What follows belongs to an exercise in optimizing a design on an open flow for small area; a production flow would make more cautious choices. At most, simulation tests tie the RTL to the original design; equivalence was not proved. The series may have gaps, and a smaller design here may also do less where the tests do not look. The RTL of run 3 was laid out without a check of its function. In runs 9 to 13 the design's own scripts or RTL, not TritonCTS, make the clock network. The flow treats the clock pin as an ideal source. Dropping or thinning the clock tree relies on that and would not hold on a real chip.

**Run 1: signal wires on met1**

Drawn at 3 px/um. Supply wires on this layer in gray.
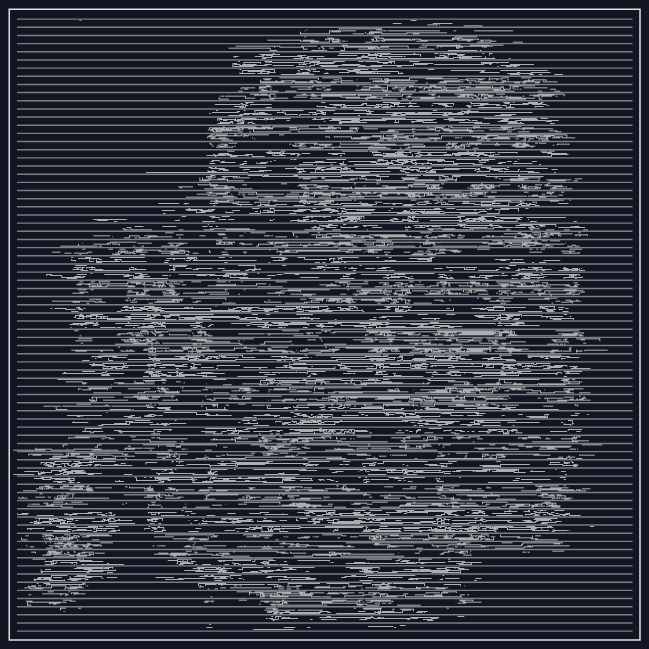
**Run 1: M2 wires**

Drawn at 2 px/um.
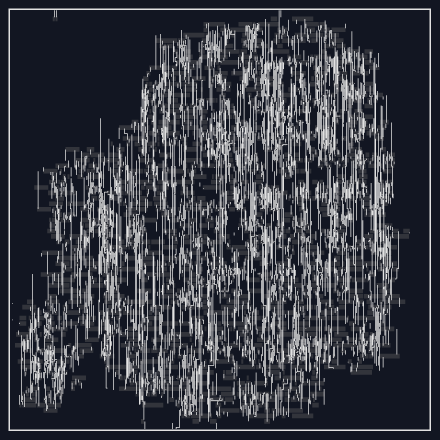
**Run 1: signal wires on met3**

Drawn at 2 px/um.
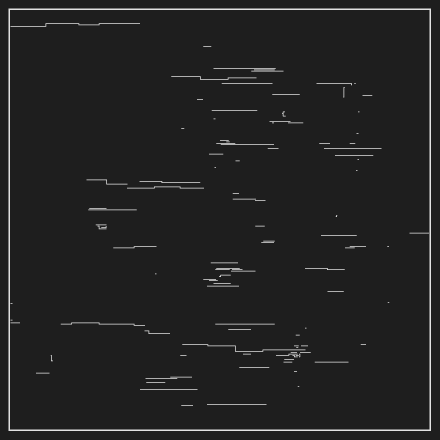
### design/flow/design.v
module pewpew (
	input clk,
	input rst,
	input RX,
	output TST1,
	output TST2,
	output TST3,
	output TST4,
	output TST5,
	output LED1,
	output LED2,
	output LED3,
	output LED4,
	output LED5
);
	parameter integer BAUD_RATE = 9600;
	parameter integer CLOCK_FREQ_HZ = 12000000;
	localparam integer PERIOD = CLOCK_FREQ_HZ / BAUD_RATE;
	wire [7:0] uart_rx_byte;
	wire uart_rx_latch;
	uart_rx #(
		.HALF_PERIOD(PERIOD / 2)
	) uart_rx1 (
		.clk(clk),
		.rst(rst),
		.RX(RX),
		.debug_led(LED5),
		.read_byte(uart_rx_byte),
		.latch(uart_rx_latch)
	);
	localparam integer N_BITS = 20;
	reg reset;   
	assign LED1 = ~reset;
	assign LED2 = ~RX;
	assign LED3 = 1'b0;
	assign LED4 = 1'b0;
	reg [N_BITS-1:0] repeat_period;   
	wire [N_BITS-1:0] pulse_length = 120;
	wire [N_BITS-1:0] warm_up_time = 1680;
	reg [N_BITS-1:0] delay;   
	wire [N_BITS-1:0] pre_exposure = 120;
	reg [N_BITS-1:0] exposure_time;  
	wire cmd_enable_match;
	cmd #(
		.KEY("E")
	) cmd_enable (
		.clk(clk),
		.rst(rst),
		.in_byte(uart_rx_byte),
		.latch(uart_rx_latch),
		.match(cmd_enable_match)
	);
	wire cmd_disable_match;
	cmd #(
		.KEY("D")
	) cmd_disable (
		.clk(clk),
		.rst(rst),
		.in_byte(uart_rx_byte),
		.latch(uart_rx_latch),
		.match(cmd_disable_match)
	);
	wire cmd_reset_match;
	cmd #(
		.KEY("R")
	) cmd_reset (
		.clk(clk),
		.rst(rst),
		.in_byte(uart_rx_byte),
		.latch(uart_rx_latch),
		.match(cmd_reset_match)
	);
	wire cmd_val_repeat_period_match;
	wire [N_BITS-1:0] cmd_val_repeat_period_value;
	cmd_val #(
		.KEY("p"),
		.VAL_BITS(N_BITS)
	) cmd_val_repeat_period (
		.clk(clk),
		.rst(rst),
		.in_byte(uart_rx_byte),
		.latch(uart_rx_latch),
		.match(cmd_val_repeat_period_match),
		.value(cmd_val_repeat_period_value)
	);
	wire cmd_val_delay_match;
	wire [N_BITS-1:0] cmd_val_delay_value;
	cmd_val #(
		.KEY("d"),
		.VAL_BITS(N_BITS)
	) cmd_val_delay (
		.clk(clk),
		.rst(rst),
		.in_byte(uart_rx_byte),
		.latch(uart_rx_latch),
		.match(cmd_val_delay_match),
		.value(cmd_val_delay_value)
	);
	wire cmd_val_exposure_match;
	wire [N_BITS-1:0] cmd_val_exposure_value;
	cmd_val #(
		.KEY("e"),
		.VAL_BITS(N_BITS)
	) cmd_val_exposure (
		.clk(clk),
		.rst(rst),
		.in_byte(uart_rx_byte),
		.latch(uart_rx_latch),
		.match(cmd_val_exposure_match),
		.value(cmd_val_exposure_value)
	);
	always @(posedge clk) begin
		if (rst) begin
			reset <= 1;
			repeat_period <= 800000;
			delay <= 1200;
			exposure_time <= 360;
		end else begin
		if (cmd_enable_match) begin
			reset <= 0;
		end else if (cmd_disable_match) begin
			reset <= 1;
		end else if (cmd_reset_match) begin
			reset <= ~reset;
		end
		if (cmd_val_repeat_period_match) repeat_period <= cmd_val_repeat_period_value;
		if (cmd_val_delay_match) delay <= cmd_val_delay_value;
		if (cmd_val_exposure_match) exposure_time <= cmd_val_exposure_value;
		end
	end
	pulser #(
		.N_BITS(N_BITS)
	) pulser_1 (
		.clk(clk),
		.reset(reset),
		.repeat_period(repeat_period),
		.pulse_length(pulse_length),
		.warm_up_time(warm_up_time),
		.delay(delay),
		.pre_exposure(pre_exposure),
		.exposure_time(exposure_time),
		.warm_up_a(TST1),
		.warm_up_b(TST2),
		.trigger_a(TST3),
		.trigger_b(TST4),
		.camera(TST5)
	);
endmodule
module pulser #(
	parameter N_BITS = 20
) (
	input clk,
	input reset,
	input [N_BITS-1:0] repeat_period,
	input [N_BITS-1:0] pulse_length,
	input [N_BITS-1:0] warm_up_time,
	input [N_BITS-1:0] delay,
	input [N_BITS-1:0] pre_exposure,
	input [N_BITS-1:0] exposure_time,
	output warm_up_a,
	output warm_up_b,
	output trigger_a,
	output trigger_b,
	output camera
);
	reg [N_BITS-1:0] count;
	always @(posedge clk) begin
		if (reset) begin
			count <= 0;
		end else if (count >= repeat_period) begin
			count <= 0;
		end else begin
			count <= count + 1;
		end
	end
	assign warm_up_a = ~reset & (count > 0) & (count <= pulse_length);
	assign warm_up_b = ~reset & (
		(count > delay) &
		(count <= (delay + pulse_length)));
	assign trigger_a = ~reset & (
		(count > warm_up_time) &
		(count <= (warm_up_time + pulse_length)));
	assign trigger_b = ~reset & (
		(count > (warm_up_time + delay)) &
		(count <= (warm_up_time + delay + pulse_length)));
	assign camera = ~reset & (
		(
			(count > (warm_up_time - pre_exposure)) &
			(count <= (warm_up_time - pre_exposure + exposure_time))) |
		(
			(count > (warm_up_time - pre_exposure + delay)) &
			(count <= (warm_up_time - pre_exposure + delay + exposure_time))));
endmodule
module uart_rx #(
	parameter integer HALF_PERIOD = 5
) (
	input  clk,
	input  rst,
	input  RX,
	output debug_led,
	output reg [7:0] read_byte,
	output reg latch
);
	reg [7:0] buffer;
	reg [$clog2(3*HALF_PERIOD):0] cycle_cnt;
	reg [3:0] bit_cnt;
	reg recv;
	always @(posedge clk) begin
		if (rst) begin
			read_byte <= 8'hFF;
			latch <= 0;
			cycle_cnt <= 0;
			bit_cnt <= 0;
			recv <= 0;
		end else if (!recv) begin
			latch <= 0;
			if (!RX) begin
				cycle_cnt <= HALF_PERIOD;
				bit_cnt <= 0;
				recv <= 1;
			end
		end else begin
			if (cycle_cnt == 2*HALF_PERIOD) begin
				cycle_cnt <= 0;
				bit_cnt <= bit_cnt + 1;
				if (bit_cnt == 1) begin
					latch <= 0;
				end
				if (bit_cnt > 8) begin
					read_byte <= buffer;
					latch <= 1;
					recv <= 0;
				end else begin
					buffer <= {RX, buffer[7:1]};
				end
			end else begin
				cycle_cnt <= cycle_cnt + 1;
			end
		end
	end
	assign debug_led = latch;
endmodule
module cmd #(
	parameter KEY = "a"
) (
	input clk,
	input rst,
	input [7:0] in_byte,
	input latch,
	output reg match
);
	parameter STATE_WAIT = 0;   
	parameter STATE_IGNORE = 1;   
	parameter STATE_PACKET = 2;   
	reg [2:0] state;
	always @(posedge clk) begin
		if (rst) begin
			state <= STATE_WAIT;
			match <= 0;
		end else
		case (state)
			STATE_WAIT: begin
				match <= 0;
				if (latch) begin
					if (in_byte == KEY) begin
						state <= STATE_PACKET;
						match <= 1;
					end else if ((in_byte == 10) | (in_byte == 13)) begin
						state <= STATE_WAIT;
					end else begin
						state <= STATE_IGNORE;
					end
				end else begin
					state <= STATE_WAIT;
				end
			end
			STATE_IGNORE: begin
				match <= 0;
				if (latch & ((in_byte == 10) | (in_byte == 13))) begin
					state <= STATE_WAIT;
				end else begin
					state <= STATE_IGNORE;
				end
			end
			STATE_PACKET: begin
				match <= 0;
				if (latch & ((in_byte == 10) | (in_byte == 13))) begin
					state <= STATE_WAIT;
				end else begin
					state <= STATE_PACKET;
				end
			end
		endcase
	end
endmodule
module cmd_val #(
	parameter KEY = "a",
	parameter VAL_BITS = 8
) (
	input clk,
	input rst,
	input [7:0] in_byte,
	input latch,
	output reg match,
	output reg [VAL_BITS-1:0] value
);
	parameter STATE_WAIT = 0;   
	parameter STATE_IGNORE = 1;   
	parameter STATE_PACKET = 2;   
	reg [2:0] state;
	always @(posedge clk) begin
		if (rst) begin
			state <= STATE_WAIT;
			match <= 0;
		end else
		case (state)
			STATE_WAIT: begin
				match <= 0;
				if (latch) begin
					if (in_byte == KEY) begin
						state <= STATE_PACKET;
						value <= 0;
					end else if ((in_byte == 10) | (in_byte == 13)) begin
						state <= STATE_WAIT;
					end else begin
						state <= STATE_IGNORE;
					end
				end else begin
					state <= STATE_WAIT;
				end
			end
			STATE_IGNORE: begin
				match <= 0;
				if (latch & ((in_byte == 10) | (in_byte == 13))) begin
					state <= STATE_WAIT;
				end else begin
					state <= STATE_IGNORE;
				end
			end
			STATE_PACKET: begin
				if (latch) begin
					case (in_byte)
						10, 13: begin
							state <= STATE_WAIT;
							match <= 1;
						end
						"0","1","2","3","4",   
						"5","6","7","8","9": begin
							state <= STATE_PACKET;
							value <= (
								(value << 3) + (value << 1) +
								(in_byte - 48)
							);
						end
						default: state <= STATE_PACKET;
					endcase
				end else begin
					state <= STATE_PACKET;
				end
			end
		endcase
	end
endmodule
### design/flow/run.sh
#!/bin/bash
# synth_recipe.tcl (not shown) runs the flow's synth.tcl, then flattens the netlist and writes it again
# the make line also repeats each setting of config.mk as NAME=value (left out here)
make -C /OpenROAD-flow-scripts/flow DESIGN_CONFIG=/design/flow/config.mk WORK_HOME=/design/flow/orfs CLKGATE_MAP_FILE= SYNTH_SCRIPT=/design/flow/synth_recipe.tcl finish
### design/flow/config.mk
export PLATFORM = sky130hd
export DESIGN_NAME = pewpew
export DESIGN_NICKNAME = pewpew
export VERILOG_FILES = /design/flow/design.v
export SDC_FILE = /design/flow/constraint.sdc
export NUM_CORES = 4
export LEC_CHECK = 0
export CAP_MARGIN = 20
export CORE_MARGIN = 2
export CORE_UTILIZATION = 40
export SLEW_MARGIN = 20
### design/flow/constraint.sdc
create_clock -name core_clock -period 10.0 [get_ports {clk}]
set_input_delay 2.0000 -clock core_clock [delete_from_list [all_inputs] [get_ports {clk}]]
set_output_delay 2.0000 -clock core_clock [all_outputs]
set_load 0.01 [all_outputs]
==> results.cfg, run 1 <==
[placed_design]
routabilityCongestion = 0.8812
dpl.hpwl_um = 31670
port_buffers = 10

[final_layout]
drive_gt1_frac = 0.03349
fin_util = 0.4343
fin_cells = 2420

[setup_path]
crit_family = compound AO/OA/AOI/OAI gates
slowest_stage = clkdlybuf4s50_1
startpoint_type = flop
worstPathArrival_ns = 5.94
slowest_delay_ns = 0.63
cp.buffers_inverters = 2
crit_path_frequent_cell = ha_1
cp-startpoint = delay[4]
critPathRequiredTime_ns = 8.00

[detailed_routing]
wire_per_inst_um = 17.01
firstDrtPassIters = 5
drcViolationCount = 0

[clock_tree]
cts_buffer_depth = 2
cts_setup_buffers = 0
cts_tree = done
cts.htree.levels = 4
cts_hold_buf = 0

[yosys]
synth.ff_latch_count = 193
ys_top_cells_by_area = ha_1, dfxtp_1, edfxtp_1
ys_types = 68
yosysSeqAreaShare = 0.2683
synth_enable_flop_cells = 68
yosys-top-cells-count = ha_1, nor2_1, inv_1
yosysTopAreaCell = ha_1
syn_inst = 1878
yosysWarnings = 9

[outcome]
outcome = finished clean

[die]
io_pins = 13
start_util = 0.4047
rows = 75
dieArea_um2 = 44000
fp.coreArea_um2 = 41850

[sta]
fmax_mhz = 126.0
layout_setup_ws_ns = 2.062

[global_routing]
grt_overflow = 0
grt_max_degree = 69
About 'signal wires on met1':
The layer carries 20,000 um of wire. The wires run mostly horizontal.
met1 GRT Util: 0.2598
Routed WL: 41,170 um

About 'M2 wires':
The longest straight run is 96.9 um. The layer carries 19,600 um of wire.
met2 GRT Util: 0.3346
via count: 13,270

About 'signal wires on met3':
The layer carries 1,110 um of wire. 78 nets have wire on it.
M3 GR Usage: 0.02514

-- run 1: path summary, 6_finish.rpt --
| kind | endpoint | slack, ns | cells after the start |
|---|---|---|---|
| max reg2reg | cmd_val_delay.value[18] | 5.43 | 11 |
| min | reset | 0.44 | 1 |
| min reg2reg | reset | 0.44 | 1 |
| max | TST5 | 2.06 | 19 |
-- run 1: cell usage in the layout, fill, tap and decap left out, drive strengths merged, types with 68 or more instances in the layout --
cell / count
a21o: 74
a21oi: 120
dfxtp: 125
edfxtp: 68
ha: 258
inv: 149
nand2: 93
nor2: 179
o21ai: 74
xnor2: 106
-- run 1: layout make-up --
type	count	area (um^2)	area share
sequential	193	4544	0.2500
clock buffer	17	425.4	0.02341
clock inverter	15	145.1	0.007986
tap	539	674.4	0.03711
timing repair buffer	21	177.7	0.009776
multi-input combinational	1488	11660	0.6413
inverter	147	551.8	0.03036
-- run 1: per-layer routing --
layer  track usage  part of all wire  vias to the layer above
met5             0                 0                        -
met4       0.04133             0.011                        0
met3       0.02514             0.027                       35
met2        0.3346              0.48                      193
met1        0.2598              0.49                     6338
li1              -                 -                     6707
-- run 1: registers in the layout, summed over array words and instances (netlist names), 2 cells and up --
name and count:
cmd_val_delay.value 20, cmd_val_exposure.value 20, cmd_val_repeat_period.value 20, delay 20, exposure_time 20, pulser_1.count 20
repeat_period 20, uart_rx1.cycle_cnt 12, uart_rx1.buffer 8, uart_rx1.read_byte 8, uart_rx1.bit_cnt 4, cmd_disable.state 2
cmd_enable.state 2, cmd_reset.state 2, cmd_val_delay.state 2, cmd_val_exposure.state 2, cmd_val_repeat_period.state 2
-- run 1: worst register-to-register path: stages (launching register included) --
cell and delay [ns]:
dfxtp_1 0.65, a21oi_1 0.15, xnor2_1 0.81, fa_1 0.56
inv_1 0.07, ha_1 0.29, or4_1 0.54, a311oi_1 0.40
o21ai_0 0.17, a21o_1 0.23, o31ai_1 0.33, mux2i_1 0.12
-- run 1: metrics by stage --
step                cell area (um^2)
detailed placement             17600
CTS                            18170
finish                         18170
global placement               17600
global route                   18170
floorplan                      16940
-- run 1: cells by family after synthesis --
kind of cell,count (synthesis),synth area share
and+or+nand+nor,559,0.1656
adders and majority gates,310,0.2521
muxes,57,0.03369
other,1,0.0002214
AOI/OAI and AO/OA,405,0.1548
DFF,193,0.2683
buffers and inverters,198,0.04514
xor gates and xnor gates,155,0.08016
## Run 2: files that changed since run 1, shown whole
==> design/flow/design.v <==
module pewpew (
	input clk,
	input rst,
	input RX,
	output TST1,
	output TST2,
	output TST3,
	output TST4,
	output TST5,
	output LED1,
	output LED2,
	output LED3,
	output LED4,
	output LED5
);
	wire [7:0] rx_byte;
	wire rx_latch;
	uart_rx uart_rx1 (
		.clk(clk),
		.rst(rst),
		.RX(RX),
		.read_byte(rx_byte),
		.latch(rx_latch)
	);
	reg reset;   
	assign LED1 = ~reset;
	assign LED2 = ~RX;
	assign LED3 = 1'b0;
	assign LED4 = 1'b0;
	assign LED5 = rx_latch;
	wire inl, digit, do_ctrl, do_write;
	wire [2:0] typ;
	cmd cmd1 (
		.clk(clk),
		.rst(rst),
		.in_byte(rx_byte),
		.latch(rx_latch),
		.inl(inl),
		.typ(typ),
		.digit(digit),
		.do_ctrl(do_ctrl),
		.do_write(do_write)
	);
	wire [19:0] value;
	cmd_val cmd_val1 (
		.clk(clk),
		.in_byte(rx_byte),
		.latch(rx_latch),
		.inl(inl),
		.digit(digit),
		.value(value)
	);
	reg [19:0] repeat_period;   
	reg [19:0] delay;           
	reg [19:0] ex;              
	always @(posedge clk) begin
		if (rst) begin
			reset <= 1;
			repeat_period <= 800000;
			delay <= 1200;
			ex <= 1560 + 360;
		end else begin
			if (do_ctrl) begin
				if (typ[1:0] == 2'd1) reset <= 0;
				else if (typ[1:0] == 2'd2) reset <= 1;
				else reset <= ~reset;
			end
			if (do_write & (typ[1:0] == 2'd1)) repeat_period <= value;
			if (do_write & (typ[1:0] == 2'd2)) delay <= value;
			if (do_write & (typ[1:0] == 2'd3)) ex <= value + 20'd1560;
		end
	end
	pulser pulser_1 (
		.clk(clk),
		.reset(reset),
		.repeat_period(repeat_period),
		.delay(delay),
		.ex(ex),
		.warm_up_a(TST1),
		.warm_up_b(TST2),
		.trigger_a(TST3),
		.trigger_b(TST4),
		.camera(TST5)
	);
endmodule
module pulser (
	input clk,
	input reset,
	input [19:0] repeat_period,
	input [19:0] delay,
	input [19:0] ex,
	output warm_up_a,
	output warm_up_b,
	output trigger_a,
	output trigger_b,
	output camera
);
	reg [19:0] count;
	always @(posedge clk) begin
		if (reset | (count >= repeat_period)) count <= 0;
		else count <= count + 1;
	end
	wire [19:0] d = delay;
	wire [19:0] u = count - d;
	wire en = ~reset;
	wire d_hi1 = (d >= 20'hFFF88);                           
	wire d_hi2 = (d >= 20'hFF8F8) & (d <= 20'hFF96F);        
	wire ex_wrap = (ex < 20'd1560);                           
	wire d_wrap = (d >= 20'd1047016);                         
	wire le = (ex <= ~d);                                     
	wire nowrap2 = (ex_wrap == d_wrap) ? le : d_wrap;
	wire u_gt = (u > 20'd1560);
	wire u_le = (u <= ex);
	assign warm_up_a = en & (count != 0) & (count <= 20'd120);
	assign trigger_a = en & (count > 20'd1680) & (count <= 20'd1800);
	assign warm_up_b = en & (u != 0) & (u <= 20'd120) & ~d_hi1;
	assign trigger_b = en & (u > 20'd1680) & (u <= 20'd1800) & ~d_hi2;
	wire cam1 = (count > 20'd1560) & (count <= ex);
	wire cam2 = nowrap2 & (ex_wrap ? (u_gt | u_le) : (u_gt & u_le));
	assign camera = en & (cam1 | cam2);
endmodule
module uart_rx (
	input clk,
	input rst,
	input RX,
	output [7:0] read_byte,
	output latch
);
	localparam [10:0] LA = 11'd735;
	localparam [10:0] LB = 11'd309;
	localparam [10:0] TERM = 11'h7ff;
	reg recv;
	reg [10:0] cnt;
	reg [8:0] sh;
	wire term = (cnt == TERM);
	always @(posedge clk) begin
		if (!recv) cnt <= LA;
		else if (term) cnt <= LB;
		else cnt <= {cnt[9:0], cnt[10] ^ cnt[8]};
		if (rst | !recv) sh <= 9'b1_0000_0000;
		else if (term & !sh[0]) sh <= {RX, sh[8:1]};
		if (rst) recv <= 0;
		else if (!recv) recv <= !RX;
		else if (term & sh[0]) recv <= 0;
	end
	assign latch = !recv & sh[0];
	assign read_byte = sh[8:1];
endmodule
module cmd (
	input clk,
	input rst,
	input [7:0] in_byte,
	input latch,
	output reg inl,
	output reg [2:0] typ,
	output digit,
	output do_ctrl,
	output do_write
);
	wire eol = (in_byte == 8'd10) | (in_byte == 8'd13);
	assign digit = (in_byte[7:4] == 4'h3) & (in_byte[3:0] <= 4'd9);
	assign do_ctrl = typ[2];
	assign do_write = !inl & (typ[1] | typ[0]);
	reg [2:0] code;
	always @(*) begin
		case (in_byte)
			"p": code = 3'd1;
			"d": code = 3'd2;
			"e": code = 3'd3;
			"E": code = 3'd5;
			"D": code = 3'd6;
			"R": code = 3'd7;
			default: code = 3'd0;
		endcase
	end
	always @(posedge clk) begin
		if (rst) begin
			inl <= 0;
			typ <= 0;
		end else if (latch) begin
			if (!inl) begin
				if (!eol) begin
					inl <= 1;
					typ <= code;
				end
			end else if (eol) begin
				inl <= 0;
			end
		end else if (do_ctrl | do_write) begin
			typ <= 0;
		end
	end
endmodule
module cmd_val (
	input clk,
	input [7:0] in_byte,
	input latch,
	input inl,
	input digit,
	output reg [19:0] value
);
	always @(posedge clk) begin
		if (latch) begin
			if (!inl) value <= 0;
			else if (digit) value <= (value << 3) + (value << 1) + in_byte[3:0];
		end
	end
endmodule
**Run 2: signal wires on met1**

Drawn at 4 px/um. Supply wires on this layer in gray.
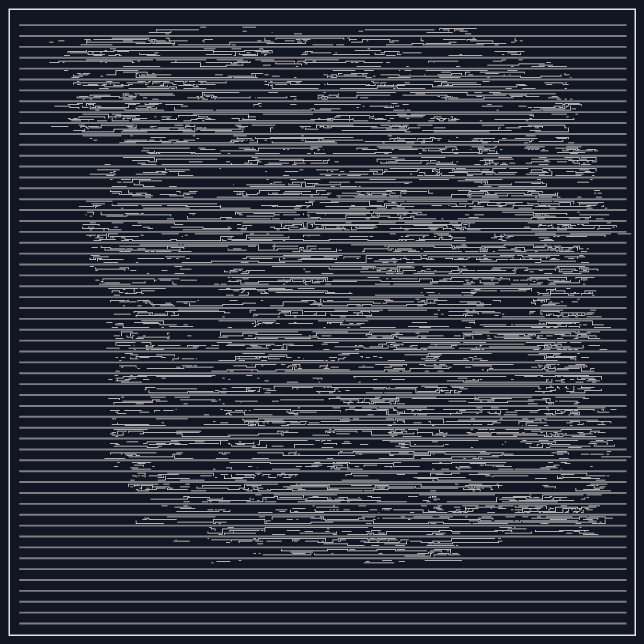
The layer carries 11,800 um of wire. The wires run mostly horizontal. The layer holds 50% of the routed length. 1,227 nets have wire on it. The longest straight run is 40.9 um.
met1 GRT Util: 0.2815
via count: 7,948
Routed WL: 23,820 um

==> run 2 against run 1 <==
Still clean. Non-clock buffer count decreased by 7. Die area is 45% lower. Synthesized area is 45% lower. Worst setup slack better by 0.46 ns. Global-route usage increased by 0.95 points. Sequential share of layout area up 1.7 points. Highest routed layer unchanged.
==> results.cfg, run 2 <==
[global_routing]
grt_max_degree = 53
grt_overflow = 0

[detailed_routing]
firstDrtPassIters = 5
drcViolationCount = 0

[yosys]
yosysTopAreaCell = dfxtp_1
synth.ff_latch_count = 126
yosysSeqAreaShare = 0.2942
yosysWarnings = 5
ys_top_cells_by_area = dfxtp_1, ha_1, edfxtp_1
synthMuxAreaShare = 0.002163
ys_types = 72
synth_enable_flop_cells = 20
synthAdderAreaFrac = 0.1904
synth_compound_area_frac = 0.2012
syn_inst = 1141
synth_top_family_by_area = simple AND/OR/NAND/NOR gates
synth-simple-area-share = 0.2021
yosys-top-cells-count = nand2_1, ha_1, dfxtp_1
synth_xor_area_frac = 0.05679

[final_layout]
postLayoutCellArea_um2 = 10200
drive_gt1_frac = 0.04435
register_area_um2 = 2723
multi_input_area_um2 = 6063
fin_util = 0.4492
layout_common_cells = nand2_1, ha_1, dfxtp_1, nor2_1, a21oi_1

[die]
dieArea_um2 = 24370
rows = 55
fp.coreArea_um2 = 22710

[clock_tree]
cts.htree.levels = 4
cts_buffer_depth = 2
cts_setup_buffers = 0
cts_tree = done
cts_resized = 0
cts_hold_buf = 0

[setup_path]
critPathRequiredTime_ns = 8.00
worstPathArrival_ns = 5.48
startpoint_type = flop
worst-path-max-fanout = 5

[placed_design]
dpl.hpwl_um = 18560
place_area_um2 = 9598
port_buffers = 10
routabilityCongestion = 0.8782

[outcome]
outcome = finished clean
**Run 2: metal 4**

Drawn at 2 px/um. Supply wires on this layer in gray.
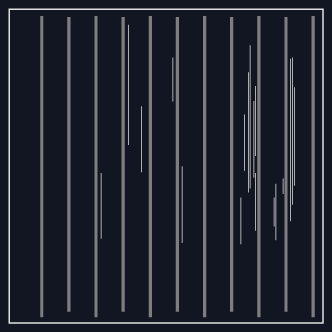
15 nets have wire on it. The wires run mostly vertical. The layer holds 3.0% of the routed length.

## run 2: worst paths after layout
check / endpoint / slack, ns / cells past startpoint
max reg2reg: cmd_val1.value[19] / 5.88 / 11
max: TST5 / 2.52 / 20
min reg2reg: uart_rx1.cnt[2] / 0.45 / 1
min: uart_rx1.cnt[2] / 0.45 / 1
## run 2: per-stage QoR
stage / cells
6_report: 1435
5_1_grt: 1435
4_1_cts: 1435
3_5_place_dp: 1403
3_3_place_gp: 1403
2_1_floorplan: 1142
## run 2: worst max-delay path, stage by stage, from the launching register on
cell and delay, ns:
dfxtp_1 0.41, inv_1 0.09, ha_1 0.36, a211o_1 0.31, a2111o_1 0.36, o211ai_2 0.22, o31ai_2 0.13, a221o_1 0.31
a21oi_1 0.17, xnor2_1 0.20, inv_1 0.08, ha_1 0.28, and3_1 0.17, nand4_1 0.16, nor3_1 0.08, a2111oi_0 0.42
a21oi_1 0.16, or3_1 0.33, a21oi_1 0.15, a22o_1 0.15, clkdlybuf4s50_1 0.53
## run 2: cell families after synthesis
| family | count (synthesis) |
|---|---|
| AOI/OAI and AO/OA | 284 |
| xor gates and xnor gates | 60 |
| adders and majority gates | 139 |
| buffers and inverters | 128 |
| DFF | 126 |
| muxes | 2 |
| other | 1 |
| and+or+nand+nor | 401 |
## run 2: area by class of cell
type	instances	area share
clock inverters	12	0.01558
multi-input cells	888	0.5944
clock buffers	20	0.04281
flip-flops and latches	126	0.2669
inverters	90	0.03312
well taps	285	0.03496
repair buffers	14	0.01227
## run 2: metal layers
| metal | global-route usage | wire, um |
|---|---|---|
| met5 | 0 | 0 |
| met4 | 0.08170 | 721 |
| met1 | 0.2815 | 11790 |
| met3 | 0.02750 | 746 |
| met2 | 0.3209 | 10560 |
--- run 3 (diff from run 2) ---
--- a/design/flow/design.v
+++ b/design/flow/design.v
@@ -96,11 +96,29 @@
 	output camera
 );
+	function automatic le20(input [19:0] a, input [19:0] b);  
+		integer i; reg c;
+		begin
+			c = 1'b1;
+			for (i = 0; i < 20; i = i + 1) c = (~a[i] & b[i]) | ((~a[i] | b[i]) & c);
+			le20 = c;
+		end
+	endfunction
+	function automatic [19:0] sub20(input [19:0] a, input [19:0] b);  
+		integer i; reg c;
+		begin
+			c = 1'b1;
+			for (i = 0; i < 20; i = i + 1) begin
+				sub20[i] = a[i] ^ ~b[i] ^ c;
+				c = (a[i] & ~b[i]) | (a[i] & c) | (~b[i] & c);
+			end
+		end
+	endfunction
 	reg [19:0] count;
 	always @(posedge clk) begin
-		if (reset | (count >= repeat_period)) count <= 0;
+		if (reset | le20(repeat_period, count)) count <= 0;
 		else count <= count + 1;
 	end
 	wire [19:0] d = delay;
-	wire [19:0] u = count - d;
+	wire [19:0] u = sub20(count, d);
 	wire en = ~reset;
 	wire d_hi1 = (d >= 20'hFFF88);                           
@@ -108,13 +126,13 @@
 	wire ex_wrap = (ex < 20'd1560);                           
 	wire d_wrap = (d >= 20'd1047016);                         
-	wire le = (ex <= ~d);                                     
+	wire le = le20(ex, ~d);                                     
 	wire nowrap2 = (ex_wrap == d_wrap) ? le : d_wrap;
 	wire u_gt = (u > 20'd1560);
-	wire u_le = (u <= ex);
+	wire u_le = le20(u, ex);
 	assign warm_up_a = en & (count != 0) & (count <= 20'd120);
 	assign trigger_a = en & (count > 20'd1680) & (count <= 20'd1800);
 	assign warm_up_b = en & (u != 0) & (u <= 20'd120) & ~d_hi1;
 	assign trigger_b = en & (u > 20'd1680) & (u <= 20'd1800) & ~d_hi2;
-	wire cam1 = (count > 20'd1560) & (count <= ex);
+	wire cam1 = (count > 20'd1560) & le20(count, ex);
 	wire cam2 = nowrap2 & (ex_wrap ? (u_gt | u_le) : (u_gt & u_le));
 	assign camera = en & (cam1 | cam2);
@@ -200,9 +218,23 @@
 	output reg [19:0] value
 );
+	wire [3:0] d = in_byte[3:0];
+	wire [2:0] lo = {value[1:0], d[0]} + {d[2:1], 1'b0};
+	wire k = (value[1] & d[2]) | ((value[1] | d[2]) & value[0] & d[1]);
+	reg [16:0] hi;
+	integer i;
+	reg c;
+	always @(*) begin
+		c = k | d[3];
+		for (i = 0; i < 17; i = i + 1) begin
+			hi[i] = value[i] ^ value[i + 2] ^ c;
+			c = (value[i] & value[i + 2]) | ((value[i] | value[i + 2]) & c);
+		end
+	end
+	wire [19:0] next = {hi, lo};
 	always @(posedge clk) begin
 		if (latch) begin
 			if (!inl) value <= 0;
-			else if (digit) value <= (value << 3) + (value << 1) + in_byte[3:0];
-		end
-	end
-endmodule
+			else if (digit) value <= next;
+		end
+	end
+endmodule
==> design/flow/flow/run.sh (new file) <==
#!/bin/bash
# Standard synthesis, then the combinational logic is re-mapped by ABC for
# area (registers, their names and cell types are kept as the standard
# synthesis made them), then the standard flow from floorplan to finish.
set -euo pipefail
R=orfs/results/$FLOW_PLATFORM/pewpew/base
bash standard.sh synth > std_synth.log 2>&1
cp $R/1_2_yosys.v $R/1_2_yosys_std.v
bash flow/resyn.sh $R/1_2_yosys_std.v $R/1_2_yosys.v resyn.log
bash standard.sh finish > std_finish.log 2>&1
==> design/flow/flow/resyn.sh (new file) <==
#!/bin/bash
# usage: resyn.sh IN.v OUT.v LOG
# Re-maps the combinational cells of a synthesized netlist with ABC for area.
# Flip-flops, tie cells and full adders stay as they are.
set -euo pipefail
IN=$1; OUT=$2; LOG=$3
LIB=$FLOW_HOME/platforms/sky130hd/lib/sky130_fd_sc_hd__tt_025C_1v80.lib
TOP=${FLOW_TOP:-pewpew}
SCRIPT="+strash;dch;map -a;strash;dch;map -a"
DU=""
for c in $(grep -o "sky130_fd_sc_hd__probe[a-z_0-9]*\|sky130_fd_sc_hd__lpflow[a-z_0-9]*" $LIB | sort -u); do DU="$DU -dont_use $c"; done
KEEP=$(grep -o "cell *( *\"\?sky130_fd_sc_hd__[a-z0-9_]*" $LIB | sed 's/.*\(sky130_fd_sc_hd__\)/\1/' | grep -E "__(fa|df|edf|sdf|sedf|dl|conb|einv|ebuf|lpflow|probe|tap|fill|decap|diode)" | sort -u)
YS=resyn.ys
{
	echo "read_liberty -ignore_miss_func $LIB"
	echo "read_verilog $IN"
	echo "hierarchy -top $TOP"
	for k in $KEEP; do echo "setattr -mod -set keep_hierarchy 1 $k"; done
	echo "flatten"
	echo "opt_clean"
	echo "abc -liberty $LIB $DU -script \"$SCRIPT\""
	echo "opt_clean -purge"
	echo "hilomap -singleton -hicell sky130_fd_sc_hd__conb_1 HI -locell sky130_fd_sc_hd__conb_1 LO"
	echo "insbuf -buf sky130_fd_sc_hd__buf_1 A X"
	echo "opt_clean -purge"
	for k in $KEEP; do echo "blackbox $k"; done
	echo "stat -liberty $LIB $TOP"
	echo "select $TOP"
	echo "write_verilog -noattr -noexpr -nohex -nodec -selected $OUT"
} > $YS
yosys -s $YS > $LOG 2>&1
==> design/flow/standard.sh (new file) <==
#!/bin/bash
# synth_recipe.tcl (not shown) runs the flow's synth.tcl, then flattens the netlist and writes it again
# the make line also repeats each setting of config.mk as NAME=value (left out here)
make -C /OpenROAD-flow-scripts/flow DESIGN_CONFIG=/design/flow/config.mk WORK_HOME=/design/flow/orfs CLKGATE_MAP_FILE= SYNTH_SCRIPT=/design/flow/synth_recipe.tcl "${@:-finish}"
removed: design/flow/run.sh
**Run 3: M2 wires**

Drawn at 4 px/um.
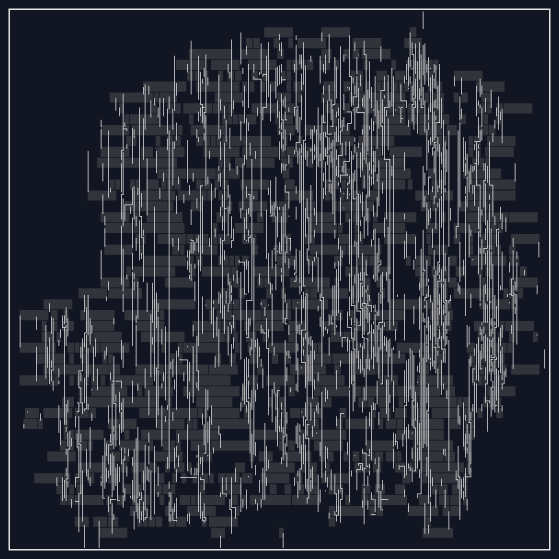
The layer carries 7,620 um of wire. The longest straight run is 84.3 um. The wires run mostly vertical. The layer holds 43% of the routed length.
Routed WL: 17,670 um
met2 GRT Util: 0.3170

==> run 3 against run 2 <==
Now fails the layout checks on setup timing. First-iteration DRC count down 17%. Cell area is 21% lower. Critical path depth increased by 11. Via count fell by 23%. Sequential cell count did not move. Die area is 25% lower. Sequential share of layout area grew 6.9 points. Cell count is 20% lower. Synthesized cell count decreased by 24%. Clock skew barely moved. Largest cell class unchanged.
==> results.cfg, run 3 <==
[worst_hold_path]
holdPathStages = 2
worstHoldEndpoint = uart_rx1.cnt[5]

[detailed_routing]
firstDrtPassIters = 5
drcViolationCount = 0
first_iter_violations = 468
wire_per_inst_um = 15.33

[placed_design]
place_area_um2 = 7480
port_buffers = 10
dpl.cell_count = 1120
routabilityCongestion = 0.9034
dpl.hpwl_um = 13490

[clock_tree]
clkSinkCount = 126
cts_tree = done
cts.htree.levels = 4
cts_buffer_depth = 2

[sta]
skew_ns = 0.008536
finalSetupViolCount = 3
fmax_mhz = 90.68
layout_setup_ws_ns = -1.028

[yosys]
syn_inst = 867
syn_area_um2 = 6839
yosysWarnings = 5

[die]
dieArea_um2 = 18160
die_height_um = 134.8
io_pins = 13
fp.coreArea_um2 = 16640
start_util = 0.4109
die_w_um = 134.8
rows = 47

[global_routing]
grt_antenna_before_repair = 0
grt_overflow = 0
grt_max_degree = 39

[setup_path]
worstPathArrival_ns = 9.03
critPathRequiredTime_ns = 8.00
worst-path-max-fanout = 3
regToRegEndpoint = cmd_val1.value[19]
ff2ff_path_depth = 23
setup.reg_to_reg.worst_slack_ns = 1.16
slowest_delay_ns = 0.39
slowest_stage = fa_2
r2r_start = cmd_val1.value[1]
crit_path_frequent_cell = fa_2
startpoint_type = flop

[outcome]
outcome = complete, but fails checks
violatedChecks = setup timing

[final_layout]
layout_common_cells = clkinv_1, nor2_1, dfxtp_1, a21oi_1, o21ai_0
postLayoutCellArea_um2 = 8107
antennaDiodeCount = 0
fin_util = 0.4871
layout_commonest_cell = clkinv_1
drive_gt1_frac = 0.1083
fin_cells = 1153
**Run 3: metal 4**

Drawn at 3 px/um. Supply wires on this layer in gray.
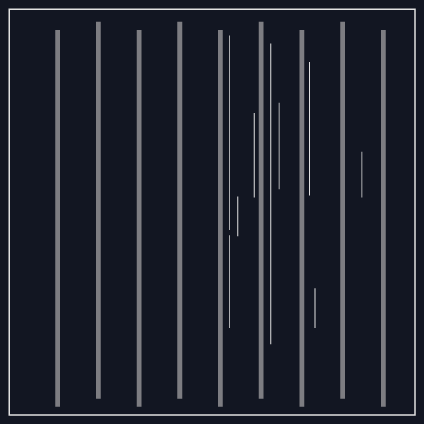
The wires run mostly vertical. 5 nets have wire on it. The longest straight run is 100 um. The layer holds 1.9% of the routed length. The layer carries 337 um of wire.
via count: 6,150

run 3: layout make-up:
cell class,count,area [um^2],share of cell area
clock buffers,18,439.2,0.05418
clock inverters,14,141.4,0.01744
inverters,167,631.9,0.07794
multi-input cells,574,3627,0.4474
flip-flops and latches,126,2726,0.3363
well taps,220,275.3,0.03396
repair buffers,34,265.3,0.03272
run 3: worst max-delay path by stage:
stage / cells after the start / slack (ns) / end / startpoint
finish: 31 / -1.03 / TST5 / delay[1]
global route: 31 / -1.36 / TST5 / delay[1]
CTS: 30 / -1.08 / TST5 / delay[1]
detailed placement: 30 / -1.15 / TST5 / delay[1]
global placement: 30 / -1.02 / TST5 / delay[1]
floorplan: 31 / -0.37 / TST5 / pulser_1.count[0]
run 3: per-layer routing:
metal,global-route usage,vias to the layer above,part of all wire
met5,0,-,0
met4,0.06608,0,0.019
met3,0.04354,22,0.046
met2,0.3170,127,0.43
met1,0.3029,2857,0.50
li1,-,3144,-
run 3: what timing repair did:
| item | CTS | global route |
|---|---|---|
| gates resized for setup | 18 | 3 |
| buffers inserted | 1 | 0 |
| endpoints found under the setup margin | 3 | 3 |
| pin swaps | 6 | 1 |
| hold buffers | 0 | 0 |
run 3: worst max-delay path: cells and delay by family, from the launching register on:
kind,cells,cell delay (ns)
AOI/OAI and AO/OA,3,0.40
and+or+nand+nor,5,0.43
buffers and inverters,3,0.27
DFF,1,0.34
adders and majority gates,18,6.79
xor gates and xnor gates,2,0.38
--- run 4 (diff from run 3) ---
--- a/design/flow/design.v
+++ b/design/flow/design.v
@@ -232,9 +232,6 @@
 	end
 	wire [19:0] next = {hi, lo};
-	always @(posedge clk) begin
-		if (latch) begin
-			if (!inl) value <= 0;
-			else if (digit) value <= next;
-		end
-	end
-endmodule
+	wire clr = latch & !inl;
+	wire ld = latch & inl & digit;
+	always @(posedge clk) value <= value ^ (({20{ld}} & (next ^ value)) | ({20{clr}} & value));
+endmodule
==> design/flow/flow/run.sh (replaced) <==
#!/bin/bash
# Standard synthesis, then the combinational logic is re-mapped by ABC for
# area (registers, their names and cell types are kept as the standard
# synthesis made them), then the standard flow from floorplan to finish.
# If the re-mapped netlist misses timing before layout (ideal clock), the
# standard netlist is kept.
set -euo pipefail
R=orfs/results/$FLOW_PLATFORM/pewpew/base
bash standard.sh synth > std_synth.log 2>&1
cp $R/1_2_yosys.v $R/1_2_yosys_std.v
bash flow/resyn.sh $R/1_2_yosys_std.v resyn.v resyn.log
LIB=$FLOW_HOME/platforms/sky130hd/lib/sky130_fd_sc_hd__tt_025C_1v80.lib
cat > sta_resyn.tcl <<EOT
read_liberty $LIB
read_verilog resyn.v
link_design $FLOW_TOP
read_sdc $FLOW_SDC
report_checks -path_delay max
report_worst_slack -max
EOT
sta -no_init -exit sta_resyn.tcl > sta_resyn.log 2>&1 || true
SLACK=$(grep -o "worst slack max [-0-9.]*" sta_resyn.log | awk '{print $4}')
echo "resyn slack: ${SLACK:-none}" > choice.log
if [[ -n "$SLACK" ]] && awk -v s="$SLACK" 'BEGIN{exit !(s >= 1.0)}'; then
	cp resyn.v $R/1_2_yosys.v
	echo "using resyn.v" >> choice.log
else
	echo "using the standard netlist" >> choice.log
fi
bash standard.sh finish > std_finish.log 2>&1
--- a/design/flow/flow/resyn.sh
+++ b/design/flow/flow/resyn.sh
@@ -2,13 +2,13 @@
 # usage: resyn.sh IN.v OUT.v LOG
 # Re-maps the combinational cells of a synthesized netlist with ABC for area.
-# Flip-flops, tie cells and full adders stay as they are.
+# Flip-flops and tie cells stay as they are.
 set -euo pipefail
 IN=$1; OUT=$2; LOG=$3
 LIB=$FLOW_HOME/platforms/sky130hd/lib/sky130_fd_sc_hd__tt_025C_1v80.lib
 TOP=${FLOW_TOP:-pewpew}
-SCRIPT="+strash;dch;map -a;strash;dch;map -a"
+SCRIPT=${RESYN_SCRIPT:-"+strash;&get -n;&deepsyn -T 60;&put;dch;amap"}
 DU=""
 for c in $(grep -o "sky130_fd_sc_hd__probe[a-z_0-9]*\|sky130_fd_sc_hd__lpflow[a-z_0-9]*" $LIB | sort -u); do DU="$DU -dont_use $c"; done
-KEEP=$(grep -o "cell *( *\"\?sky130_fd_sc_hd__[a-z0-9_]*" $LIB | sed 's/.*\(sky130_fd_sc_hd__\)/\1/' | grep -E "__(fa|df|edf|sdf|sedf|dl|conb|einv|ebuf|lpflow|probe|tap|fill|decap|diode)" | sort -u)
+KEEP=$(grep -o "cell *( *\"\?sky130_fd_sc_hd__[a-z0-9_]*" $LIB | sed 's/.*\(sky130_fd_sc_hd__\)/\1/' | grep -E "__(df|edf|sdf|sedf|dl|conb|einv|ebuf|lpflow|probe|tap|fill|decap|diode)" | sort -u)
 YS=resyn.ys
 {
--- a/design/flow/config.mk
+++ b/design/flow/config.mk
@@ -8,4 +8,7 @@
 export CAP_MARGIN = 20
 export CORE_MARGIN = 2
-export CORE_UTILIZATION = 40
+export CORE_UTILIZATION = 70
+export CTS_BUF_LIST = sky130_fd_sc_hd__clkbuf_8
+export CTS_CLUSTER_DIAMETER = 100
+export CTS_CLUSTER_SIZE = 30
 export SLEW_MARGIN = 20
**Run 4: metal 4**

Drawn at 4 px/um. Supply wires on this layer in gray.
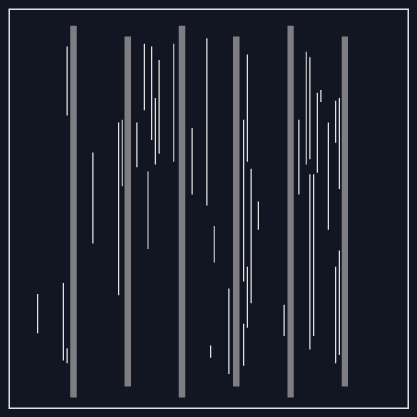
32 nets have wire on it. The longest straight run is 43.5 um. The layer carries 785 um of wire. The wires run mostly vertical. The layer holds 4.4% of the routed length.
Routed WL: 17,800 um
via count: 6,823

==> run 4 against run 3 <==
The run now finishes clean. Non-clock buffer count down 22. Register-to-register slack improved by 3.4 ns. Clock skew up 0.0062 ns. Die area is 46% lower. Via count is 11% higher. Core utilization rose by 31 points. Critical endpoint unchanged. Largest cell class unchanged.
==> results.cfg, run 4 <==
[outcome]
outcome = finished clean

[sta]
layout_setup_ws_ns = 1.014
finalSetupViolCount = 0
fin_setup_tns_ns = 0
tightest_slew_ns = 1.098
holdWs_ns = 0.4462
skew_ns = 0.01471
fmax_mhz = 111.3

[die]
start_util = 0.7263
rows = 34
die_w_um = 99.36
io_pins = 13
die_height_um = 99.36
dieArea_um2 = 9871
fp.coreArea_um2 = 8763

[yosys]
syn_area_um2 = 6365
syn_inst = 853
yosysWarnings = 5

[detailed_routing]
drcViolationCount = 0
first_iter_violations = 802
firstDrtPassIters = 6
wire_per_inst_um = 17.71

[setup_path]
critPathRequiredTime_ns = 8.00
worstPathArrival_ns = 6.99
crit_path_frequent_cell = nand2_1
worst-path-max-fanout = 7
startpoint_type = flop
slowest_stage = clkdlybuf4s50_1
slowest_delay_ns = 0.54

[placed_design]
port_buffers = 10
dpl.hpwl_um = 12560
routabilityCongestion = 0.9591

[flow_run]
max_cap_violations = 0

[clock_tree]
root_buffer = clkbuf_8
clkSinkCount = 126
cts_tree = done
cts_hold_buf = 0
cts_setup_buffers = 0
cts.htree.levels = 4
cts_buffer_depth = 2
cts_resized = 0

[final_layout]
layout_common_cells = clkinv_1, dfxtp_1, o21ai_0, nor2_1, nand2_1
layout_commonest_cell = clkinv_1
drive_gt1_frac = 0.03790

[global_routing]
grt_overflow = 0
grt_pass1_wl_um = 30250
grt_max_degree = 22
grt_antenna_before_repair = 0
**Run 4: signal wires on met3**

Drawn at 4 px/um.
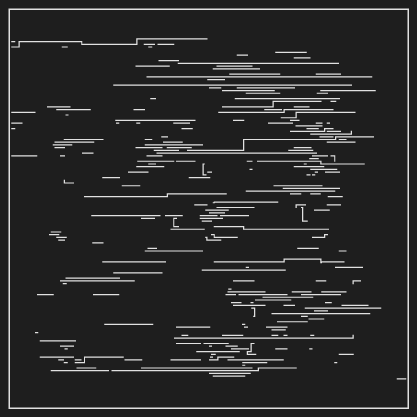
The wires run mostly horizontal. The longest straight run is 59.3 um.
M3 GR Usage: 0.1131

## run 4: worst paths after layout
path	from	endpoint	slack (ns)	cells after the start
max	pulser_1.count[1]	TST5	1.01	47
min	uart_rx1.cnt[2]	uart_rx1.cnt[3]	0.45	2
max reg2reg	cmd_val1.value[1]	cmd_val1.value[19]	4.56	37
min reg2reg	uart_rx1.cnt[2]	uart_rx1.cnt[3]	0.45	2
## run 4: critical path: cells and delay by family, from the launching register on
family | cells | cell delay [ns]
DFF | 1 | 0.44
AOI/OAI and AO/OA | 22 | 3.09
buffers and inverters | 2 | 0.69
and+or+nand+nor | 23 | 2.33
## run 4: routing by layer
layer / global-route usage / up-vias / wire (um)
met5: 0 / - / 0
met4: 0.1654 / 0 / 784
met3: 0.1131 / 81 / 1729
met2: 0.5852 / 397 / 7863
met1: 0.4881 / 3111 / 7424
li1: - / 3234 / -
## run 4: through the flow
stage                     area [um^2]  instances  utilization
after CTS                        6983       1005       0.7968
after global placement           6615        973       0.7549
final                            6983       1005       0.7968
after global routing             6983       1005       0.7968
after floorplan                  6369        854            -
after detailed placement         6615        973       0.7549
## run 4: cell type report
type                            instances  area [um^2]
Clock inverter                         15        133.9
Inverter                              135        506.7
Multi-Input combinational cell        592         3336
Sequential cell                       126         2522
Fill cell                             628         1780
Clock buffer                           17        234.0
Timing Repair Buffer                   12        115.1
Tap cell                              108        135.1
--- run 5 (diff from run 4) ---
--- a/design/flow/config.mk
+++ b/design/flow/config.mk
@@ -10,5 +10,5 @@
 export CORE_UTILIZATION = 70
 export CTS_BUF_LIST = sky130_fd_sc_hd__clkbuf_8
-export CTS_CLUSTER_DIAMETER = 100
-export CTS_CLUSTER_SIZE = 30
+export CTS_CLUSTER_DIAMETER = 300
+export CTS_CLUSTER_SIZE = 60
 export SLEW_MARGIN = 20
**Run 5: signal wires on met1**

Drawn at 6 px/um. Supply wires on this layer in gray.
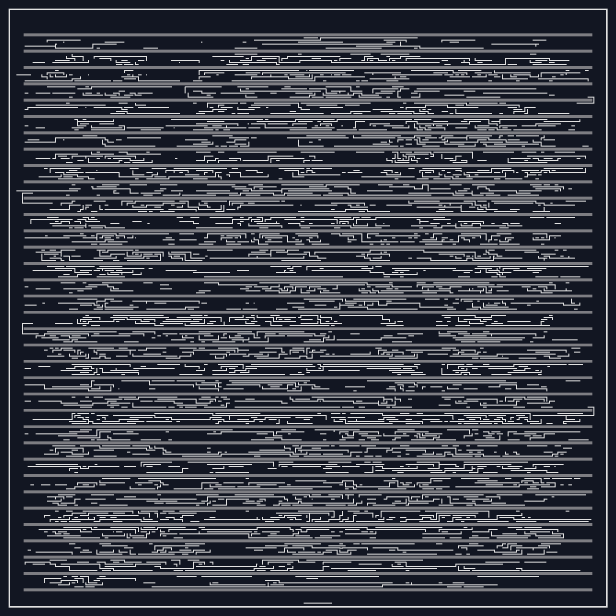
The layer carries 7,420 um of wire. The wires run mostly horizontal. The layer holds 42% of the routed length. The longest straight run is 38.4 um.
met1 GRT Util: 0.4881

==> run 5 against run 4 <==
Still clean on timing, DRC and antenna. Count of clock-buffer cells in the layout unchanged. Cell count unchanged. Routed wire length unchanged. Die area did not move.
==> results.cfg, run 5 <==
[outcome]
outcome = finished clean

[setup_path]
setup.reg_to_reg.worst_slack_ns = 4.56
critPathRequiredTime_ns = 8.00
r2r_start = cmd_val1.value[1]
worst-path-max-fanout = 7
worstPathArrival_ns = 6.99
slowest_stage = clkdlybuf4s50_1
regToRegEndpoint = cmd_val1.value[19]
ff2ff_path_depth = 37
slowest_delay_ns = 0.54
end_kind = primary output
crit_path_frequent_cell = nand2_1
startpoint_type = flop
critPathKind = reg -> out

[clock_tree]
root_buffer = clkbuf_8
cts_resized = 0
cts_buffer_depth = 2
cts_hold_buf = 0
cts_setup_buffers = 0
clkTransAtPathRegs_ns = 0.08
insertion_delay_ns = 0.45
clkSinkCount = 126
cts_tree = done
cts.htree.levels = 4
numCtsBuffers = 17

[global_routing]
first_global_vias = 6496
grt_antenna_before_repair = 0
grt_max_degree = 22
grt_overflow = 0
grt_pass1_wl_um = 30250
grtUsageTotal = 0.3768

[worst_hold_path]
hold_path_class = reg -> reg
worstHoldEndpoint = uart_rx1.cnt[3]
min_from = uart_rx1.cnt[2]
holdPathStages = 2

[sta]
drv_slew = 0
slew_headroom = 0.2662
finalSetupViolCount = 0
fin_crit_ns = 8.986
tightest_slew_ns = 1.098
report.final.hold_viol_count = 0
holdWs_ns = 0.4462
fmax_mhz = 111.3
fin_setup_tns_ns = 0
finalCritPeriodShare = 0.8986
skew_ns = 0.01471
rsz0062_at_grt = false

[yosys]
avgSynthCellArea_um2 = 7.462
yosysWarnings = 5
syn_inst = 853
syn_area_um2 = 6365

[final_layout]
antennaDiodeCount = 0
nNetsFinal = 887
drive_gt1_frac = 0.03790
syn_to_final_growth_pct = 9.711
layout_commonest_cell = clkinv_1
layout_common_cells = clkinv_1, dfxtp_1, o21ai_0, nor2_1, nand2_1
postLayoutCellArea_um2 = 6983

[die]
dieArea_um2 = 9871
die_height_um = 99.36
rows = 34
start_util = 0.7263
io_pins = 13
die_w_um = 99.36

[placed_design]
port_buffers = 10
routabilityCongestion = 0.9591
place_area_um2 = 6615
dpl.hpwl_um = 12560

[detailed_routing]
via_count = 6823
firstDrtPassIters = 6
drtAntennaViolNets = 0
wire_per_inst_um = 17.71
routed_wl_um = 17800
drcViolationCount = 0
first_iter_violations = 802
via_per_inst = 6.789

[flow_run]
max_cap_violations = 0
**Run 5: placement view**

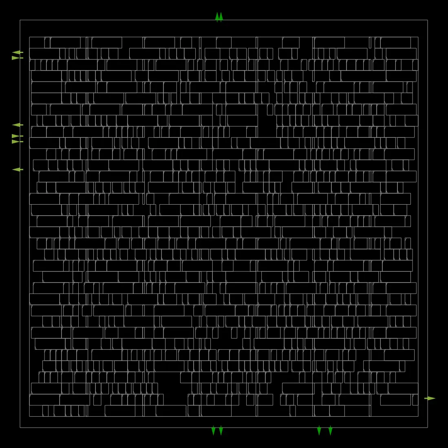
area of the core: 8763 um^2
TAP cells: 108
fillcell total: 628

run 5: how the worst max path moves through the flow:
| stage | from | endpoint | slack, ns | depth (start not counted) |
|---|---|---|---|---|
| final | pulser_1.count[1] | TST5 | 1.01 | 47 |
| after global placement | pulser_1.count[1] | TST5 | 2.22 | 47 |
| after CTS | pulser_1.count[1] | TST5 | 1.24 | 47 |
| after floorplan | pulser_1.count[1] | TST5 | 3.27 | 47 |
| after detailed placement | pulser_1.count[1] | TST5 | 1.86 | 47 |
| after global routing | pulser_1.count[1] | TST5 | 0.08 | 47 |
run 5: cell type report:
class / count / area [um^2]
Multi-Input combinational cell: 592 / 3336
Tap cell: 108 / 135.1
Clock buffer: 17 / 234.0
Inverter: 135 / 506.7
Clock inverter: 15 / 133.9
Fill cell: 628 / 1780
Timing Repair Buffer: 12 / 115.1
Sequential cell: 126 / 2522
run 5: stage by stage:
step | setup WS (ns) | instances | util
after CTS | 1.238 | 1005 | 0.7968
after detailed placement | 1.865 | 973 | 0.7549
final | 1.014 | 1005 | 0.7968
after global placement | 2.224 | 973 | 0.7549
after floorplan | 3.271 | 854 | -
after global routing | 0.08438 | 1005 | 0.7968
run 5: metal layers:
metal / share of wire / track usage
met3: 0.097 / 0.1131
met2: 0.44 / 0.5852
met5: 0 / 0
met1: 0.42 / 0.4881
met4: 0.044 / 0.1654
run 5: worst max-delay path: cells and delay by family, from the launching register on:
| family | cells | cell delay [ns] |
|---|---|---|
| AO/OA/AOI/OAI | 22 | 3.09 |
| buffers and inverters | 2 | 0.69 |
| AND/OR/NAND/NOR | 23 | 2.33 |
| flip-flops | 1 | 0.44 |
--- run 6 (diff from run 5) ---
==> design/flow/config.mk (replaced) <==
export PLATFORM = sky130hd
export DESIGN_NAME = pewpew
export DESIGN_NICKNAME = pewpew
export VERILOG_FILES = /design/flow/design.v
export SDC_FILE = /design/flow/constraint.sdc
export NUM_CORES = 4
export LEC_CHECK = 0
export CAP_MARGIN = 20
export CORE_MARGIN = 2
export CORE_UTILIZATION = 60
export SLEW_MARGIN = 20
**Run 6: placement view**

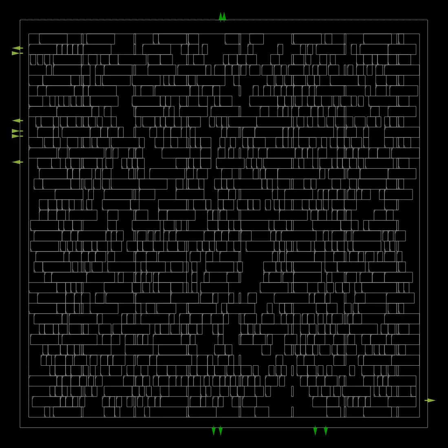
area of the core: 10,320 um^2
final core utilization: 0.6979
fillcell total: 880
Seq/total area: 0.3501

==> run 6 against run 5 <==
Still clean. Count of clock-buffer cells in the layout increased by 5. Clock skew is 0.0084 ns lower. Critical path depth fell by 1. Die area increased by 16%. Highest routed layer unchanged.
==> results.cfg, run 6 <==
[sta]
slew_headroom = 0.2502
report.final.hold_viol_count = 0
finalCritPeriodShare = 0.8941
tightest_slew_ns = 1.122
finalSetupViolCount = 0
drv_slew = 0
fin_crit_ns = 8.941
fmax_mhz = 111.8
skew_ns = 0.006265
fin_setup_tns_ns = 0
rsz0062_at_grt = false

[placed_design]
dpl.hpwl_um = 12840
port_buffers = 10
routabilityCongestion = 0.9340
dpl.cell_count = 1001

[clock_tree]
numCtsBuffers = 17
clkTransAtPathRegs_ns = 0.06
cts_buffer_depth = 2
insertion_delay_ns = 0.54
clkSinkCount = 126
cts.htree.levels = 4
root_buffer = clkbuf_8
cts_hold_buf = 0
cts_setup_buffers = 0
cts_resized = 0
cts_tree = done

[die]
io_pins = 13
dieArea_um2 = 11450
start_util = 0.6165
die_height_um = 107.0
die_w_um = 107.0
rows = 37

[global_routing]
grt_overflow = 0
grt_antenna_before_repair = 0
first_global_vias = 6309
grtUsageTotal = 0.3335
grt_max_degree = 22
grt_pass1_wl_um = 30150

[detailed_routing]
via_per_inst = 6.456
drt-met1-wl_um = 8107
highest_layer = met4
firstDrtPassIters = 5
drtAntennaViolNets = 0
first_iter_violations = 646
wire_per_inst_um = 17.79
wl_met2_um = 8496
drcViolationCount = 0
met3WireLength_um = 1235

[worst_hold_path]
min_from = uart_rx1.cnt[3]
worstHoldEndpoint = uart_rx1.cnt[4]
holdPathStages = 1
hold_path_class = reg -> reg

[setup_path]
slowest_delay_ns = 0.49
ff2ff_path_depth = 37
worst-path-max-fanout = 7
startpoint_type = flop
setup.reg_to_reg.worst_slack_ns = 4.79
critPathRequiredTime_ns = 8.00
critPathKind = reg -> out
end_kind = primary output
slowest_stage = clkdlybuf4s50_1
worstPathArrival_ns = 6.94
regToRegEndpoint = cmd_val1.value[19]
crit_path_frequent_cell = nand2_1
r2r_start = cmd_val1.value[1]

[final_layout]
layout_common_cells = clkinv_1, dfxtp_1, o21ai_0, nor2_1, nand2_1
nNetsFinal = 888
syn_to_final_growth_pct = 13.19
antennaDiodeCount = 0
drive_gt1_frac = 0.03563
layout_commonest_cell = clkinv_1
fin_cells = 1034

[yosys]
avgSynthCellArea_um2 = 7.462
syn_area_um2 = 6365
yosysWarnings = 5
syn_inst = 853

[outcome]
outcome = finished clean

[flow_run]
max_cap_violations = 0
**Run 6: metal 4**

Drawn at 4 px/um. Supply wires on this layer in gray.
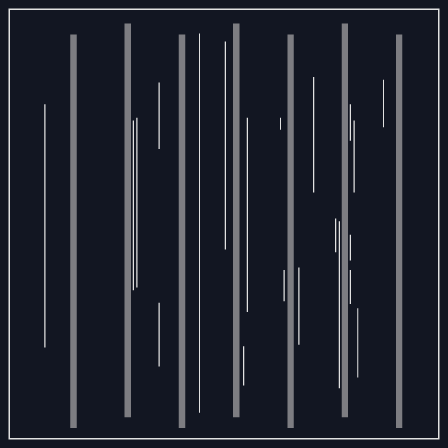
The layer carries 558 um of wire. The layer holds 3.0% of the routed length. The wires run mostly vertical. The longest straight run is 94.5 um.
Routed WL: 18,400 um
via count: 6,676

## run 6: critical path, delay by kind of cell, from the launching register on
kind                   cells  cell delay [ns]
AND/OR/NAND/NOR           22             2.38
AO/OA/AOI/OAI             22             2.94
flip-flops                 1             0.44
buffers and inverters      2             0.64
## run 6: per-stage QoR
stage	hold WS, ns	worst slack (ns)	instance area [um^2]
final	0.4496	1.059	7204
after floorplan	0.4187	3.271	6369
after detailed placement	0.4407	1.971	6650
after global routing	0.4783	0.1643	7204
after CTS	0.4535	1.266	7193
after global placement	0.4284	2.188	6650
## run 6: worst max path at each step
| stage | start | end | slack [ns] | cells past startpoint |
|---|---|---|---|---|
| after CTS | pulser_1.count[1] | TST5 | 1.27 | 47 |
| final | pulser_1.count[1] | TST5 | 1.06 | 46 |
| after global routing | pulser_1.count[1] | TST5 | 0.16 | 48 |
| after floorplan | pulser_1.count[1] | TST5 | 3.27 | 47 |
| after detailed placement | pulser_1.count[1] | TST5 | 1.97 | 47 |
| after global placement | pulser_1.count[1] | TST5 | 2.19 | 47 |
## run 6: layer usage
layer | track usage | up-vias
met2 | 0.5350 | 267
li1 | - | 3224
met1 | 0.4413 | 3136
met4 | 0.1373 | 0
met5 | 0 | -
met3 | 0.06444 | 49
## run 6: layout make-up
cell class	count	area (um^2)	area share
clock buffers	22	452.9	0.06287
clock inverters	10	90.09	0.01250
inverters	135	506.7	0.07034
multi-input cells	592	3336	0.4630
flip-flops and latches	126	2522	0.3501
well taps	136	170.2	0.02362
repair buffers	13	126.4	0.01754
--- run 7 (diff from run 6) ---
--- a/design/flow/config.mk
+++ b/design/flow/config.mk
@@ -8,4 +8,7 @@
 export CAP_MARGIN = 20
 export CORE_MARGIN = 2
-export CORE_UTILIZATION = 60
+export CORE_UTILIZATION = 70
+export CTS_BUF_LIST = sky130_fd_sc_hd__clkbuf_4 sky130_fd_sc_hd__clkbuf_8
+export CTS_CLUSTER_DIAMETER = 100
+export CTS_CLUSTER_SIZE = 30
 export SLEW_MARGIN = 20
**Run 7: M2 wires**

Drawn at 4 px/um.
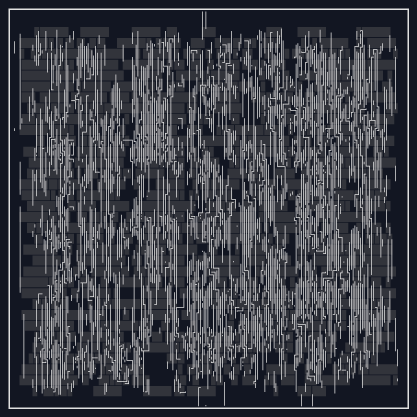
The layer carries 7,860 um of wire. The wires run mostly vertical.
Routed WL: 17,800 um
met2 GRT Util: 0.5852
via count: 6,823

==> run 7 against run 6 <==
Sequential share of layout area grew 1.1 points. Non-clock buffer count shrank 1. Via count grew 2.2%. Synthesized area is the same. Die area shrank 14%. Cell area shrank 3.1%. Cell count shrank 2.8%.
==> results.cfg, run 7 <==
[sta]
fin_crit_ns = 8.986
fmax_mhz = 111.3
holdWs_ns = 0.4462
slew_headroom = 0.2662
finalCritPeriodShare = 0.8986
finalSetupViolCount = 0
report.final.hold_viol_count = 0

[setup_path]
startpoint_type = flop
regToRegEndpoint = cmd_val1.value[19]
ff2ff_path_depth = 37
critPathKind = reg -> out
worst-path-max-fanout = 7
critPathRequiredTime_ns = 8.00

[yosys]
syn_inst = 853
avgSynthCellArea_um2 = 7.462

[final_layout]
antennaDiodeCount = 0
fillers = 628
fin_util = 0.7968
syn_to_final_growth_pct = 9.711
drive_gt1_frac = 0.03790
layout_commonest_cell = clkinv_1
layout_common_cells = clkinv_1, dfxtp_1, o21ai_0, nor2_1, nand2_1
nNetsFinal = 887
fin_cells = 1005

[die]
start_util = 0.7263
dieArea_um2 = 9871
io_pins = 13
fp.coreArea_um2 = 8763

[clock_tree]
cts.htree.levels = 4
clkTransAtPathRegs_ns = 0.08
root_buffer = clkbuf_8
cts_hold_buf = 0

[global_routing]
first_global_vias = 6496
grt_antenna_before_repair = 0
grt_overflow = 0

[detailed_routing]
drcViolationCount = 0
first_iter_violations = 802

[placed_design]
dpl.hpwl_um = 12560

[outcome]
outcome = finished clean
## run 7: changes by cell type in the layout (fill, tap and decap cells not counted)
| cell | previous run | this run |
|---|---|---|
| clkinv_2 | 4 | 5 |
| clkinv_4 | 2 | 0 |
| clkbuf_16 | 16 | 0 |
| clkinvlp_4 | 3 | 2 |
| inv_6 | 0 | 6 |
| buf_6 | 1 | 0 |
| clkbuf_8 | 3 | 17 |
| inv_8 | 0 | 1 |
| clkbuf_1 | 3 | 0 |
## run 7: worst max-delay path by stage
stage	start	to	slack (ns)	depth (start not counted)
after detailed placement	pulser_1.count[1]	TST5	1.86	47
after CTS	pulser_1.count[1]	TST5	1.24	47
after global routing	pulser_1.count[1]	TST5	0.08	47
after global placement	pulser_1.count[1]	TST5	2.22	47
final	pulser_1.count[1]	TST5	1.01	47
after floorplan	pulser_1.count[1]	TST5	3.27	47
## run 7: per-stage QoR
step	worst slack (ns)	instance area (um^2)
floorplan	3.271	6369
global placement	2.224	6615
detailed placement	1.865	6615
CTS	1.238	6983
global route	0.08438	6983
finish	1.014	6983
## run 7: layer usage
| metal | track usage | up-vias | part of all wire | wire (um) |
|---|---|---|---|---|
| li1 | - | 3234 | - | - |
| met1 | 0.4881 | 3111 | 0.42 | 7424 |
| met2 | 0.5852 | 397 | 0.44 | 7863 |
| met3 | 0.1131 | 81 | 0.097 | 1729 |
| met4 | 0.1654 | 0 | 0.044 | 784 |
| met5 | 0 | - | 0 | 0 |
## run 7: worst max-delay path: cells and delay by family (launching register included)
kind                   cells  cell delay [ns]
and+or+nand+nor           23             2.33
buffers and inverters      2             0.69
AOI/OAI and AO/OA         22             3.09
DFF                        1             0.44
## run 7: layout make-up
type | count | area, um^2 | share of cell area
clock inverter | 15 | 133.9 | 0.01917
inverter | 135 | 506.7 | 0.07257
timing repair buffer | 12 | 115.1 | 0.01648
clock buffer | 17 | 234.0 | 0.03351
multi-input combinational | 592 | 3336 | 0.4777
tap | 108 | 135.1 | 0.01935
sequential | 126 | 2522 | 0.3612
--- run 8 (diff from run 7) ---
--- a/design/flow/flow/run.sh
+++ b/design/flow/flow/run.sh
@@ -1,13 +1,15 @@
 #!/bin/bash
-# Standard synthesis, then the combinational logic is re-mapped by ABC for
+# Standard synthesis; then the combinational logic is re-mapped by ABC for
 # area (registers, their names and cell types are kept as the standard
-# synthesis made them), then the standard flow from floorplan to finish.
+# synthesis made them); then the standard flow from floorplan to finish,
+# with 1x port buffers and a clock tree of clkbuf_8 without dummy loads.
 # If the re-mapped netlist misses timing before layout (ideal clock), the
-# standard netlist is kept.
+# standard netlist is kept. Each tool's output goes to its own log here.
 set -euo pipefail
 R=orfs/results/$FLOW_PLATFORM/pewpew/base
 bash standard.sh synth > std_synth.log 2>&1
 cp $R/1_2_yosys.v $R/1_2_yosys_std.v
-bash flow/resyn.sh $R/1_2_yosys_std.v resyn.v resyn.log
+python3 flow/softfa.py $R/1_2_yosys_std.v soft.v > softfa.log 2>&1
+bash flow/resyn.sh soft.v resyn.v resyn.log
 LIB=$FLOW_HOME/platforms/sky130hd/lib/sky130_fd_sc_hd__tt_025C_1v80.lib
 cat > sta_resyn.tcl <<EOT
@@ -28,3 +30,6 @@
 	echo "using the standard netlist" >> choice.log
 fi
-bash standard.sh finish > std_finish.log 2>&1
+bash standard.sh \
+	"BUFFER_PORTS_ARGS=-inputs -outputs -buffer_cell sky130_fd_sc_hd__buf_1" \
+	"CTS_ARGS=-sink_clustering_enable -repair_clock_nets -dont_use_dummy_load -buf_list sky130_fd_sc_hd__clkbuf_8" \
+	finish > std_finish.log 2>&1
--- a/design/flow/flow/resyn.sh
+++ b/design/flow/flow/resyn.sh
@@ -2,13 +2,13 @@
 # usage: resyn.sh IN.v OUT.v LOG
 # Re-maps the combinational cells of a synthesized netlist with ABC for area.
-# Flip-flops and tie cells stay as they are.
+# Flip-flops, tie cells and full adders (but fa_soft, see softfa.py) stay as they are.
 set -euo pipefail
 IN=$1; OUT=$2; LOG=$3
 LIB=$FLOW_HOME/platforms/sky130hd/lib/sky130_fd_sc_hd__tt_025C_1v80.lib
 TOP=${FLOW_TOP:-pewpew}
-SCRIPT=${RESYN_SCRIPT:-"+strash;&get -n;&deepsyn -T 60;&put;dch;amap"}
+SCRIPT=${RESYN_SCRIPT:-"+strash;&get -n;&deepsyn -T 120;&put;dch;amap"}
 DU=""
 for c in $(grep -o "sky130_fd_sc_hd__probe[a-z_0-9]*\|sky130_fd_sc_hd__lpflow[a-z_0-9]*" $LIB | sort -u); do DU="$DU -dont_use $c"; done
-KEEP=$(grep -o "cell *( *\"\?sky130_fd_sc_hd__[a-z0-9_]*" $LIB | sed 's/.*\(sky130_fd_sc_hd__\)/\1/' | grep -E "__(df|edf|sdf|sedf|dl|conb|einv|ebuf|lpflow|probe|tap|fill|decap|diode)" | sort -u)
+KEEP=$(grep -o "cell *( *\"\?sky130_fd_sc_hd__[a-z0-9_]*" $LIB | sed 's/.*\(sky130_fd_sc_hd__\)/\1/' | grep -E "__(fa|df|edf|sdf|sedf|dl|conb|einv|ebuf|lpflow|probe|tap|fill|decap|diode)" | sort -u)
 YS=resyn.ys
 {
@@ -17,5 +17,5 @@
 	echo "hierarchy -top $TOP"
 	for k in $KEEP; do echo "setattr -mod -set keep_hierarchy 1 $k"; done
-	echo "flatten"
+	echo "flatten"; echo "techmap"; echo "opt -fast"
 	echo "opt_clean"
 	echo "abc -liberty $LIB $DU -script \"$SCRIPT\""
==> design/flow/flow/softfa.py (new file) <==
#!/usr/bin/env python3
"""softfa.py IN.v OUT.v: in a flat gate-level netlist, retype the full-adder
cells (sky130_fd_sc_hd__fa_*) from which a top-level output port is reached
through combinational cells only to fa_soft, a module of plain logic that
the re-mapping then flattens, so ABC may restructure those (timing-critical)
carry chains. Full adders that only feed registers stay as cells."""
import re, sys
src = open(sys.argv[1]).read()
OUTPINS = {"X", "Y", "Q", "Q_N", "COUT", "SUM", "HI", "LO", "GCLK"}
inst_re = re.compile(r"^\s*(sky130_fd_sc_hd__\w+)\s+(\\\S+|\S+)\s*\((.*?)\);", re.S | re.M)
pin_re = re.compile(r"\.(\w+)\s*\(\s*(.*?)\s*\)\s*(?:,|$)", re.S)
insts = []
for m in inst_re.finditer(src):
    typ, name, body = m.group(1), m.group(2), m.group(3)
    pins = {p: n.strip() for p, n in pin_re.findall(body)}
    insts.append((typ, name, pins, m.start(1)))
loads = {}
for i, (typ, name, pins, _) in enumerate(insts):
    for p, n in pins.items():
        if p not in OUTPINS:
            loads.setdefault(n, []).append(i)
alias = {}
for a, b in re.findall(r"assign\s+(\\\S+\s|\S+)\s*=\s*(\\\S+\s|[^;]+?)\s*;", src):
    alias.setdefault(b.strip(), []).append(a.strip())
outs = set()
for decl in re.findall(r"^\s*output\s+(?:\[[^\]]*\]\s*)?([^;]+);", src, re.M):
    for n in decl.split(","):
        outs.add(n.strip())
def seq(typ):
    return re.search(r"__(df|edf|sdf|sedf|dl)", typ) is not None
memo = {}
def reaches_out(i):
    if i in memo:
        return memo[i]
    memo[i] = False
    typ, name, pins, _ = insts[i]
    res = False
    stack = [n for p, n in pins.items() if p in OUTPINS]
    seen = set()
    while stack and not res:
        n = stack.pop()
        if n in seen:
            continue
        seen.add(n)
        base = re.sub(r"\s*\[\d+\]$", "", n)
        if n in outs or base in outs:
            res = True
            break
        for a in alias.get(n, []):
            stack.append(a)
        for j in loads.get(n, []):
            if seq(insts[j][0]):
                continue
            if reaches_out(j):
                res = True
                break
    memo[i] = res
    return res
soft = [i for i, (typ, _, _, _) in enumerate(insts) if re.match(r"sky130_fd_sc_hd__fa_\d+$", typ) and reaches_out(i)]
out = list(src)
for i in sorted(soft, key=lambda i: -insts[i][3]):
    pos = insts[i][3]
    typ = insts[i][0]
    src = src[:pos] + "fa_soft" + src[pos + len(typ):]
src += """
module fa_soft (A, B, CIN, COUT, SUM);
  input A, B, CIN;
  output COUT, SUM;
  assign SUM = A ^ B ^ CIN;
  assign COUT = (A & B) | (CIN & (A | B));
endmodule
"""
open(sys.argv[2], "w").write(src)
print("fa cells: %d, softened: %d" % (sum(1 for t in insts if t[0].startswith("sky130_fd_sc_hd__fa_")), len(soft)))
--- a/design/flow/config.mk
+++ b/design/flow/config.mk
@@ -9,6 +9,3 @@
 export CORE_MARGIN = 2
 export CORE_UTILIZATION = 70
-export CTS_BUF_LIST = sky130_fd_sc_hd__clkbuf_4 sky130_fd_sc_hd__clkbuf_8
-export CTS_CLUSTER_DIAMETER = 100
-export CTS_CLUSTER_SIZE = 30
 export SLEW_MARGIN = 20
**Run 8: signal wires on met1**

Drawn at 6 px/um. Supply wires on this layer in gray.
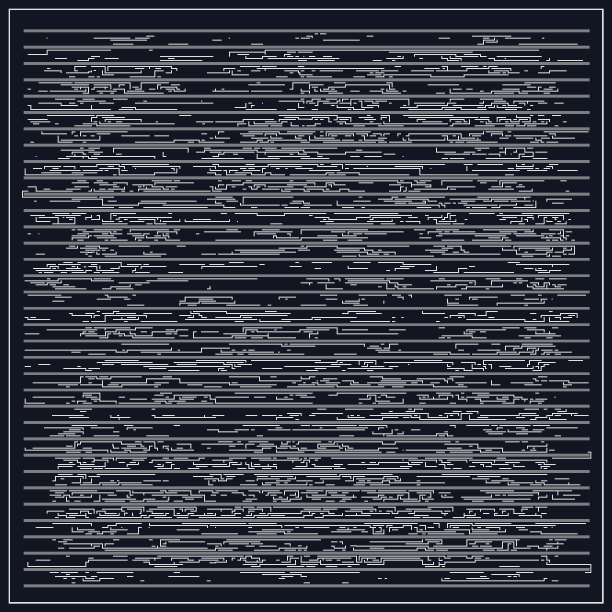
The longest straight run is 45.5 um. The layer holds 41% of the routed length. The layer carries 6,820 um of wire.
Routed WL: 16,440 um
met1 GRT Util: 0.4511
via count: 6,198

==> run 8 against run 7 <==
Cell area decreased by 4.0%. Die area decreased by 1.3%. Critical path type unchanged. Count of clock-buffer cells in the layout unchanged. Highest routed layer unchanged. Cell count decreased by 6.7%.
==> results.cfg, run 8 <==
[yosys]
avgSynthCellArea_um2 = 7.835
yosysWarnings = 5
syn_area_um2 = 6276
syn_inst = 801

[sta]
fin_setup_tns_ns = 0
layout_setup_ws_ns = 1.388
finalSetupViolCount = 0
report.final.hold_viol_count = 0
slew_headroom = 0.2428
tightest_slew_ns = 1.133
finalCritPeriodShare = 0.8612
skew_ns = 0.03007
fmax_mhz = 116.1
drv_slew = 0
rsz0062_at_grt = false
fin_crit_ns = 8.612

[final_layout]
layout_commonest_cell = clkinv_1
layout_common_cells = clkinv_1, dfxtp_1, o21ai_0, o22ai_1, nor2_1
antennaDiodeCount = 0
nNetsFinal = 851
fillers = 682
drive_gt1_frac = 0.02289
syn_to_final_growth_pct = 6.838

[global_routing]
grt_pass1_wl_um = 27400
grt_antenna_before_repair = 0
use_met2 = 0.5615
grt_overflow = 0
busiest_layer = met2
grt_max_degree = 22
grtUsageTotal = 0.3473
first_global_vias = 5816

[setup_path]
end_kind = primary output
critPathRequiredTime_ns = 8.00
crit_path_frequent_cell = nand2_1
worst-path-max-fanout = 7
worstPathArrival_ns = 6.61
slowest_delay_ns = 0.44
startpoint_type = flop
slowest_stage = dfxtp_1
critPathKind = reg -> out

[clock_tree]
cts_resized = 0
cts_buffer_depth = 2
clkTransAtPathRegs_ns = 0.08
cts_tree = done
cts.htree.levels = 4
insertion_delay_ns = 0.45
cts_hold_buf = 0
clkSinkCount = 126
cts_setup_buffers = 0
root_buffer = clkbuf_8
numCtsBuffers = 17

[detailed_routing]
via_per_inst = 6.608
first_iter_violations = 550
firstDrtPassIters = 5
wire_per_inst_um = 17.52
drtAntennaViolNets = 0
drcViolationCount = 0

[die]
fp.coreArea_um2 = 8721
start_util = 0.7197
die_height_um = 98.69
rows = 34
die_w_um = 98.69
dieArea_um2 = 9739
io_pins = 13

[placed_design]
dpl.hpwl_um = 11570
post-place-ws_ns = 2.208
routabilityCongestion = 0.9607
port_buffers = 10

[outcome]
outcome = finished clean

[worst_hold_path]
hold_path_class = reg -> reg

[flow_run]
max_cap_violations = 0
**Run 8: signal wires on met3**

Drawn at 4 px/um.
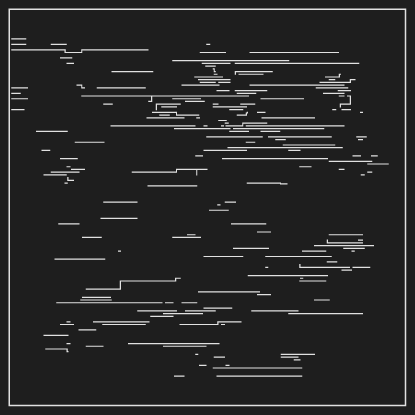
The wires run mostly horizontal. The layer holds 7.9% of the routed length. The layer carries 1,300 um of wire. 120 nets have wire on it. The longest straight run is 41.6 um.
M3 GR Usage: 0.07163

run 8: worst max-delay path: cells and delay by family (launching register included):
kind	cells	cell delay (ns)
AOI/OAI and AO/OA	22	2.92
buffers and inverters	2	0.30
and+or+nand+nor	23	2.51
DFF	1	0.44
run 8: layout make-up:
cell class              count  area, um^2  area share
multi-input cells         537        3236      0.4826
flip-flops and latches    126        2522      0.3762
inverters                 138       518.0     0.07725
clock buffers              17       234.0     0.03489
well taps                 108       135.1     0.02015
repair buffers             12       60.06    0.008957
run 8: worst paths after layout:
path	endpoint	slack [ns]	from	depth (start not counted)
setup / recovery	TST5	1.39	pulser_1.count[1]	47
hold / removal	uart_rx1.cnt[1]	0.45	uart_rx1.cnt[0]	2
setup reg to reg	cmd_val1.value[19]	2.41	uart_rx1.sh[3]	22
hold reg to reg	uart_rx1.cnt[1]	0.45	uart_rx1.cnt[0]	2
run 8: per-layer routing:
metal / part of all wire / wire [um]
met2: 0.46 / 7605
met5: 0 / 0
met3: 0.079 / 1304
met4: 0.043 / 712
met1: 0.41 / 6815
run 8: per-stage QoR:
stage	std cells	utilization	cell area [um^2]	hold slack, ns
6_report	938	0.7689	6705	0.4480
5_1_grt	938	0.7689	6705	0.4729
4_1_cts	937	0.7671	6690	0.4510
3_5_place_dp	920	0.7403	6456	0.4443
3_3_place_gp	920	0.7403	6456	0.4307
2_1_floorplan	802	-	6280	0.4149
--- run 9 (diff from run 8) ---
==> design/flow/flow/run.sh (replaced) <==
#!/bin/bash
# Standard synthesis; then the combinational logic is re-mapped by ABC for
# area (registers, their names and cell types are kept as the standard
# synthesis made them); then the standard flow to placement with 1x port
# buffers; then a small balanced clock tree (flow/mcts.tcl) in place of the
# standard CTS step; then the standard flow from global routing to finish.
# If the re-mapped netlist misses timing before layout (ideal clock), the
# standard netlist is kept; if no clock tree meets the slew limit, the
# standard CTS step runs. Each tool's output goes to its own log here.
set -euo pipefail
R=orfs/results/$FLOW_PLATFORM/pewpew/base
LIB=$FLOW_HOME/platforms/sky130hd/lib/sky130_fd_sc_hd__tt_025C_1v80.lib
bash standard.sh synth > std_synth.log 2>&1
cp $R/1_2_yosys.v $R/1_2_yosys_std.v
python3 flow/softfa.py $R/1_2_yosys_std.v soft.v > softfa.log 2>&1
bash flow/resyn.sh soft.v resyn.v resyn.log
cat > sta_resyn.tcl <<EOT
read_liberty $LIB
read_verilog resyn.v
link_design $FLOW_TOP
read_sdc $FLOW_SDC
report_checks -path_delay max
report_worst_slack -max
EOT
sta -no_init -exit sta_resyn.tcl > sta_resyn.log 2>&1 || true
SLACK=$(grep -o "worst slack max [-0-9.]*" sta_resyn.log | awk '{print $4}')
echo "resyn slack: ${SLACK:-none}" > choice.log
if [[ -n "$SLACK" ]] && awk -v s="$SLACK" 'BEGIN{exit !(s >= 1.0)}'; then
	cp resyn.v $R/1_2_yosys.v
	echo "using resyn.v" >> choice.log
else
	echo "using the standard netlist" >> choice.log
fi
PB="BUFFER_PORTS_ARGS=-inputs -outputs -buffer_cell sky130_fd_sc_hd__buf_1"
bash standard.sh "$PB" place > std_place.log 2>&1
BEST=""; BESTA=1e9
for K in 5 8 12; do
	if MCTS_LIB=$LIB MCTS_IN=$R/3_place.odb MCTS_SDC=$R/3_place.sdc MCTS_OUT_ODB=mcts_$K.odb MCTS_OUT_SDC=mcts_$K.sdc \
		MCTS_K=$K MCTS_LEAF=sky130_fd_sc_hd__clkbuf_16 MCTS_ROOT=sky130_fd_sc_hd__clkbuf_8 MCTS_SLEW=0.105 \
		openroad -no_init -exit flow/mcts.tcl > mcts_$K.log 2>&1; then
		L=$(grep "mcts: K=" mcts_$K.log | tail -1)
		A=$(echo "$L" | sed 's/.*area=\([0-9.]*\).*/\1/')
		S=$(echo "$L" | sed 's/.*maxslew=\([0-9.]*\).*/\1/')
		H=$(grep -o "worst slack min [-0-9.]*" mcts_$K.log | awk '{print $4}')
		echo "K=$K area=$A slew=$S hold=$H" >> choice.log
		if awk -v a="$A" -v b="$BESTA" -v s="$S" -v h="$H" 'BEGIN{exit !(a < b && s <= 0.115 && h >= 0.05)}'; then
			BEST=$K; BESTA=$A
		fi
	fi
done
if [[ -n "$BEST" ]]; then
	echo "clock tree: K=$BEST" >> choice.log
	cp mcts_$BEST.odb $R/4_1_cts.odb
	cp mcts_$BEST.odb $R/4_cts.odb
	cp mcts_$BEST.sdc $R/4_cts.sdc
	touch $R/4_cts.sdc
else
	echo "clock tree: standard CTS" >> choice.log
	bash standard.sh "$PB" \
		"CTS_ARGS=-sink_clustering_enable -repair_clock_nets -dont_use_dummy_load -buf_list sky130_fd_sc_hd__clkbuf_8" \
		cts > std_cts.log 2>&1
fi
bash standard.sh "$PB" finish > std_finish.log 2>&1
==> design/flow/flow/mcts.tcl (new file) <==
# Clock tree: the clock port drives one root buffer, which drives K leaf
# buffers; the registers are split into K groups by k-means on their placed
# positions and each group hangs on the leaf buffer at its centre. Each leaf
# (then the root) is sized down to the smallest clock buffer that keeps the
# slew at its registers within MCTS_SLEW (or what clkbuf_16 gives, if more).
# Env: MCTS_LIB MCTS_IN MCTS_SDC MCTS_OUT_ODB MCTS_OUT_SDC MCTS_K MCTS_LEAF MCTS_ROOT MCTS_SLEW
# Env: MCTS_IN, MCTS_SDC, MCTS_OUT_ODB, MCTS_OUT_SDC, MCTS_K, MCTS_LEAF, MCTS_ROOT
read_liberty $::env(MCTS_LIB)
read_db $::env(MCTS_IN)
read_sdc $::env(MCTS_SDC)
source $::env(FLOW_HOME)/platforms/sky130hd/setRC.tcl
set block [ord::get_db_block]
set db [ord::get_db]
set clk [$block findNet clk]
set K $::env(MCTS_K)
set sinks {}
foreach it [$clk getITerms] {
  lappend sinks $it
}
puts "mcts: [llength $sinks] sinks"
# positions
set xs {}; set ys {}
foreach it $sinks {
  set inst [$it getInst]
  set bb [$inst getBBox]
  lappend xs [expr {([$bb xMin] + [$bb xMax]) / 2.0}]
  lappend ys [expr {([$bb yMin] + [$bb yMax]) / 2.0}]
}
set n [llength $sinks]
# k-means, initial centres spread along x
set idx [lsort -real -indices $xs]
set cx {}; set cy {}
for {set k 0} {$k < $K} {incr k} {
  set j [lindex $idx [expr {int(($k + 0.5) * $n / $K)}]]
  lappend cx [lindex $xs $j]; lappend cy [lindex $ys $j]
}
for {set iter 0} {$iter < 50} {incr iter} {
  set asg {}
  for {set i 0} {$i < $n} {incr i} {
    set best 0; set bd 1e30
    for {set k 0} {$k < $K} {incr k} {
      set d [expr {abs([lindex $xs $i] - [lindex $cx $k]) + abs([lindex $ys $i] - [lindex $cy $k])}]
      if {$d < $bd} { set bd $d; set best $k }
    }
    lappend asg $best
  }
  # balance: not needed for small K, keep plain k-means
  set ncx {}; set ncy {}
  for {set k 0} {$k < $K} {incr k} {
    set sx 0.0; set sy 0.0; set c 0
    for {set i 0} {$i < $n} {incr i} {
      if {[lindex $asg $i] == $k} { set sx [expr {$sx + [lindex $xs $i]}]; set sy [expr {$sy + [lindex $ys $i]}]; incr c }
    }
    if {$c > 0} { lappend ncx [expr {$sx / $c}]; lappend ncy [expr {$sy / $c}] } else { lappend ncx [lindex $cx $k]; lappend ncy [lindex $cy $k] }
  }
  set cx $ncx; set cy $ncy
}
set leafm [$db findMaster $::env(MCTS_LEAF)]
set rootm [$db findMaster $::env(MCTS_ROOT)]
# root buffer at the centre of the leaf centres
set rx 0.0; set ry 0.0
for {set k 0} {$k < $K} {incr k} { set rx [expr {$rx + [lindex $cx $k]}]; set ry [expr {$ry + [lindex $cy $k]}] }
set rx [expr {int($rx / $K)}]; set ry [expr {int($ry / $K)}]
set root [odb::dbInst_create $block $rootm "clkbuf_root"]
set rootnet [odb::dbNet_create $block "clknet_root"]
$rootnet setSigType CLOCK
[$root findITerm A] connect $clk
[$root findITerm X] connect $rootnet
$root setLocation $rx $ry
$root setPlacementStatus PLACED
for {set k 0} {$k < $K} {incr k} {
  set b [odb::dbInst_create $block $leafm "clkbuf_leaf_$k"]
  set net [odb::dbNet_create $block "clknet_leaf_$k"]
  $net setSigType CLOCK
  [$b findITerm A] connect $rootnet
  [$b findITerm X] connect $net
  $b setLocation [expr {int([lindex $cx $k])}] [expr {int([lindex $cy $k])}]
  $b setPlacementStatus PLACED
  set c 0
  for {set i 0} {$i < $n} {incr i} {
    if {[lindex $asg $i] == $k} {
      set it [lindex $sinks $i]
      $it disconnect
      $it connect $net
      incr c
    }
  }
  puts "mcts: leaf $k at ([lindex $cx $k], [lindex $cy $k]) drives $c sinks"
}
detailed_placement
check_placement -verbose
set_propagated_clock [all_clocks]
estimate_parasitics -placement
# size each leaf (and then the root) down to the smallest buffer whose sinks
# stay at or under the slew target
set target $::env(MCTS_SLEW)
proc maxslew {net} {
  set ms 0
  foreach it [$net getITerms] {
    if {[$it isInputSignal] || [[$it getMTerm] getName] == "CLK"} {
      set inst [$it getInst]
      set pin [get_pins "[$inst getName]/[[$it getMTerm] getName]"]
      set s [get_property $pin slew_max]
      if {$s > $ms} {set ms $s}
    }
  }
  return $ms
}
proc allmax {} {
  set ms 0
  foreach pin [get_pins -hierarchical */CLK] {
    set s [get_property $pin slew_max]
    if {$s > $ms} {set ms $s}
  }
  return $ms
}
set sizes {sky130_fd_sc_hd__clkbuf_2 sky130_fd_sc_hd__clkbuf_4 sky130_fd_sc_hd__clkbuf_8 sky130_fd_sc_hd__clkbuf_16}
set bufs {}
for {set k 0} {$k < $K} {incr k} { lappend bufs [$block findInst "clkbuf_leaf_$k"] }
lappend bufs $root
foreach b $bufs {
  set orig [[$b getMaster] getName]
  set net [[$b findITerm X] getNet]
  if {$b == $root} { set lim [expr {max($target, [allmax])}] } else { set lim [expr {max($target, [maxslew $net])}] }
  foreach m $sizes {
    replace_cell [$b getName] $m
    estimate_parasitics -placement
    if {$b == $root} { set cur [allmax] } else { set cur [maxslew $net] }
    if {$cur <= $lim} { break }
  }
}
detailed_placement
check_placement -verbose
estimate_parasitics -placement
set area 0.0
foreach b $bufs { set m [$b getMaster]; set area [expr {$area + [$m getWidth] * [$m getHeight] / 1e6}] ; puts "mcts: [$b getName] [$m getName]" }
report_clock_skew
puts "mcts: K=$K area=$area maxslew=[allmax]"
report_worst_slack -max
report_worst_slack -min
write_db $::env(MCTS_OUT_ODB)
write_sdc -no_timestamp $::env(MCTS_OUT_SDC)
**Run 9: signal wires on met1**

Drawn at 6 px/um. Supply wires on this layer in gray.
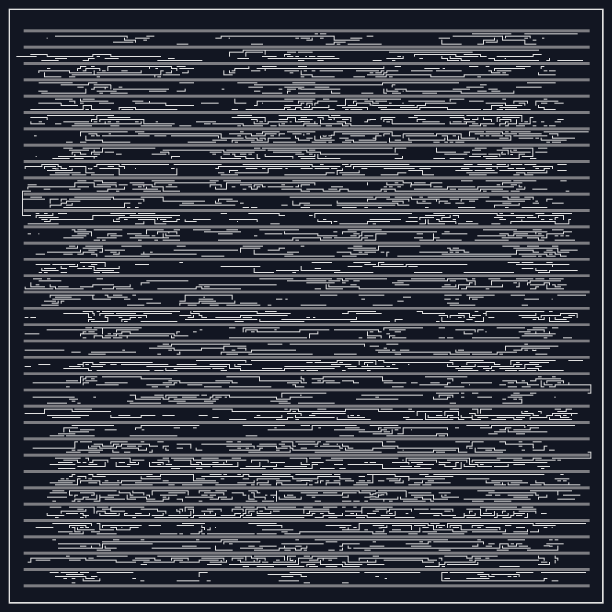
824 nets have wire on it. The layer carries 6,840 um of wire. The longest straight run is 49.2 um.
met1 GRT Util: 0.4452
Routed WL: 16,540 um
via count: 6,180

==> run 9 against run 8 <==
Critical path depth unchanged. Cell area shrank 1.4%. Still clean on timing, DRC and antenna. Worst setup slack worse by 0.10 ns. Sequential share of layout area increased by 0.54 points. Routed wire length is 0.60% higher. Worst hold slack worse by 0.0015 ns.
==> results.cfg, run 9 <==
[sta]
fin_setup_tns_ns = 0
drv_slew = 0
fin_crit_ns = 8.716
rsz0062_at_grt = false
skew_ns = 0.04245
tightest_slew_ns = 1.103
report.final.hold_viol_count = 0
finalCritPeriodShare = 0.8716
finalSetupViolCount = 0
fmax_mhz = 114.7
holdWs_ns = 0.4465
slew_headroom = 0.2629

[setup_path]
worstPathArrival_ns = 6.72
slowest_stage = dfxtp_1
slowest_delay_ns = 0.45
critPathRequiredTime_ns = 8.00
startpoint_type = flop
worst-path-max-fanout = 7
crit_path_frequent_cell = nand2_1
critPathKind = reg -> out
end_kind = primary output

[die]
io_pins = 13
die_height_um = 98.69
start_util = 0.7197
rows = 34
dieArea_um2 = 9739
die_w_um = 98.69
fp.coreArea_um2 = 8721

[yosys]
avgSynthCellArea_um2 = 7.835
syn_area_um2 = 6276
yosysWarnings = 5
syn_inst = 801

[final_layout]
postLayoutCellArea_um2 = 6610
nNetsFinal = 847
layout_commonest_cell = clkinv_1
drive_gt1_frac = 0.01816
syn_to_final_growth_pct = 5.323
antennaDiodeCount = 0
layout_common_cells = clkinv_1, dfxtp_1, o21ai_0, o22ai_1, nor2_1

[placed_design]
place_area_um2 = 6456
port_buffers = 10
dpl.hpwl_um = 11570
routabilityCongestion = 0.9607

[flow_run]
max_cap_violations = 0

[global_routing]
grtUsageTotal = 0.3379
grt_max_degree = 22
grt_overflow = 0
grt_pass1_wl_um = 27570
first_global_vias = 5862
grt_antenna_before_repair = 0

[detailed_routing]
drtAntennaViolNets = 0
drcViolationCount = 0
via_per_inst = 6.617
firstDrtPassIters = 5
wire_per_inst_um = 17.70
first_iter_violations = 573

[clock_tree]
clkTransAtPathRegs_ns = 0.10
insertion_delay_ns = 0.55

[outcome]
outcome = finished clean

[worst_hold_path]
hold_path_class = reg -> reg
**Run 9: metal 4**

Drawn at 4 px/um. Supply wires on this layer in gray.
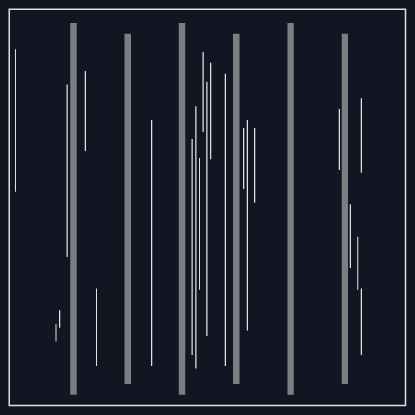
18 nets have wire on it. The wires run mostly vertical. The layer holds 4.1% of the routed length.

==> run 9: cell type report <==
| class | instances | area [um^2] |
|---|---|---|
| Tap cell | 108 | 135.1 |
| Timing Repair Buffer | 12 | 60.06 |
| Inverter | 138 | 518.0 |
| Multi-Input combinational cell | 537 | 3236 |
| Fill cell | 666 | 2111 |
| Buffer | 13 | 138.9 |
| Sequential cell | 126 | 2522 |
==> run 9: path summary, 6_finish.rpt <==
| check | from | endpoint | slack [ns] | cells past startpoint |
|---|---|---|---|---|
| setup / recovery | pulser_1.count[1] | TST5 | 1.28 | 47 |
| setup reg to reg | uart_rx1.sh[3] | cmd_val1.value[19] | 2.42 | 22 |
| hold reg to reg | uart_rx1.cnt[6] | uart_rx1.cnt[7] | 0.45 | 2 |
| hold / removal | uart_rx1.cnt[6] | uart_rx1.cnt[7] | 0.45 | 2 |
==> run 9: per-stage QoR <==
stage,util,std cells,setup slack (ns)
global route,0.7580,934,0.4017
detailed placement,0.7403,920,2.208
floorplan,-,802,2.858
finish,0.7580,934,1.284
global placement,0.7403,920,2.634
==> run 9: per-layer routing <==
layer	vias to the layer above	GRT usage	part of all wire
met5	-	0	0
met4	0	0.1264	0.041
met3	47	0.03262	0.075
met2	277	0.5803	0.47
met1	2870	0.4452	0.41
li1	2986	-	-
==> run 9: critical path: cells and delay by family (launching register included) <==
family                 cells  cell delay, ns
and+or+nand+nor           23            2.52
DFF                        1            0.45
buffers and inverters      2            0.30
AOI/OAI and AO/OA         22            2.88
--- run 10 (diff from run 9) ---
--- a/design/flow/flow/run.sh
+++ b/design/flow/flow/run.sh
@@ -37,5 +37,5 @@
 for K in 5 8 12; do
 	if MCTS_LIB=$LIB MCTS_IN=$R/3_place.odb MCTS_SDC=$R/3_place.sdc MCTS_OUT_ODB=mcts_$K.odb MCTS_OUT_SDC=mcts_$K.sdc \
-		MCTS_K=$K MCTS_LEAF=sky130_fd_sc_hd__clkbuf_16 MCTS_ROOT=sky130_fd_sc_hd__clkbuf_8 MCTS_SLEW=0.105 \
+		MCTS_K=$K MCTS_LEAF=sky130_fd_sc_hd__clkbuf_16 MCTS_ROOT=sky130_fd_sc_hd__clkbuf_8 MCTS_SLEW=0.100 \
 		openroad -no_init -exit flow/mcts.tcl > mcts_$K.log 2>&1; then
 		L=$(grep "mcts: K=" mcts_$K.log | tail -1)
@@ -44,5 +44,5 @@
 		H=$(grep -o "worst slack min [-0-9.]*" mcts_$K.log | awk '{print $4}')
 		echo "K=$K area=$A slew=$S hold=$H" >> choice.log
-		if awk -v a="$A" -v b="$BESTA" -v s="$S" -v h="$H" 'BEGIN{exit !(a < b && s <= 0.115 && h >= 0.05)}'; then
+		if awk -v a="$A" -v b="$BESTA" -v s="$S" -v h="$H" 'BEGIN{exit !(a < b && s <= 0.108 && h >= 0.05)}'; then
 			BEST=$K; BESTA=$A
 		fi
--- a/design/flow/flow/mcts.tcl
+++ b/design/flow/flow/mcts.tcl
@@ -5,5 +5,4 @@
 # slew at its registers within MCTS_SLEW (or what clkbuf_16 gives, if more).
 # Env: MCTS_LIB MCTS_IN MCTS_SDC MCTS_OUT_ODB MCTS_OUT_SDC MCTS_K MCTS_LEAF MCTS_ROOT MCTS_SLEW
-# Env: MCTS_IN, MCTS_SDC, MCTS_OUT_ODB, MCTS_OUT_SDC, MCTS_K, MCTS_LEAF, MCTS_ROOT
 read_liberty $::env(MCTS_LIB)
 read_db $::env(MCTS_IN)
**Run 10: signal wires on met1**

Drawn at 6 px/um. Supply wires on this layer in gray.
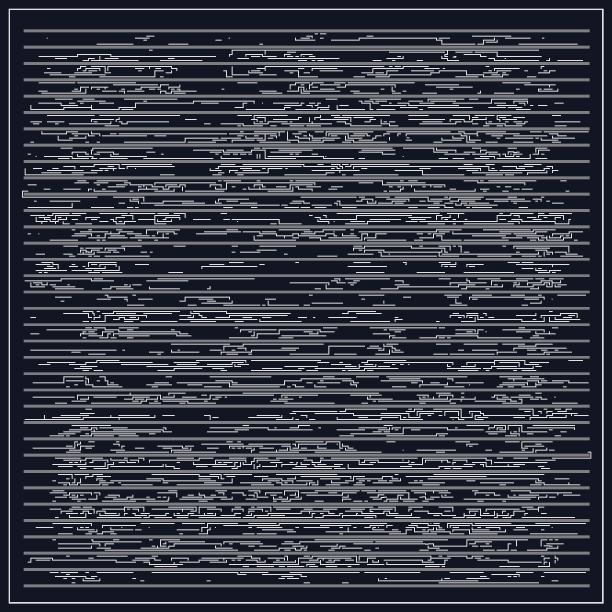
810 nets have wire on it. The longest straight run is 51.1 um. The layer holds 43% of the routed length. The wires run mostly horizontal. The layer carries 6,770 um of wire.
met1 GRT Util: 0.4491
via count: 6,062
Routed WL: 15,860 um

==> run 10 against run 9 <==
Die area unchanged. Core utilization stayed put. Register-to-register slack about the same. Worst hold slack better by 0.013 ns. Synthesized area is the same. Via count shrank 1.9%.
==> results.cfg, run 10 <==
[global_routing]
grtUsageTotal = 0.3244
grt_max_degree = 30
grt_pass1_wl_um = 26640
grt_overflow = 0
grt_antenna_before_repair = 0
first_global_vias = 5656

[setup_path]
crit_path_frequent_cell = nand2_1
critPathRequiredTime_ns = 8.00
cp-startpoint = pulser_1.count[1]
r2r_start = uart_rx1.sh[3]
regToRegEndpoint = cmd_val1.value[19]
startpoint_type = flop
setup.reg_to_reg.worst_slack_ns = 2.42
worstPathArrival_ns = 6.48
slowest_stage = dfxtp_1
ff2ff_path_depth = 22
worst-path-max-fanout = 7
critPathKind = reg -> out
slowest_delay_ns = 0.45
end_kind = primary output

[detailed_routing]
drcViolationCount = 0
wire_per_inst_um = 17.11
first_iter_violations = 509
via_per_inst = 6.539
drtAntennaViolNets = 0
firstDrtPassIters = 5

[yosys]
avgSynthCellArea_um2 = 7.835
syn_area_um2 = 6276
yosysWarnings = 5
syn_inst = 801

[die]
die_w_um = 98.69
start_util = 0.7197
io_pins = 13
die_height_um = 98.69
fp.coreArea_um2 = 8721
dieArea_um2 = 9739
rows = 34

[sta]
layout_setup_ws_ns = 1.520
finalCritPeriodShare = 0.8480
fin_crit_ns = 8.480
report.final.hold_viol_count = 0
skew_ns = 0.02506
finalSetupViolCount = 0
fin_setup_tns_ns = 0
fmax_mhz = 117.9
drv_slew = 0
slew_headroom = 0.2617
tightest_slew_ns = 1.104
rsz0062_at_grt = false

[final_layout]
nNetsFinal = 840
drive_gt1_frac = 0.009768
layout_commonest_cell = clkinv_1
antennaDiodeCount = 0
layout_common_cells = clkinv_1, dfxtp_1, o21ai_0, o22ai_1, nor2_1
syn_to_final_growth_pct = 5.323
fillers = 695

[clock_tree]
insertion_delay_ns = 0.40
clkTransAtPathRegs_ns = 0.10

[worst_hold_path]
min_from = uart_rx1.cnt[2]
holdPathStages = 2
hold_path_class = reg -> reg
worstHoldEndpoint = uart_rx1.cnt[3]

[placed_design]
post-place-ws_ns = 2.208
routabilityCongestion = 0.9607
port_buffers = 10
dpl.hpwl_um = 11570

[outcome]
outcome = finished clean

[flow_run]
max_cap_violations = 0
**Run 10: signal wires on met3**

Drawn at 4 px/um.
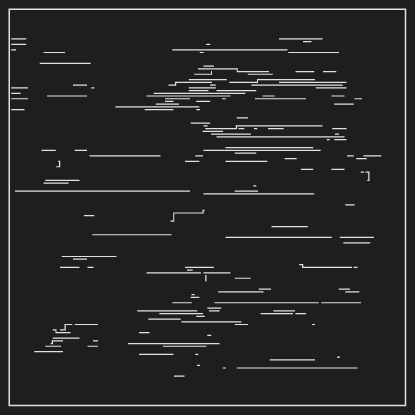
The layer carries 1,090 um of wire. The layer holds 6.9% of the routed length. The wires run mostly horizontal.
M3 GR Usage: 0.01915

-- run 10: area by class of cell --
type,count,area [um^2],share of cell area
inverters,138,518.0,0.07836
well taps,108,135.1,0.02044
repair buffers,12,60.06,0.009086
plain buffers,6,138.9,0.02101
multi-input cells,537,3236,0.4895
flip-flops and latches,126,2522,0.3816
-- run 10: worst max path at each step --
stage / endpoint / slack, ns / depth (start not counted)
final: TST5 / 1.52 / 47
after floorplan: cmd_val1.value[19] / 2.86 / 22
after global routing: TST5 / 0.63 / 45
after detailed placement: TST5 / 2.21 / 47
after global placement: TST5 / 2.63 / 45
-- run 10: per-layer routing --
metal,share of wire,up-vias,global-route usage
met2,0.47,265,0.5447
met4,0.039,0,0.1138
met3,0.068,40,0.01915
met1,0.43,2790,0.4491
li1,-,2967,-
met5,0,-,0
-- run 10: worst max-delay path: cells and delay by family (launching register included) --
family / cells / cell delay [ns]
and+or+nand+nor: 23 / 2.47
buffers and inverters: 2 / 0.30
AOI/OAI and AO/OA: 22 / 2.86
DFF: 1 / 0.45
-- run 10: metrics by stage --
step                      instance area [um^2]  std cells  hold WS [ns]    util
after floorplan                           6280        802        0.4149       -
after global placement                    6456        920        0.4307  0.7403
after detailed placement                  6456        920        0.4443  0.7403
after global routing                      6610        927        0.4913  0.7580
final                                     6610        927        0.4595  0.7580
--- run 11 (diff from run 10) ---
--- a/design/flow/design.v
+++ b/design/flow/design.v
@@ -145,7 +145,7 @@
 	output latch
 );
-	localparam [10:0] LA = 11'd735;
-	localparam [10:0] LB = 11'd309;
-	localparam [10:0] TERM = 11'h7ff;
+	localparam [10:0] LA = 11'd1993;
+	localparam [10:0] LB = 11'd1992;
+	localparam [10:0] TERM = 11'd322;
 	reg recv;
 	reg [10:0] cnt;
--- a/design/flow/config.mk
+++ b/design/flow/config.mk
@@ -8,4 +8,5 @@
 export CAP_MARGIN = 20
 export CORE_MARGIN = 2
-export CORE_UTILIZATION = 70
+export CORE_UTILIZATION = 80
+export PLACE_DENSITY = 0.85
 export SLEW_MARGIN = 20
**Run 11: M2 wires**

Drawn at 4 px/um.
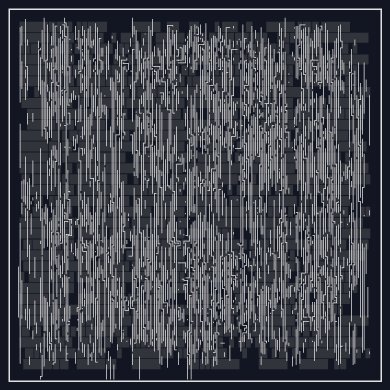
The layer holds 46% of the routed length. The longest straight run is 39.4 um. The wires run mostly vertical.
met2 GRT Util: 0.6764
Routed WL: 17,840 um

==> run 11 against run 10 <==
Via count is 6.7% higher. Clock skew grew 0.0043 ns. Register-to-register slack lost 0.10 ns. Core utilization is 10 points higher.
==> results.cfg, run 11 <==
[outcome]
outcome = finished clean

[final_layout]
fillers = 437
nNetsFinal = 838
layout_common_cells = clkinv_1, dfxtp_1, nor2_1, o22ai_1, nand2_1
antennaDiodeCount = 0
syn_to_final_growth_pct = 4.979
postLayoutCellArea_um2 = 6595
fin_cells = 919
layout_commonest_cell = clkinv_1
drive_gt1_frac = 0.01224

[detailed_routing]
drcViolationCount = 0
drtAntennaViolNets = 0
wire_per_inst_um = 19.41
wl_met2_um = 8150
firstDrtPassIters = 6
met3WireLength_um = 1967
via_per_inst = 7.041
first_iter_violations = 931
drt-met1-wl_um = 6854
highest_layer = met4

[sta]
drv_slew = 0
skew_ns = 0.02941
finalCritPeriodShare = 0.8882
holdWs_ns = 0.4299
finalSetupViolCount = 0
fin_setup_tns_ns = 0
report.final.hold_viol_count = 0
slew_headroom = 0.2339
rsz0062_at_grt = false
tightest_slew_ns = 1.146
fmax_mhz = 112.6
fin_crit_ns = 8.882

[die]
start_util = 0.8215
dieArea_um2 = 8578
die_w_um = 92.62
rows = 32
io_pins = 13
fp.coreArea_um2 = 7647
die_height_um = 92.62

[setup_path]
critPathRequiredTime_ns = 8.00
crit_path_frequent_cell = nand2_1
worst-path-max-fanout = 7
slowest_stage = a2111oi_0
end_kind = primary output
startpoint_type = flop
worstPathArrival_ns = 6.88
slowest_delay_ns = 0.57
critPathKind = reg -> out

[placed_design]
place_area_um2 = 6455
routabilityCongestion = 1.022
dpl.cell_count = 910
dpl.hpwl_um = 12610
port_buffers = 10

[global_routing]
grt_pass1_wl_um = 29320
grt_max_degree = 27
grt_overflow = 0
first_global_vias = 6095
grtUsageTotal = 0.4174
grt_antenna_before_repair = 0

[yosys]
avgSynthCellArea_um2 = 7.882
syn_area_um2 = 6282
yosysWarnings = 5
syn_inst = 797

[worst_hold_path]
hold_path_class = reg -> reg

[clock_tree]
insertion_delay_ns = 0.54
clkTransAtPathRegs_ns = 0.09

[flow_run]
max_cap_violations = 0
**Run 11: metal 4**

Drawn at 4 px/um. Supply wires on this layer in gray.
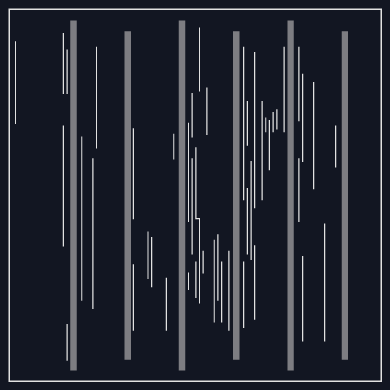
The layer carries 863 um of wire. The wires run mostly vertical.
via count: 6,471

run 11: layer usage:
layer / GRT usage / vias up
li1: - / 2941
met1: 0.5678 / 2944
met2: 0.6764 / 487
met3: 0.05533 / 99
met4: 0.1765 / 0
met5: 0 / -
run 11: cell type report:
type                       instances  area, um^2  share of cell area
buffer                             9       140.1             0.02125
inverter                         132       495.5             0.07513
multi-input combinational        539        3264              0.4950
sequential                       126        2522              0.3825
tap                              102       127.6             0.01935
timing repair buffer              11       45.04            0.006830
run 11: final timing paths:
path	cells after the start	endpoint	startpoint	slack (ns)
worst min-delay path	2	uart_rx1.cnt[5]	uart_rx1.cnt[4]	0.43
worst max-delay path	44	TST2	pulser_1.count[1]	1.12
worst min register to register	2	uart_rx1.cnt[5]	uart_rx1.cnt[4]	0.43
worst max register to register	22	cmd_val1.value[19]	uart_rx1.sh[3]	2.32
run 11: worst max-delay path: cells and delay by family (launching register included):
kind	cells	cell delay, ns
compound gates	21	3.06
flops	1	0.43
buf+inv	2	0.36
simple gates	21	2.50
run 11: per-stage QoR:
step                setup WS [ns]  utilization
global placement            2.643       0.8441
finish                      1.118       0.8624
detailed placement          2.079       0.8441
floorplan                   2.871            -
global route               0.5533       0.8624
--- run 12 (diff from run 11) ---
--- a/design/flow/flow/run.sh
+++ b/design/flow/flow/run.sh
@@ -13,9 +13,18 @@
 bash standard.sh synth > std_synth.log 2>&1
 cp $R/1_2_yosys.v $R/1_2_yosys_std.v
+: > choice.log
 python3 flow/softfa.py $R/1_2_yosys_std.v soft.v > softfa.log 2>&1
-bash flow/resyn.sh soft.v resyn.v resyn.log
-cat > sta_resyn.tcl <<EOT
+for S in 1 2 3 4; do
+	mkdir -p resyn_$S
+	(cd resyn_$S && RESYN_SCRIPT="+strash;&get -n;&deepsyn -T 120 -S $S;&put;dch;amap" \
+		bash ../flow/resyn.sh ../soft.v resyn.v resyn.log) &
+done
+wait
+BESTV=""; BESTA=1e9
+for S in 1 2 3 4; do
+	[[ -s resyn_$S/resyn.v ]] || continue
+	cat > resyn_$S/sta.tcl <<EOT
 read_liberty $LIB
-read_verilog resyn.v
+read_verilog resyn_$S/resyn.v
 link_design $FLOW_TOP
 read_sdc $FLOW_SDC
@@ -23,10 +32,15 @@
 report_worst_slack -max
 EOT
-sta -no_init -exit sta_resyn.tcl > sta_resyn.log 2>&1 || true
-SLACK=$(grep -o "worst slack max [-0-9.]*" sta_resyn.log | awk '{print $4}')
-echo "resyn slack: ${SLACK:-none}" > choice.log
-if [[ -n "$SLACK" ]] && awk -v s="$SLACK" 'BEGIN{exit !(s >= 1.0)}'; then
-	cp resyn.v $R/1_2_yosys.v
-	echo "using resyn.v" >> choice.log
+	sta -no_init -exit resyn_$S/sta.tcl > resyn_$S/sta.log 2>&1 || true
+	SLACK=$(grep -o "worst slack max [-0-9.]*" resyn_$S/sta.log | awk '{print $4}')
+	A=$(grep "Chip area" resyn_$S/resyn.log | tail -1 | awk '{print $NF}')
+	echo "resyn seed $S: area ${A:-none} slack ${SLACK:-none}" >> choice.log
+	if [[ -n "$SLACK" && -n "$A" ]] && awk -v s="$SLACK" -v a="$A" -v b="$BESTA" 'BEGIN{exit !(s >= 1.0 && a < b)}'; then
+		BESTV=resyn_$S/resyn.v; BESTA=$A
+	fi
+done
+if [[ -n "$BESTV" ]]; then
+	cp $BESTV $R/1_2_yosys.v
+	echo "using $BESTV" >> choice.log
 else
 	echo "using the standard netlist" >> choice.log
**Run 12: signal wires on met1**

Drawn at 8 px/um. Supply wires on this layer in gray.
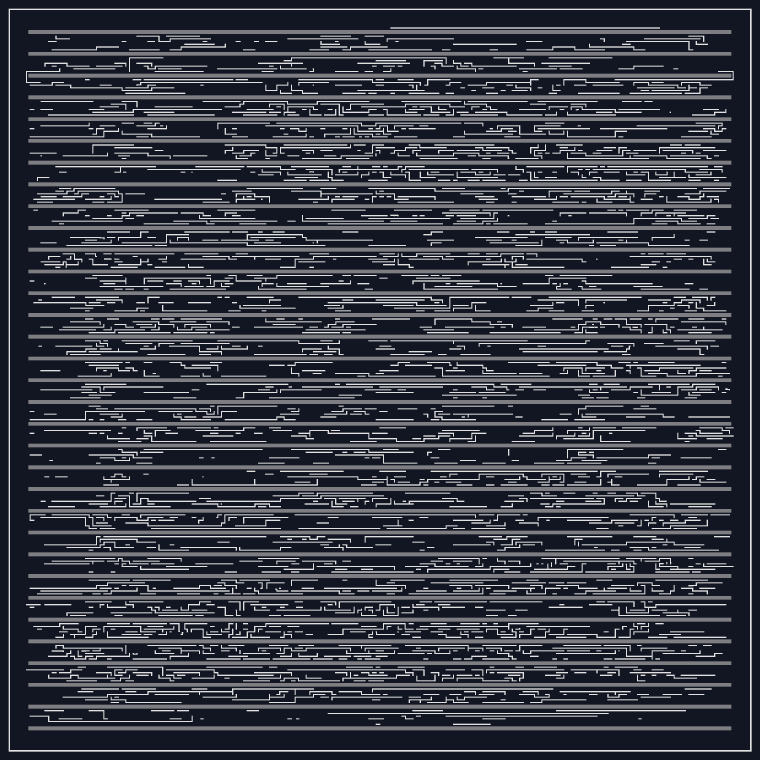
The longest straight run is 35.0 um. The wires run mostly horizontal.
via count: 6,506
met1 GRT Util: 0.5431

==> run 12 against run 11 <==
Largest cell class unchanged. Core utilization decreased by 0.11 points. Synthesized cell count decreased by 0.38%. Sequential share of layout area increased by 0.051 points. Die area decreased by 0.21%. Worst hold slack improved by 0.0033 ns. Critical path type unchanged. Synthesized area decreased by 0.22%. Maximum frequency increased by 2.8%. Critical endpoint is now TST5. Cell area decreased by 0.13%. Cell count decreased by 0.22%.
==> results.cfg, run 12 <==
[sta]
fmax_mhz = 115.8
report.final.hold_viol_count = 0
holdWs_ns = 0.4333
layout_setup_ws_ns = 1.363
tightest_slew_ns = 1.069
rsz0062_at_grt = false
slew_headroom = 0.2851
drv_slew = 0
finalCritPeriodShare = 0.8637
fin_setup_tns_ns = 0
skew_ns = 0.01640
finalSetupViolCount = 0
fin_crit_ns = 8.637

[final_layout]
nNetsFinal = 836
syn_to_final_growth_pct = 5.070
postLayoutCellArea_um2 = 6586
layout_common_cells = clkinv_1, dfxtp_1, nor2_1, o21ai_0, o22ai_1
register_area_um2 = 2522
multi_input_area_um2 = 3236
fin_cells = 917
layout_commonest_cell = clkinv_1
fillers = 434
drive_gt1_frac = 0.01350
antennaDiodeCount = 0

[detailed_routing]
drcViolationCount = 0
via_per_inst = 7.095
drtAntennaViolNets = 0
wire_per_inst_um = 19.35
routed_wl_um = 17740
first_iter_violations = 992
firstDrtPassIters = 6

[outcome]
outcome = finished clean

[global_routing]
first_global_vias = 6127
grt_max_degree = 22
grt_antenna_before_repair = 0
grtUsageTotal = 0.4188
grt_overflow = 0
grt_pass1_wl_um = 29310

[setup_path]
end_kind = primary output
slowest_delay_ns = 0.46
crit_path_frequent_cell = nand2_1
worst-path-max-fanout = 7
cp.buffers_inverters = 3
critPathKind = reg -> out
startpoint_type = flop
critPathRequiredTime_ns = 8.00
crit_family = compound AO/OA/AOI/OAI gates
worstPathArrival_ns = 6.64
slowest_stage = dfxtp_1

[yosys]
yosysWarnings = 5
syn_inst = 794
syn_area_um2 = 6269
avgSynthCellArea_um2 = 7.895

[placed_design]
port_buffers = 10
routabilityCongestion = 1.027
post-place-ws_ns = 2.339
place_area_um2 = 6449
dpl.cell_count = 908
dpl.hpwl_um = 12310

[die]
die_w_um = 92.52
io_pins = 13
dieArea_um2 = 8560
start_util = 0.8197
die_height_um = 92.52

[clock_tree]
clkTransAtPathRegs_ns = 0.09
insertion_delay_ns = 0.65

[worst_hold_path]
hold_path_class = reg -> reg

[flow_run]
max_cap_violations = 0
**Run 12: placement view**

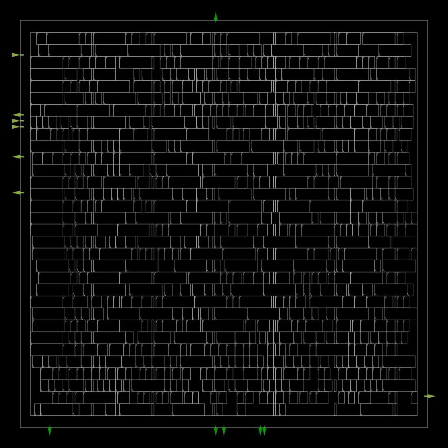
area of the core: 7647 um^2
# rows: 32
final core utilization: 0.8613

[run 12: tightest hold or removal path: stages, from the launching register on]
cell      delay (ns)
dfxtp_1         0.31
clkinv_1        0.05
nor2_1          0.04
[run 12: path summary, 6_finish.rpt]
check / from / cells past startpoint / end / slack (ns)
setup / recovery: pulser_1.count[3] / 44 / TST5 / 1.36
hold / removal: uart_rx1.cnt[4] / 2 / uart_rx1.cnt[5] / 0.43
setup reg to reg: cmd_val1.value[1] / 23 / cmd_val1.value[19] / 2.04
hold reg to reg: uart_rx1.cnt[4] / 2 / uart_rx1.cnt[5] / 0.43
[run 12: final cells by class]
class | instances | share of cell area
Buffer | 9 | 0.02090
Inverter | 136 | 0.07751
Multi-Input combinational cell | 532 | 0.4913
Sequential cell | 126 | 0.3830
Tap cell | 102 | 0.01938
Timing Repair Buffer | 12 | 0.007979
[run 12: layer usage]
layer / up-vias / share of wire / track usage
met4: 0 / 0.045 / 0.1704
met2: 525 / 0.47 / 0.7013
met1: 2941 / 0.37 / 0.5431
met3: 96 / 0.12 / 0.06753
met5: - / 0 / 0
li1: 2944 / - / -
--- run 13 (diff from run 12) ---
--- a/design/flow/flow/run.sh
+++ b/design/flow/flow/run.sh
@@ -17,5 +17,5 @@
 for S in 1 2 3 4; do
 	mkdir -p resyn_$S
-	(cd resyn_$S && RESYN_SCRIPT="+strash;&get -n;&deepsyn -T 120 -S $S;&put;dch;amap" \
+	(cd resyn_$S && RESYN_SCRIPT="+strash;&get -n;&deepsyn -T 120 -S $S;&put;amap;strash;amap" \
 		bash ../flow/resyn.sh ../soft.v resyn.v resyn.log) &
 done
@@ -49,5 +49,5 @@
 bash standard.sh "$PB" place > std_place.log 2>&1
 BEST=""; BESTA=1e9
-for K in 5 8 12; do
+for K in 4 5 6 8 10 12 16; do
 	if MCTS_LIB=$LIB MCTS_IN=$R/3_place.odb MCTS_SDC=$R/3_place.sdc MCTS_OUT_ODB=mcts_$K.odb MCTS_OUT_SDC=mcts_$K.sdc \
 		MCTS_K=$K MCTS_LEAF=sky130_fd_sc_hd__clkbuf_16 MCTS_ROOT=sky130_fd_sc_hd__clkbuf_8 MCTS_SLEW=0.100 \
--- a/design/flow/flow/resyn.sh
+++ b/design/flow/flow/resyn.sh
@@ -7,5 +7,5 @@
 LIB=$FLOW_HOME/platforms/sky130hd/lib/sky130_fd_sc_hd__tt_025C_1v80.lib
 TOP=${FLOW_TOP:-pewpew}
-SCRIPT=${RESYN_SCRIPT:-"+strash;&get -n;&deepsyn -T 120;&put;dch;amap"}
+SCRIPT=${RESYN_SCRIPT:-"+strash;&get -n;&deepsyn -T 120;&put;amap;strash;amap"}
 DU=""
 for c in $(grep -o "sky130_fd_sc_hd__probe[a-z_0-9]*\|sky130_fd_sc_hd__lpflow[a-z_0-9]*" $LIB | sort -u); do DU="$DU -dont_use $c"; done
**Run 13: signal wires on met1**

Drawn at 8 px/um. Supply wires on this layer in gray.
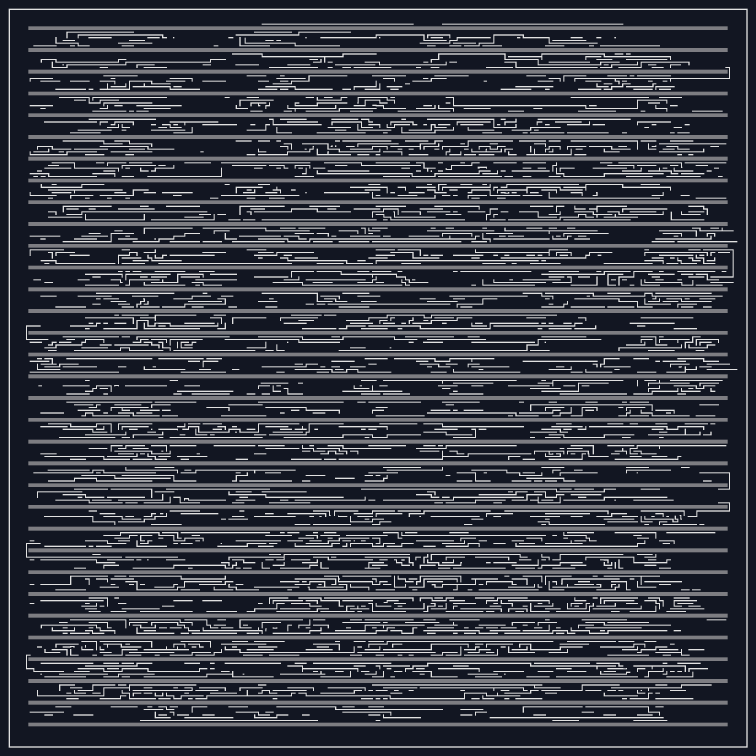
788 nets have wire on it. The layer holds 38% of the routed length. The layer carries 6,910 um of wire. The longest straight run is 24.4 um. The wires run mostly horizontal.
met1 GRT Util: 0.5575
Routed WL: 18,380 um

==> run 13 against run 12 <==
Routed wire length rose by 3.6%. Sequential cell count did not move. First-iteration DRC count fell by 13%. Core utilization fell by 0.24 points. Register-to-register slack got worse by 0.03 ns. Critical endpoint unchanged.
==> results.cfg, run 13 <==
[yosys]
syn_inst = 771
avgSynthCellArea_um2 = 8.041
syn_area_um2 = 6200

[sta]
fin_crit_ns = 9.272
finalSetupViolCount = 0
drv_slew = 0
rsz0062_at_grt = false
holdWs_ns = 0.4418
fin_setup_tns_ns = 0
finalCritPeriodShare = 0.9272
tightest_slew_ns = 1.063
fmax_mhz = 107.8
slew_headroom = 0.2895

[worst_hold_path]
worstHoldEndpoint = uart_rx1.cnt[2]
min_from = uart_rx1.cnt[1]
hold_path_class = reg -> reg
holdPathStages = 2

[setup_path]
r2r_start = uart_rx1.sh[3]
worstPathArrival_ns = 7.27
ff2ff_path_depth = 21
slowest_delay_ns = 0.40
worst-path-max-fanout = 5
setup.reg_to_reg.worst_slack_ns = 2.01
critPathKind = reg -> out
regToRegEndpoint = cmd_val1.value[19]
crit_family = compound AO/OA/AOI/OAI gates
critPathRequiredTime_ns = 8.00
slowest_stage = dfxtp_1
end_kind = primary output

[placed_design]
post-place-ws_ns = 2.096
port_buffers = 10
routabilityCongestion = 1.015

[final_layout]
drive_gt1_frac = 0.02130
syn_to_final_growth_pct = 5.389
nNetsFinal = 819
layout_commonest_cell = clkinv_1

[detailed_routing]
firstDrtPassIters = 12
first_iter_violations = 859
via_per_inst = 7.344
via_count = 6610
wire_per_inst_um = 20.43
drcViolationCount = 0

[global_routing]
grt_antenna_before_repair = 0
grt_max_degree = 22
first_global_vias = 6336
grtUsageTotal = 0.4318

[die]
fp.coreArea_um2 = 7607
rows = 32
start_util = 0.8150
dieArea_um2 = 8470
io_pins = 13

[clock_tree]
clkTransAtPathRegs_ns = 0.10
insertion_delay_ns = 0.73

[outcome]
outcome = finished clean

[flow_run]
max_cap_violations = 0
**Run 13: placement view**

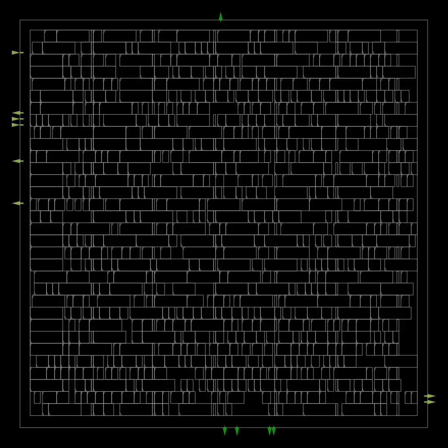
fillcell total: 418
Non-Filler Instances: 900
Seq/total area: 0.3861
Seq cells: 126

==> run 13: tightest hold or removal path: stages, from the launching register on <==
cell and delay [ns]:
dfxtp_1 0.31, clkinv_1 0.06, nor3_1 0.05
==> run 13: layout make-up <==
| cell class | count | area, um^2 | share of cell area |
|---|---|---|---|
| sequential | 126 | 2522 | 0.3861 |
| timing repair buffer | 14 | 67.56 | 0.01034 |
| inverter | 134 | 503.0 | 0.07698 |
| buffer | 13 | 138.9 | 0.02126 |
| multi-input combinational | 511 | 3174 | 0.4858 |
| tap | 102 | 127.6 | 0.01953 |
==> run 13: worst max path at each step <==
stage / start / cells past startpoint / endpoint
floorplan: cmd_val1.value[1] / 21 / cmd_val1.value[19]
global placement: delay[1] / 41 / TST5
detailed placement: delay[1] / 41 / TST5
global route: delay[1] / 45 / TST5
finish: delay[1] / 45 / TST5
==> run 13: through the flow <==
step | std cells | utilization | area (um^2)
6_report | 900 | 0.8589 | 6534
5_1_grt | 900 | 0.8589 | 6534
3_5_place_dp | 887 | 0.8406 | 6395
3_3_place_gp | 887 | 0.8406 | 6395
2_1_floorplan | 772 | - | 6203
==> run 13: per-layer routing <==
layer / global-route usage / vias to the layer above / wire length (um)
li1: - / 2916 / -
met1: 0.5575 / 2982 / 6913
met2: 0.7175 / 564 / 8272
met3: 0.04684 / 148 / 1960
met4: 0.2289 / 0 / 1237
met5: 0 / - / 0

[afterwards: timing with drivers on the ports]
Ports are ideal in the flow. The routed layouts listed here were re-timed in OpenROAD.
Step 1 (the two cells are an assumption about what drives the block):
set clk [get_ports {clk}]
set_driving_cell -lib_cell sky130_fd_sc_hd__clkbuf_16 $clk
set_driving_cell -lib_cell sky130_fd_sc_hd__buf_2 [delete_from_list [all_inputs] $clk]
Step 2 adds t to the input delays and takes it off the output delays; t is the mean of the earliest and latest rising clock arrival at the registers after step 1. Input paths then give back, and output paths get back, about the clock's delay inside the block.
Slacks: ideal ports / drivers / drivers and shift; pairs: ideal ports / drivers.
| run | t, ns | setup WS [ns] | slew at the worst register clock pin (ns) |
|---|---|---|---|
| run 1 | 0.506 | 2.062 / 2.012 / 2.519 | 0.08 / 0.08 |
| run 2 | 0.454 | 2.520 / 2.476 / 2.929 | 0.06 / 0.06 |
| run 3 | 0.468 | -1.028 / -1.075 / -0.607 | 0.06 / 0.06 |
| run 4 | 0.474 | 1.014 / 0.979 / 1.452 | 0.08 / 0.08 |
| run 5 | 0.474 | 1.014 / 0.979 / 1.452 | 0.08 / 0.08 |
| run 6 | 0.578 | 1.059 / 1.022 / 1.600 | 0.06 / 0.06 |
| run 7 | 0.474 | 1.014 / 0.979 / 1.452 | 0.08 / 0.08 |
| run 8 | 0.467 | 1.388 / 1.355 / 1.822 | 0.08 / 0.08 |
| run 9 | 0.565 | 1.284 / 1.255 / 1.819 | 0.11 / 0.11 |
| run 10 | 0.414 | 1.520 / 1.490 / 1.905 | 0.11 / 0.11 |
| run 11 | 0.558 | 1.118 / 1.084 / 1.642 | 0.10 / 0.10 |
| run 12 | 0.679 | 1.363 / 1.330 / 2.009 | 0.10 / 0.10 |
| run 13 | 0.746 | 0.728 / 0.699 / 1.445 | 0.10 / 0.10 |
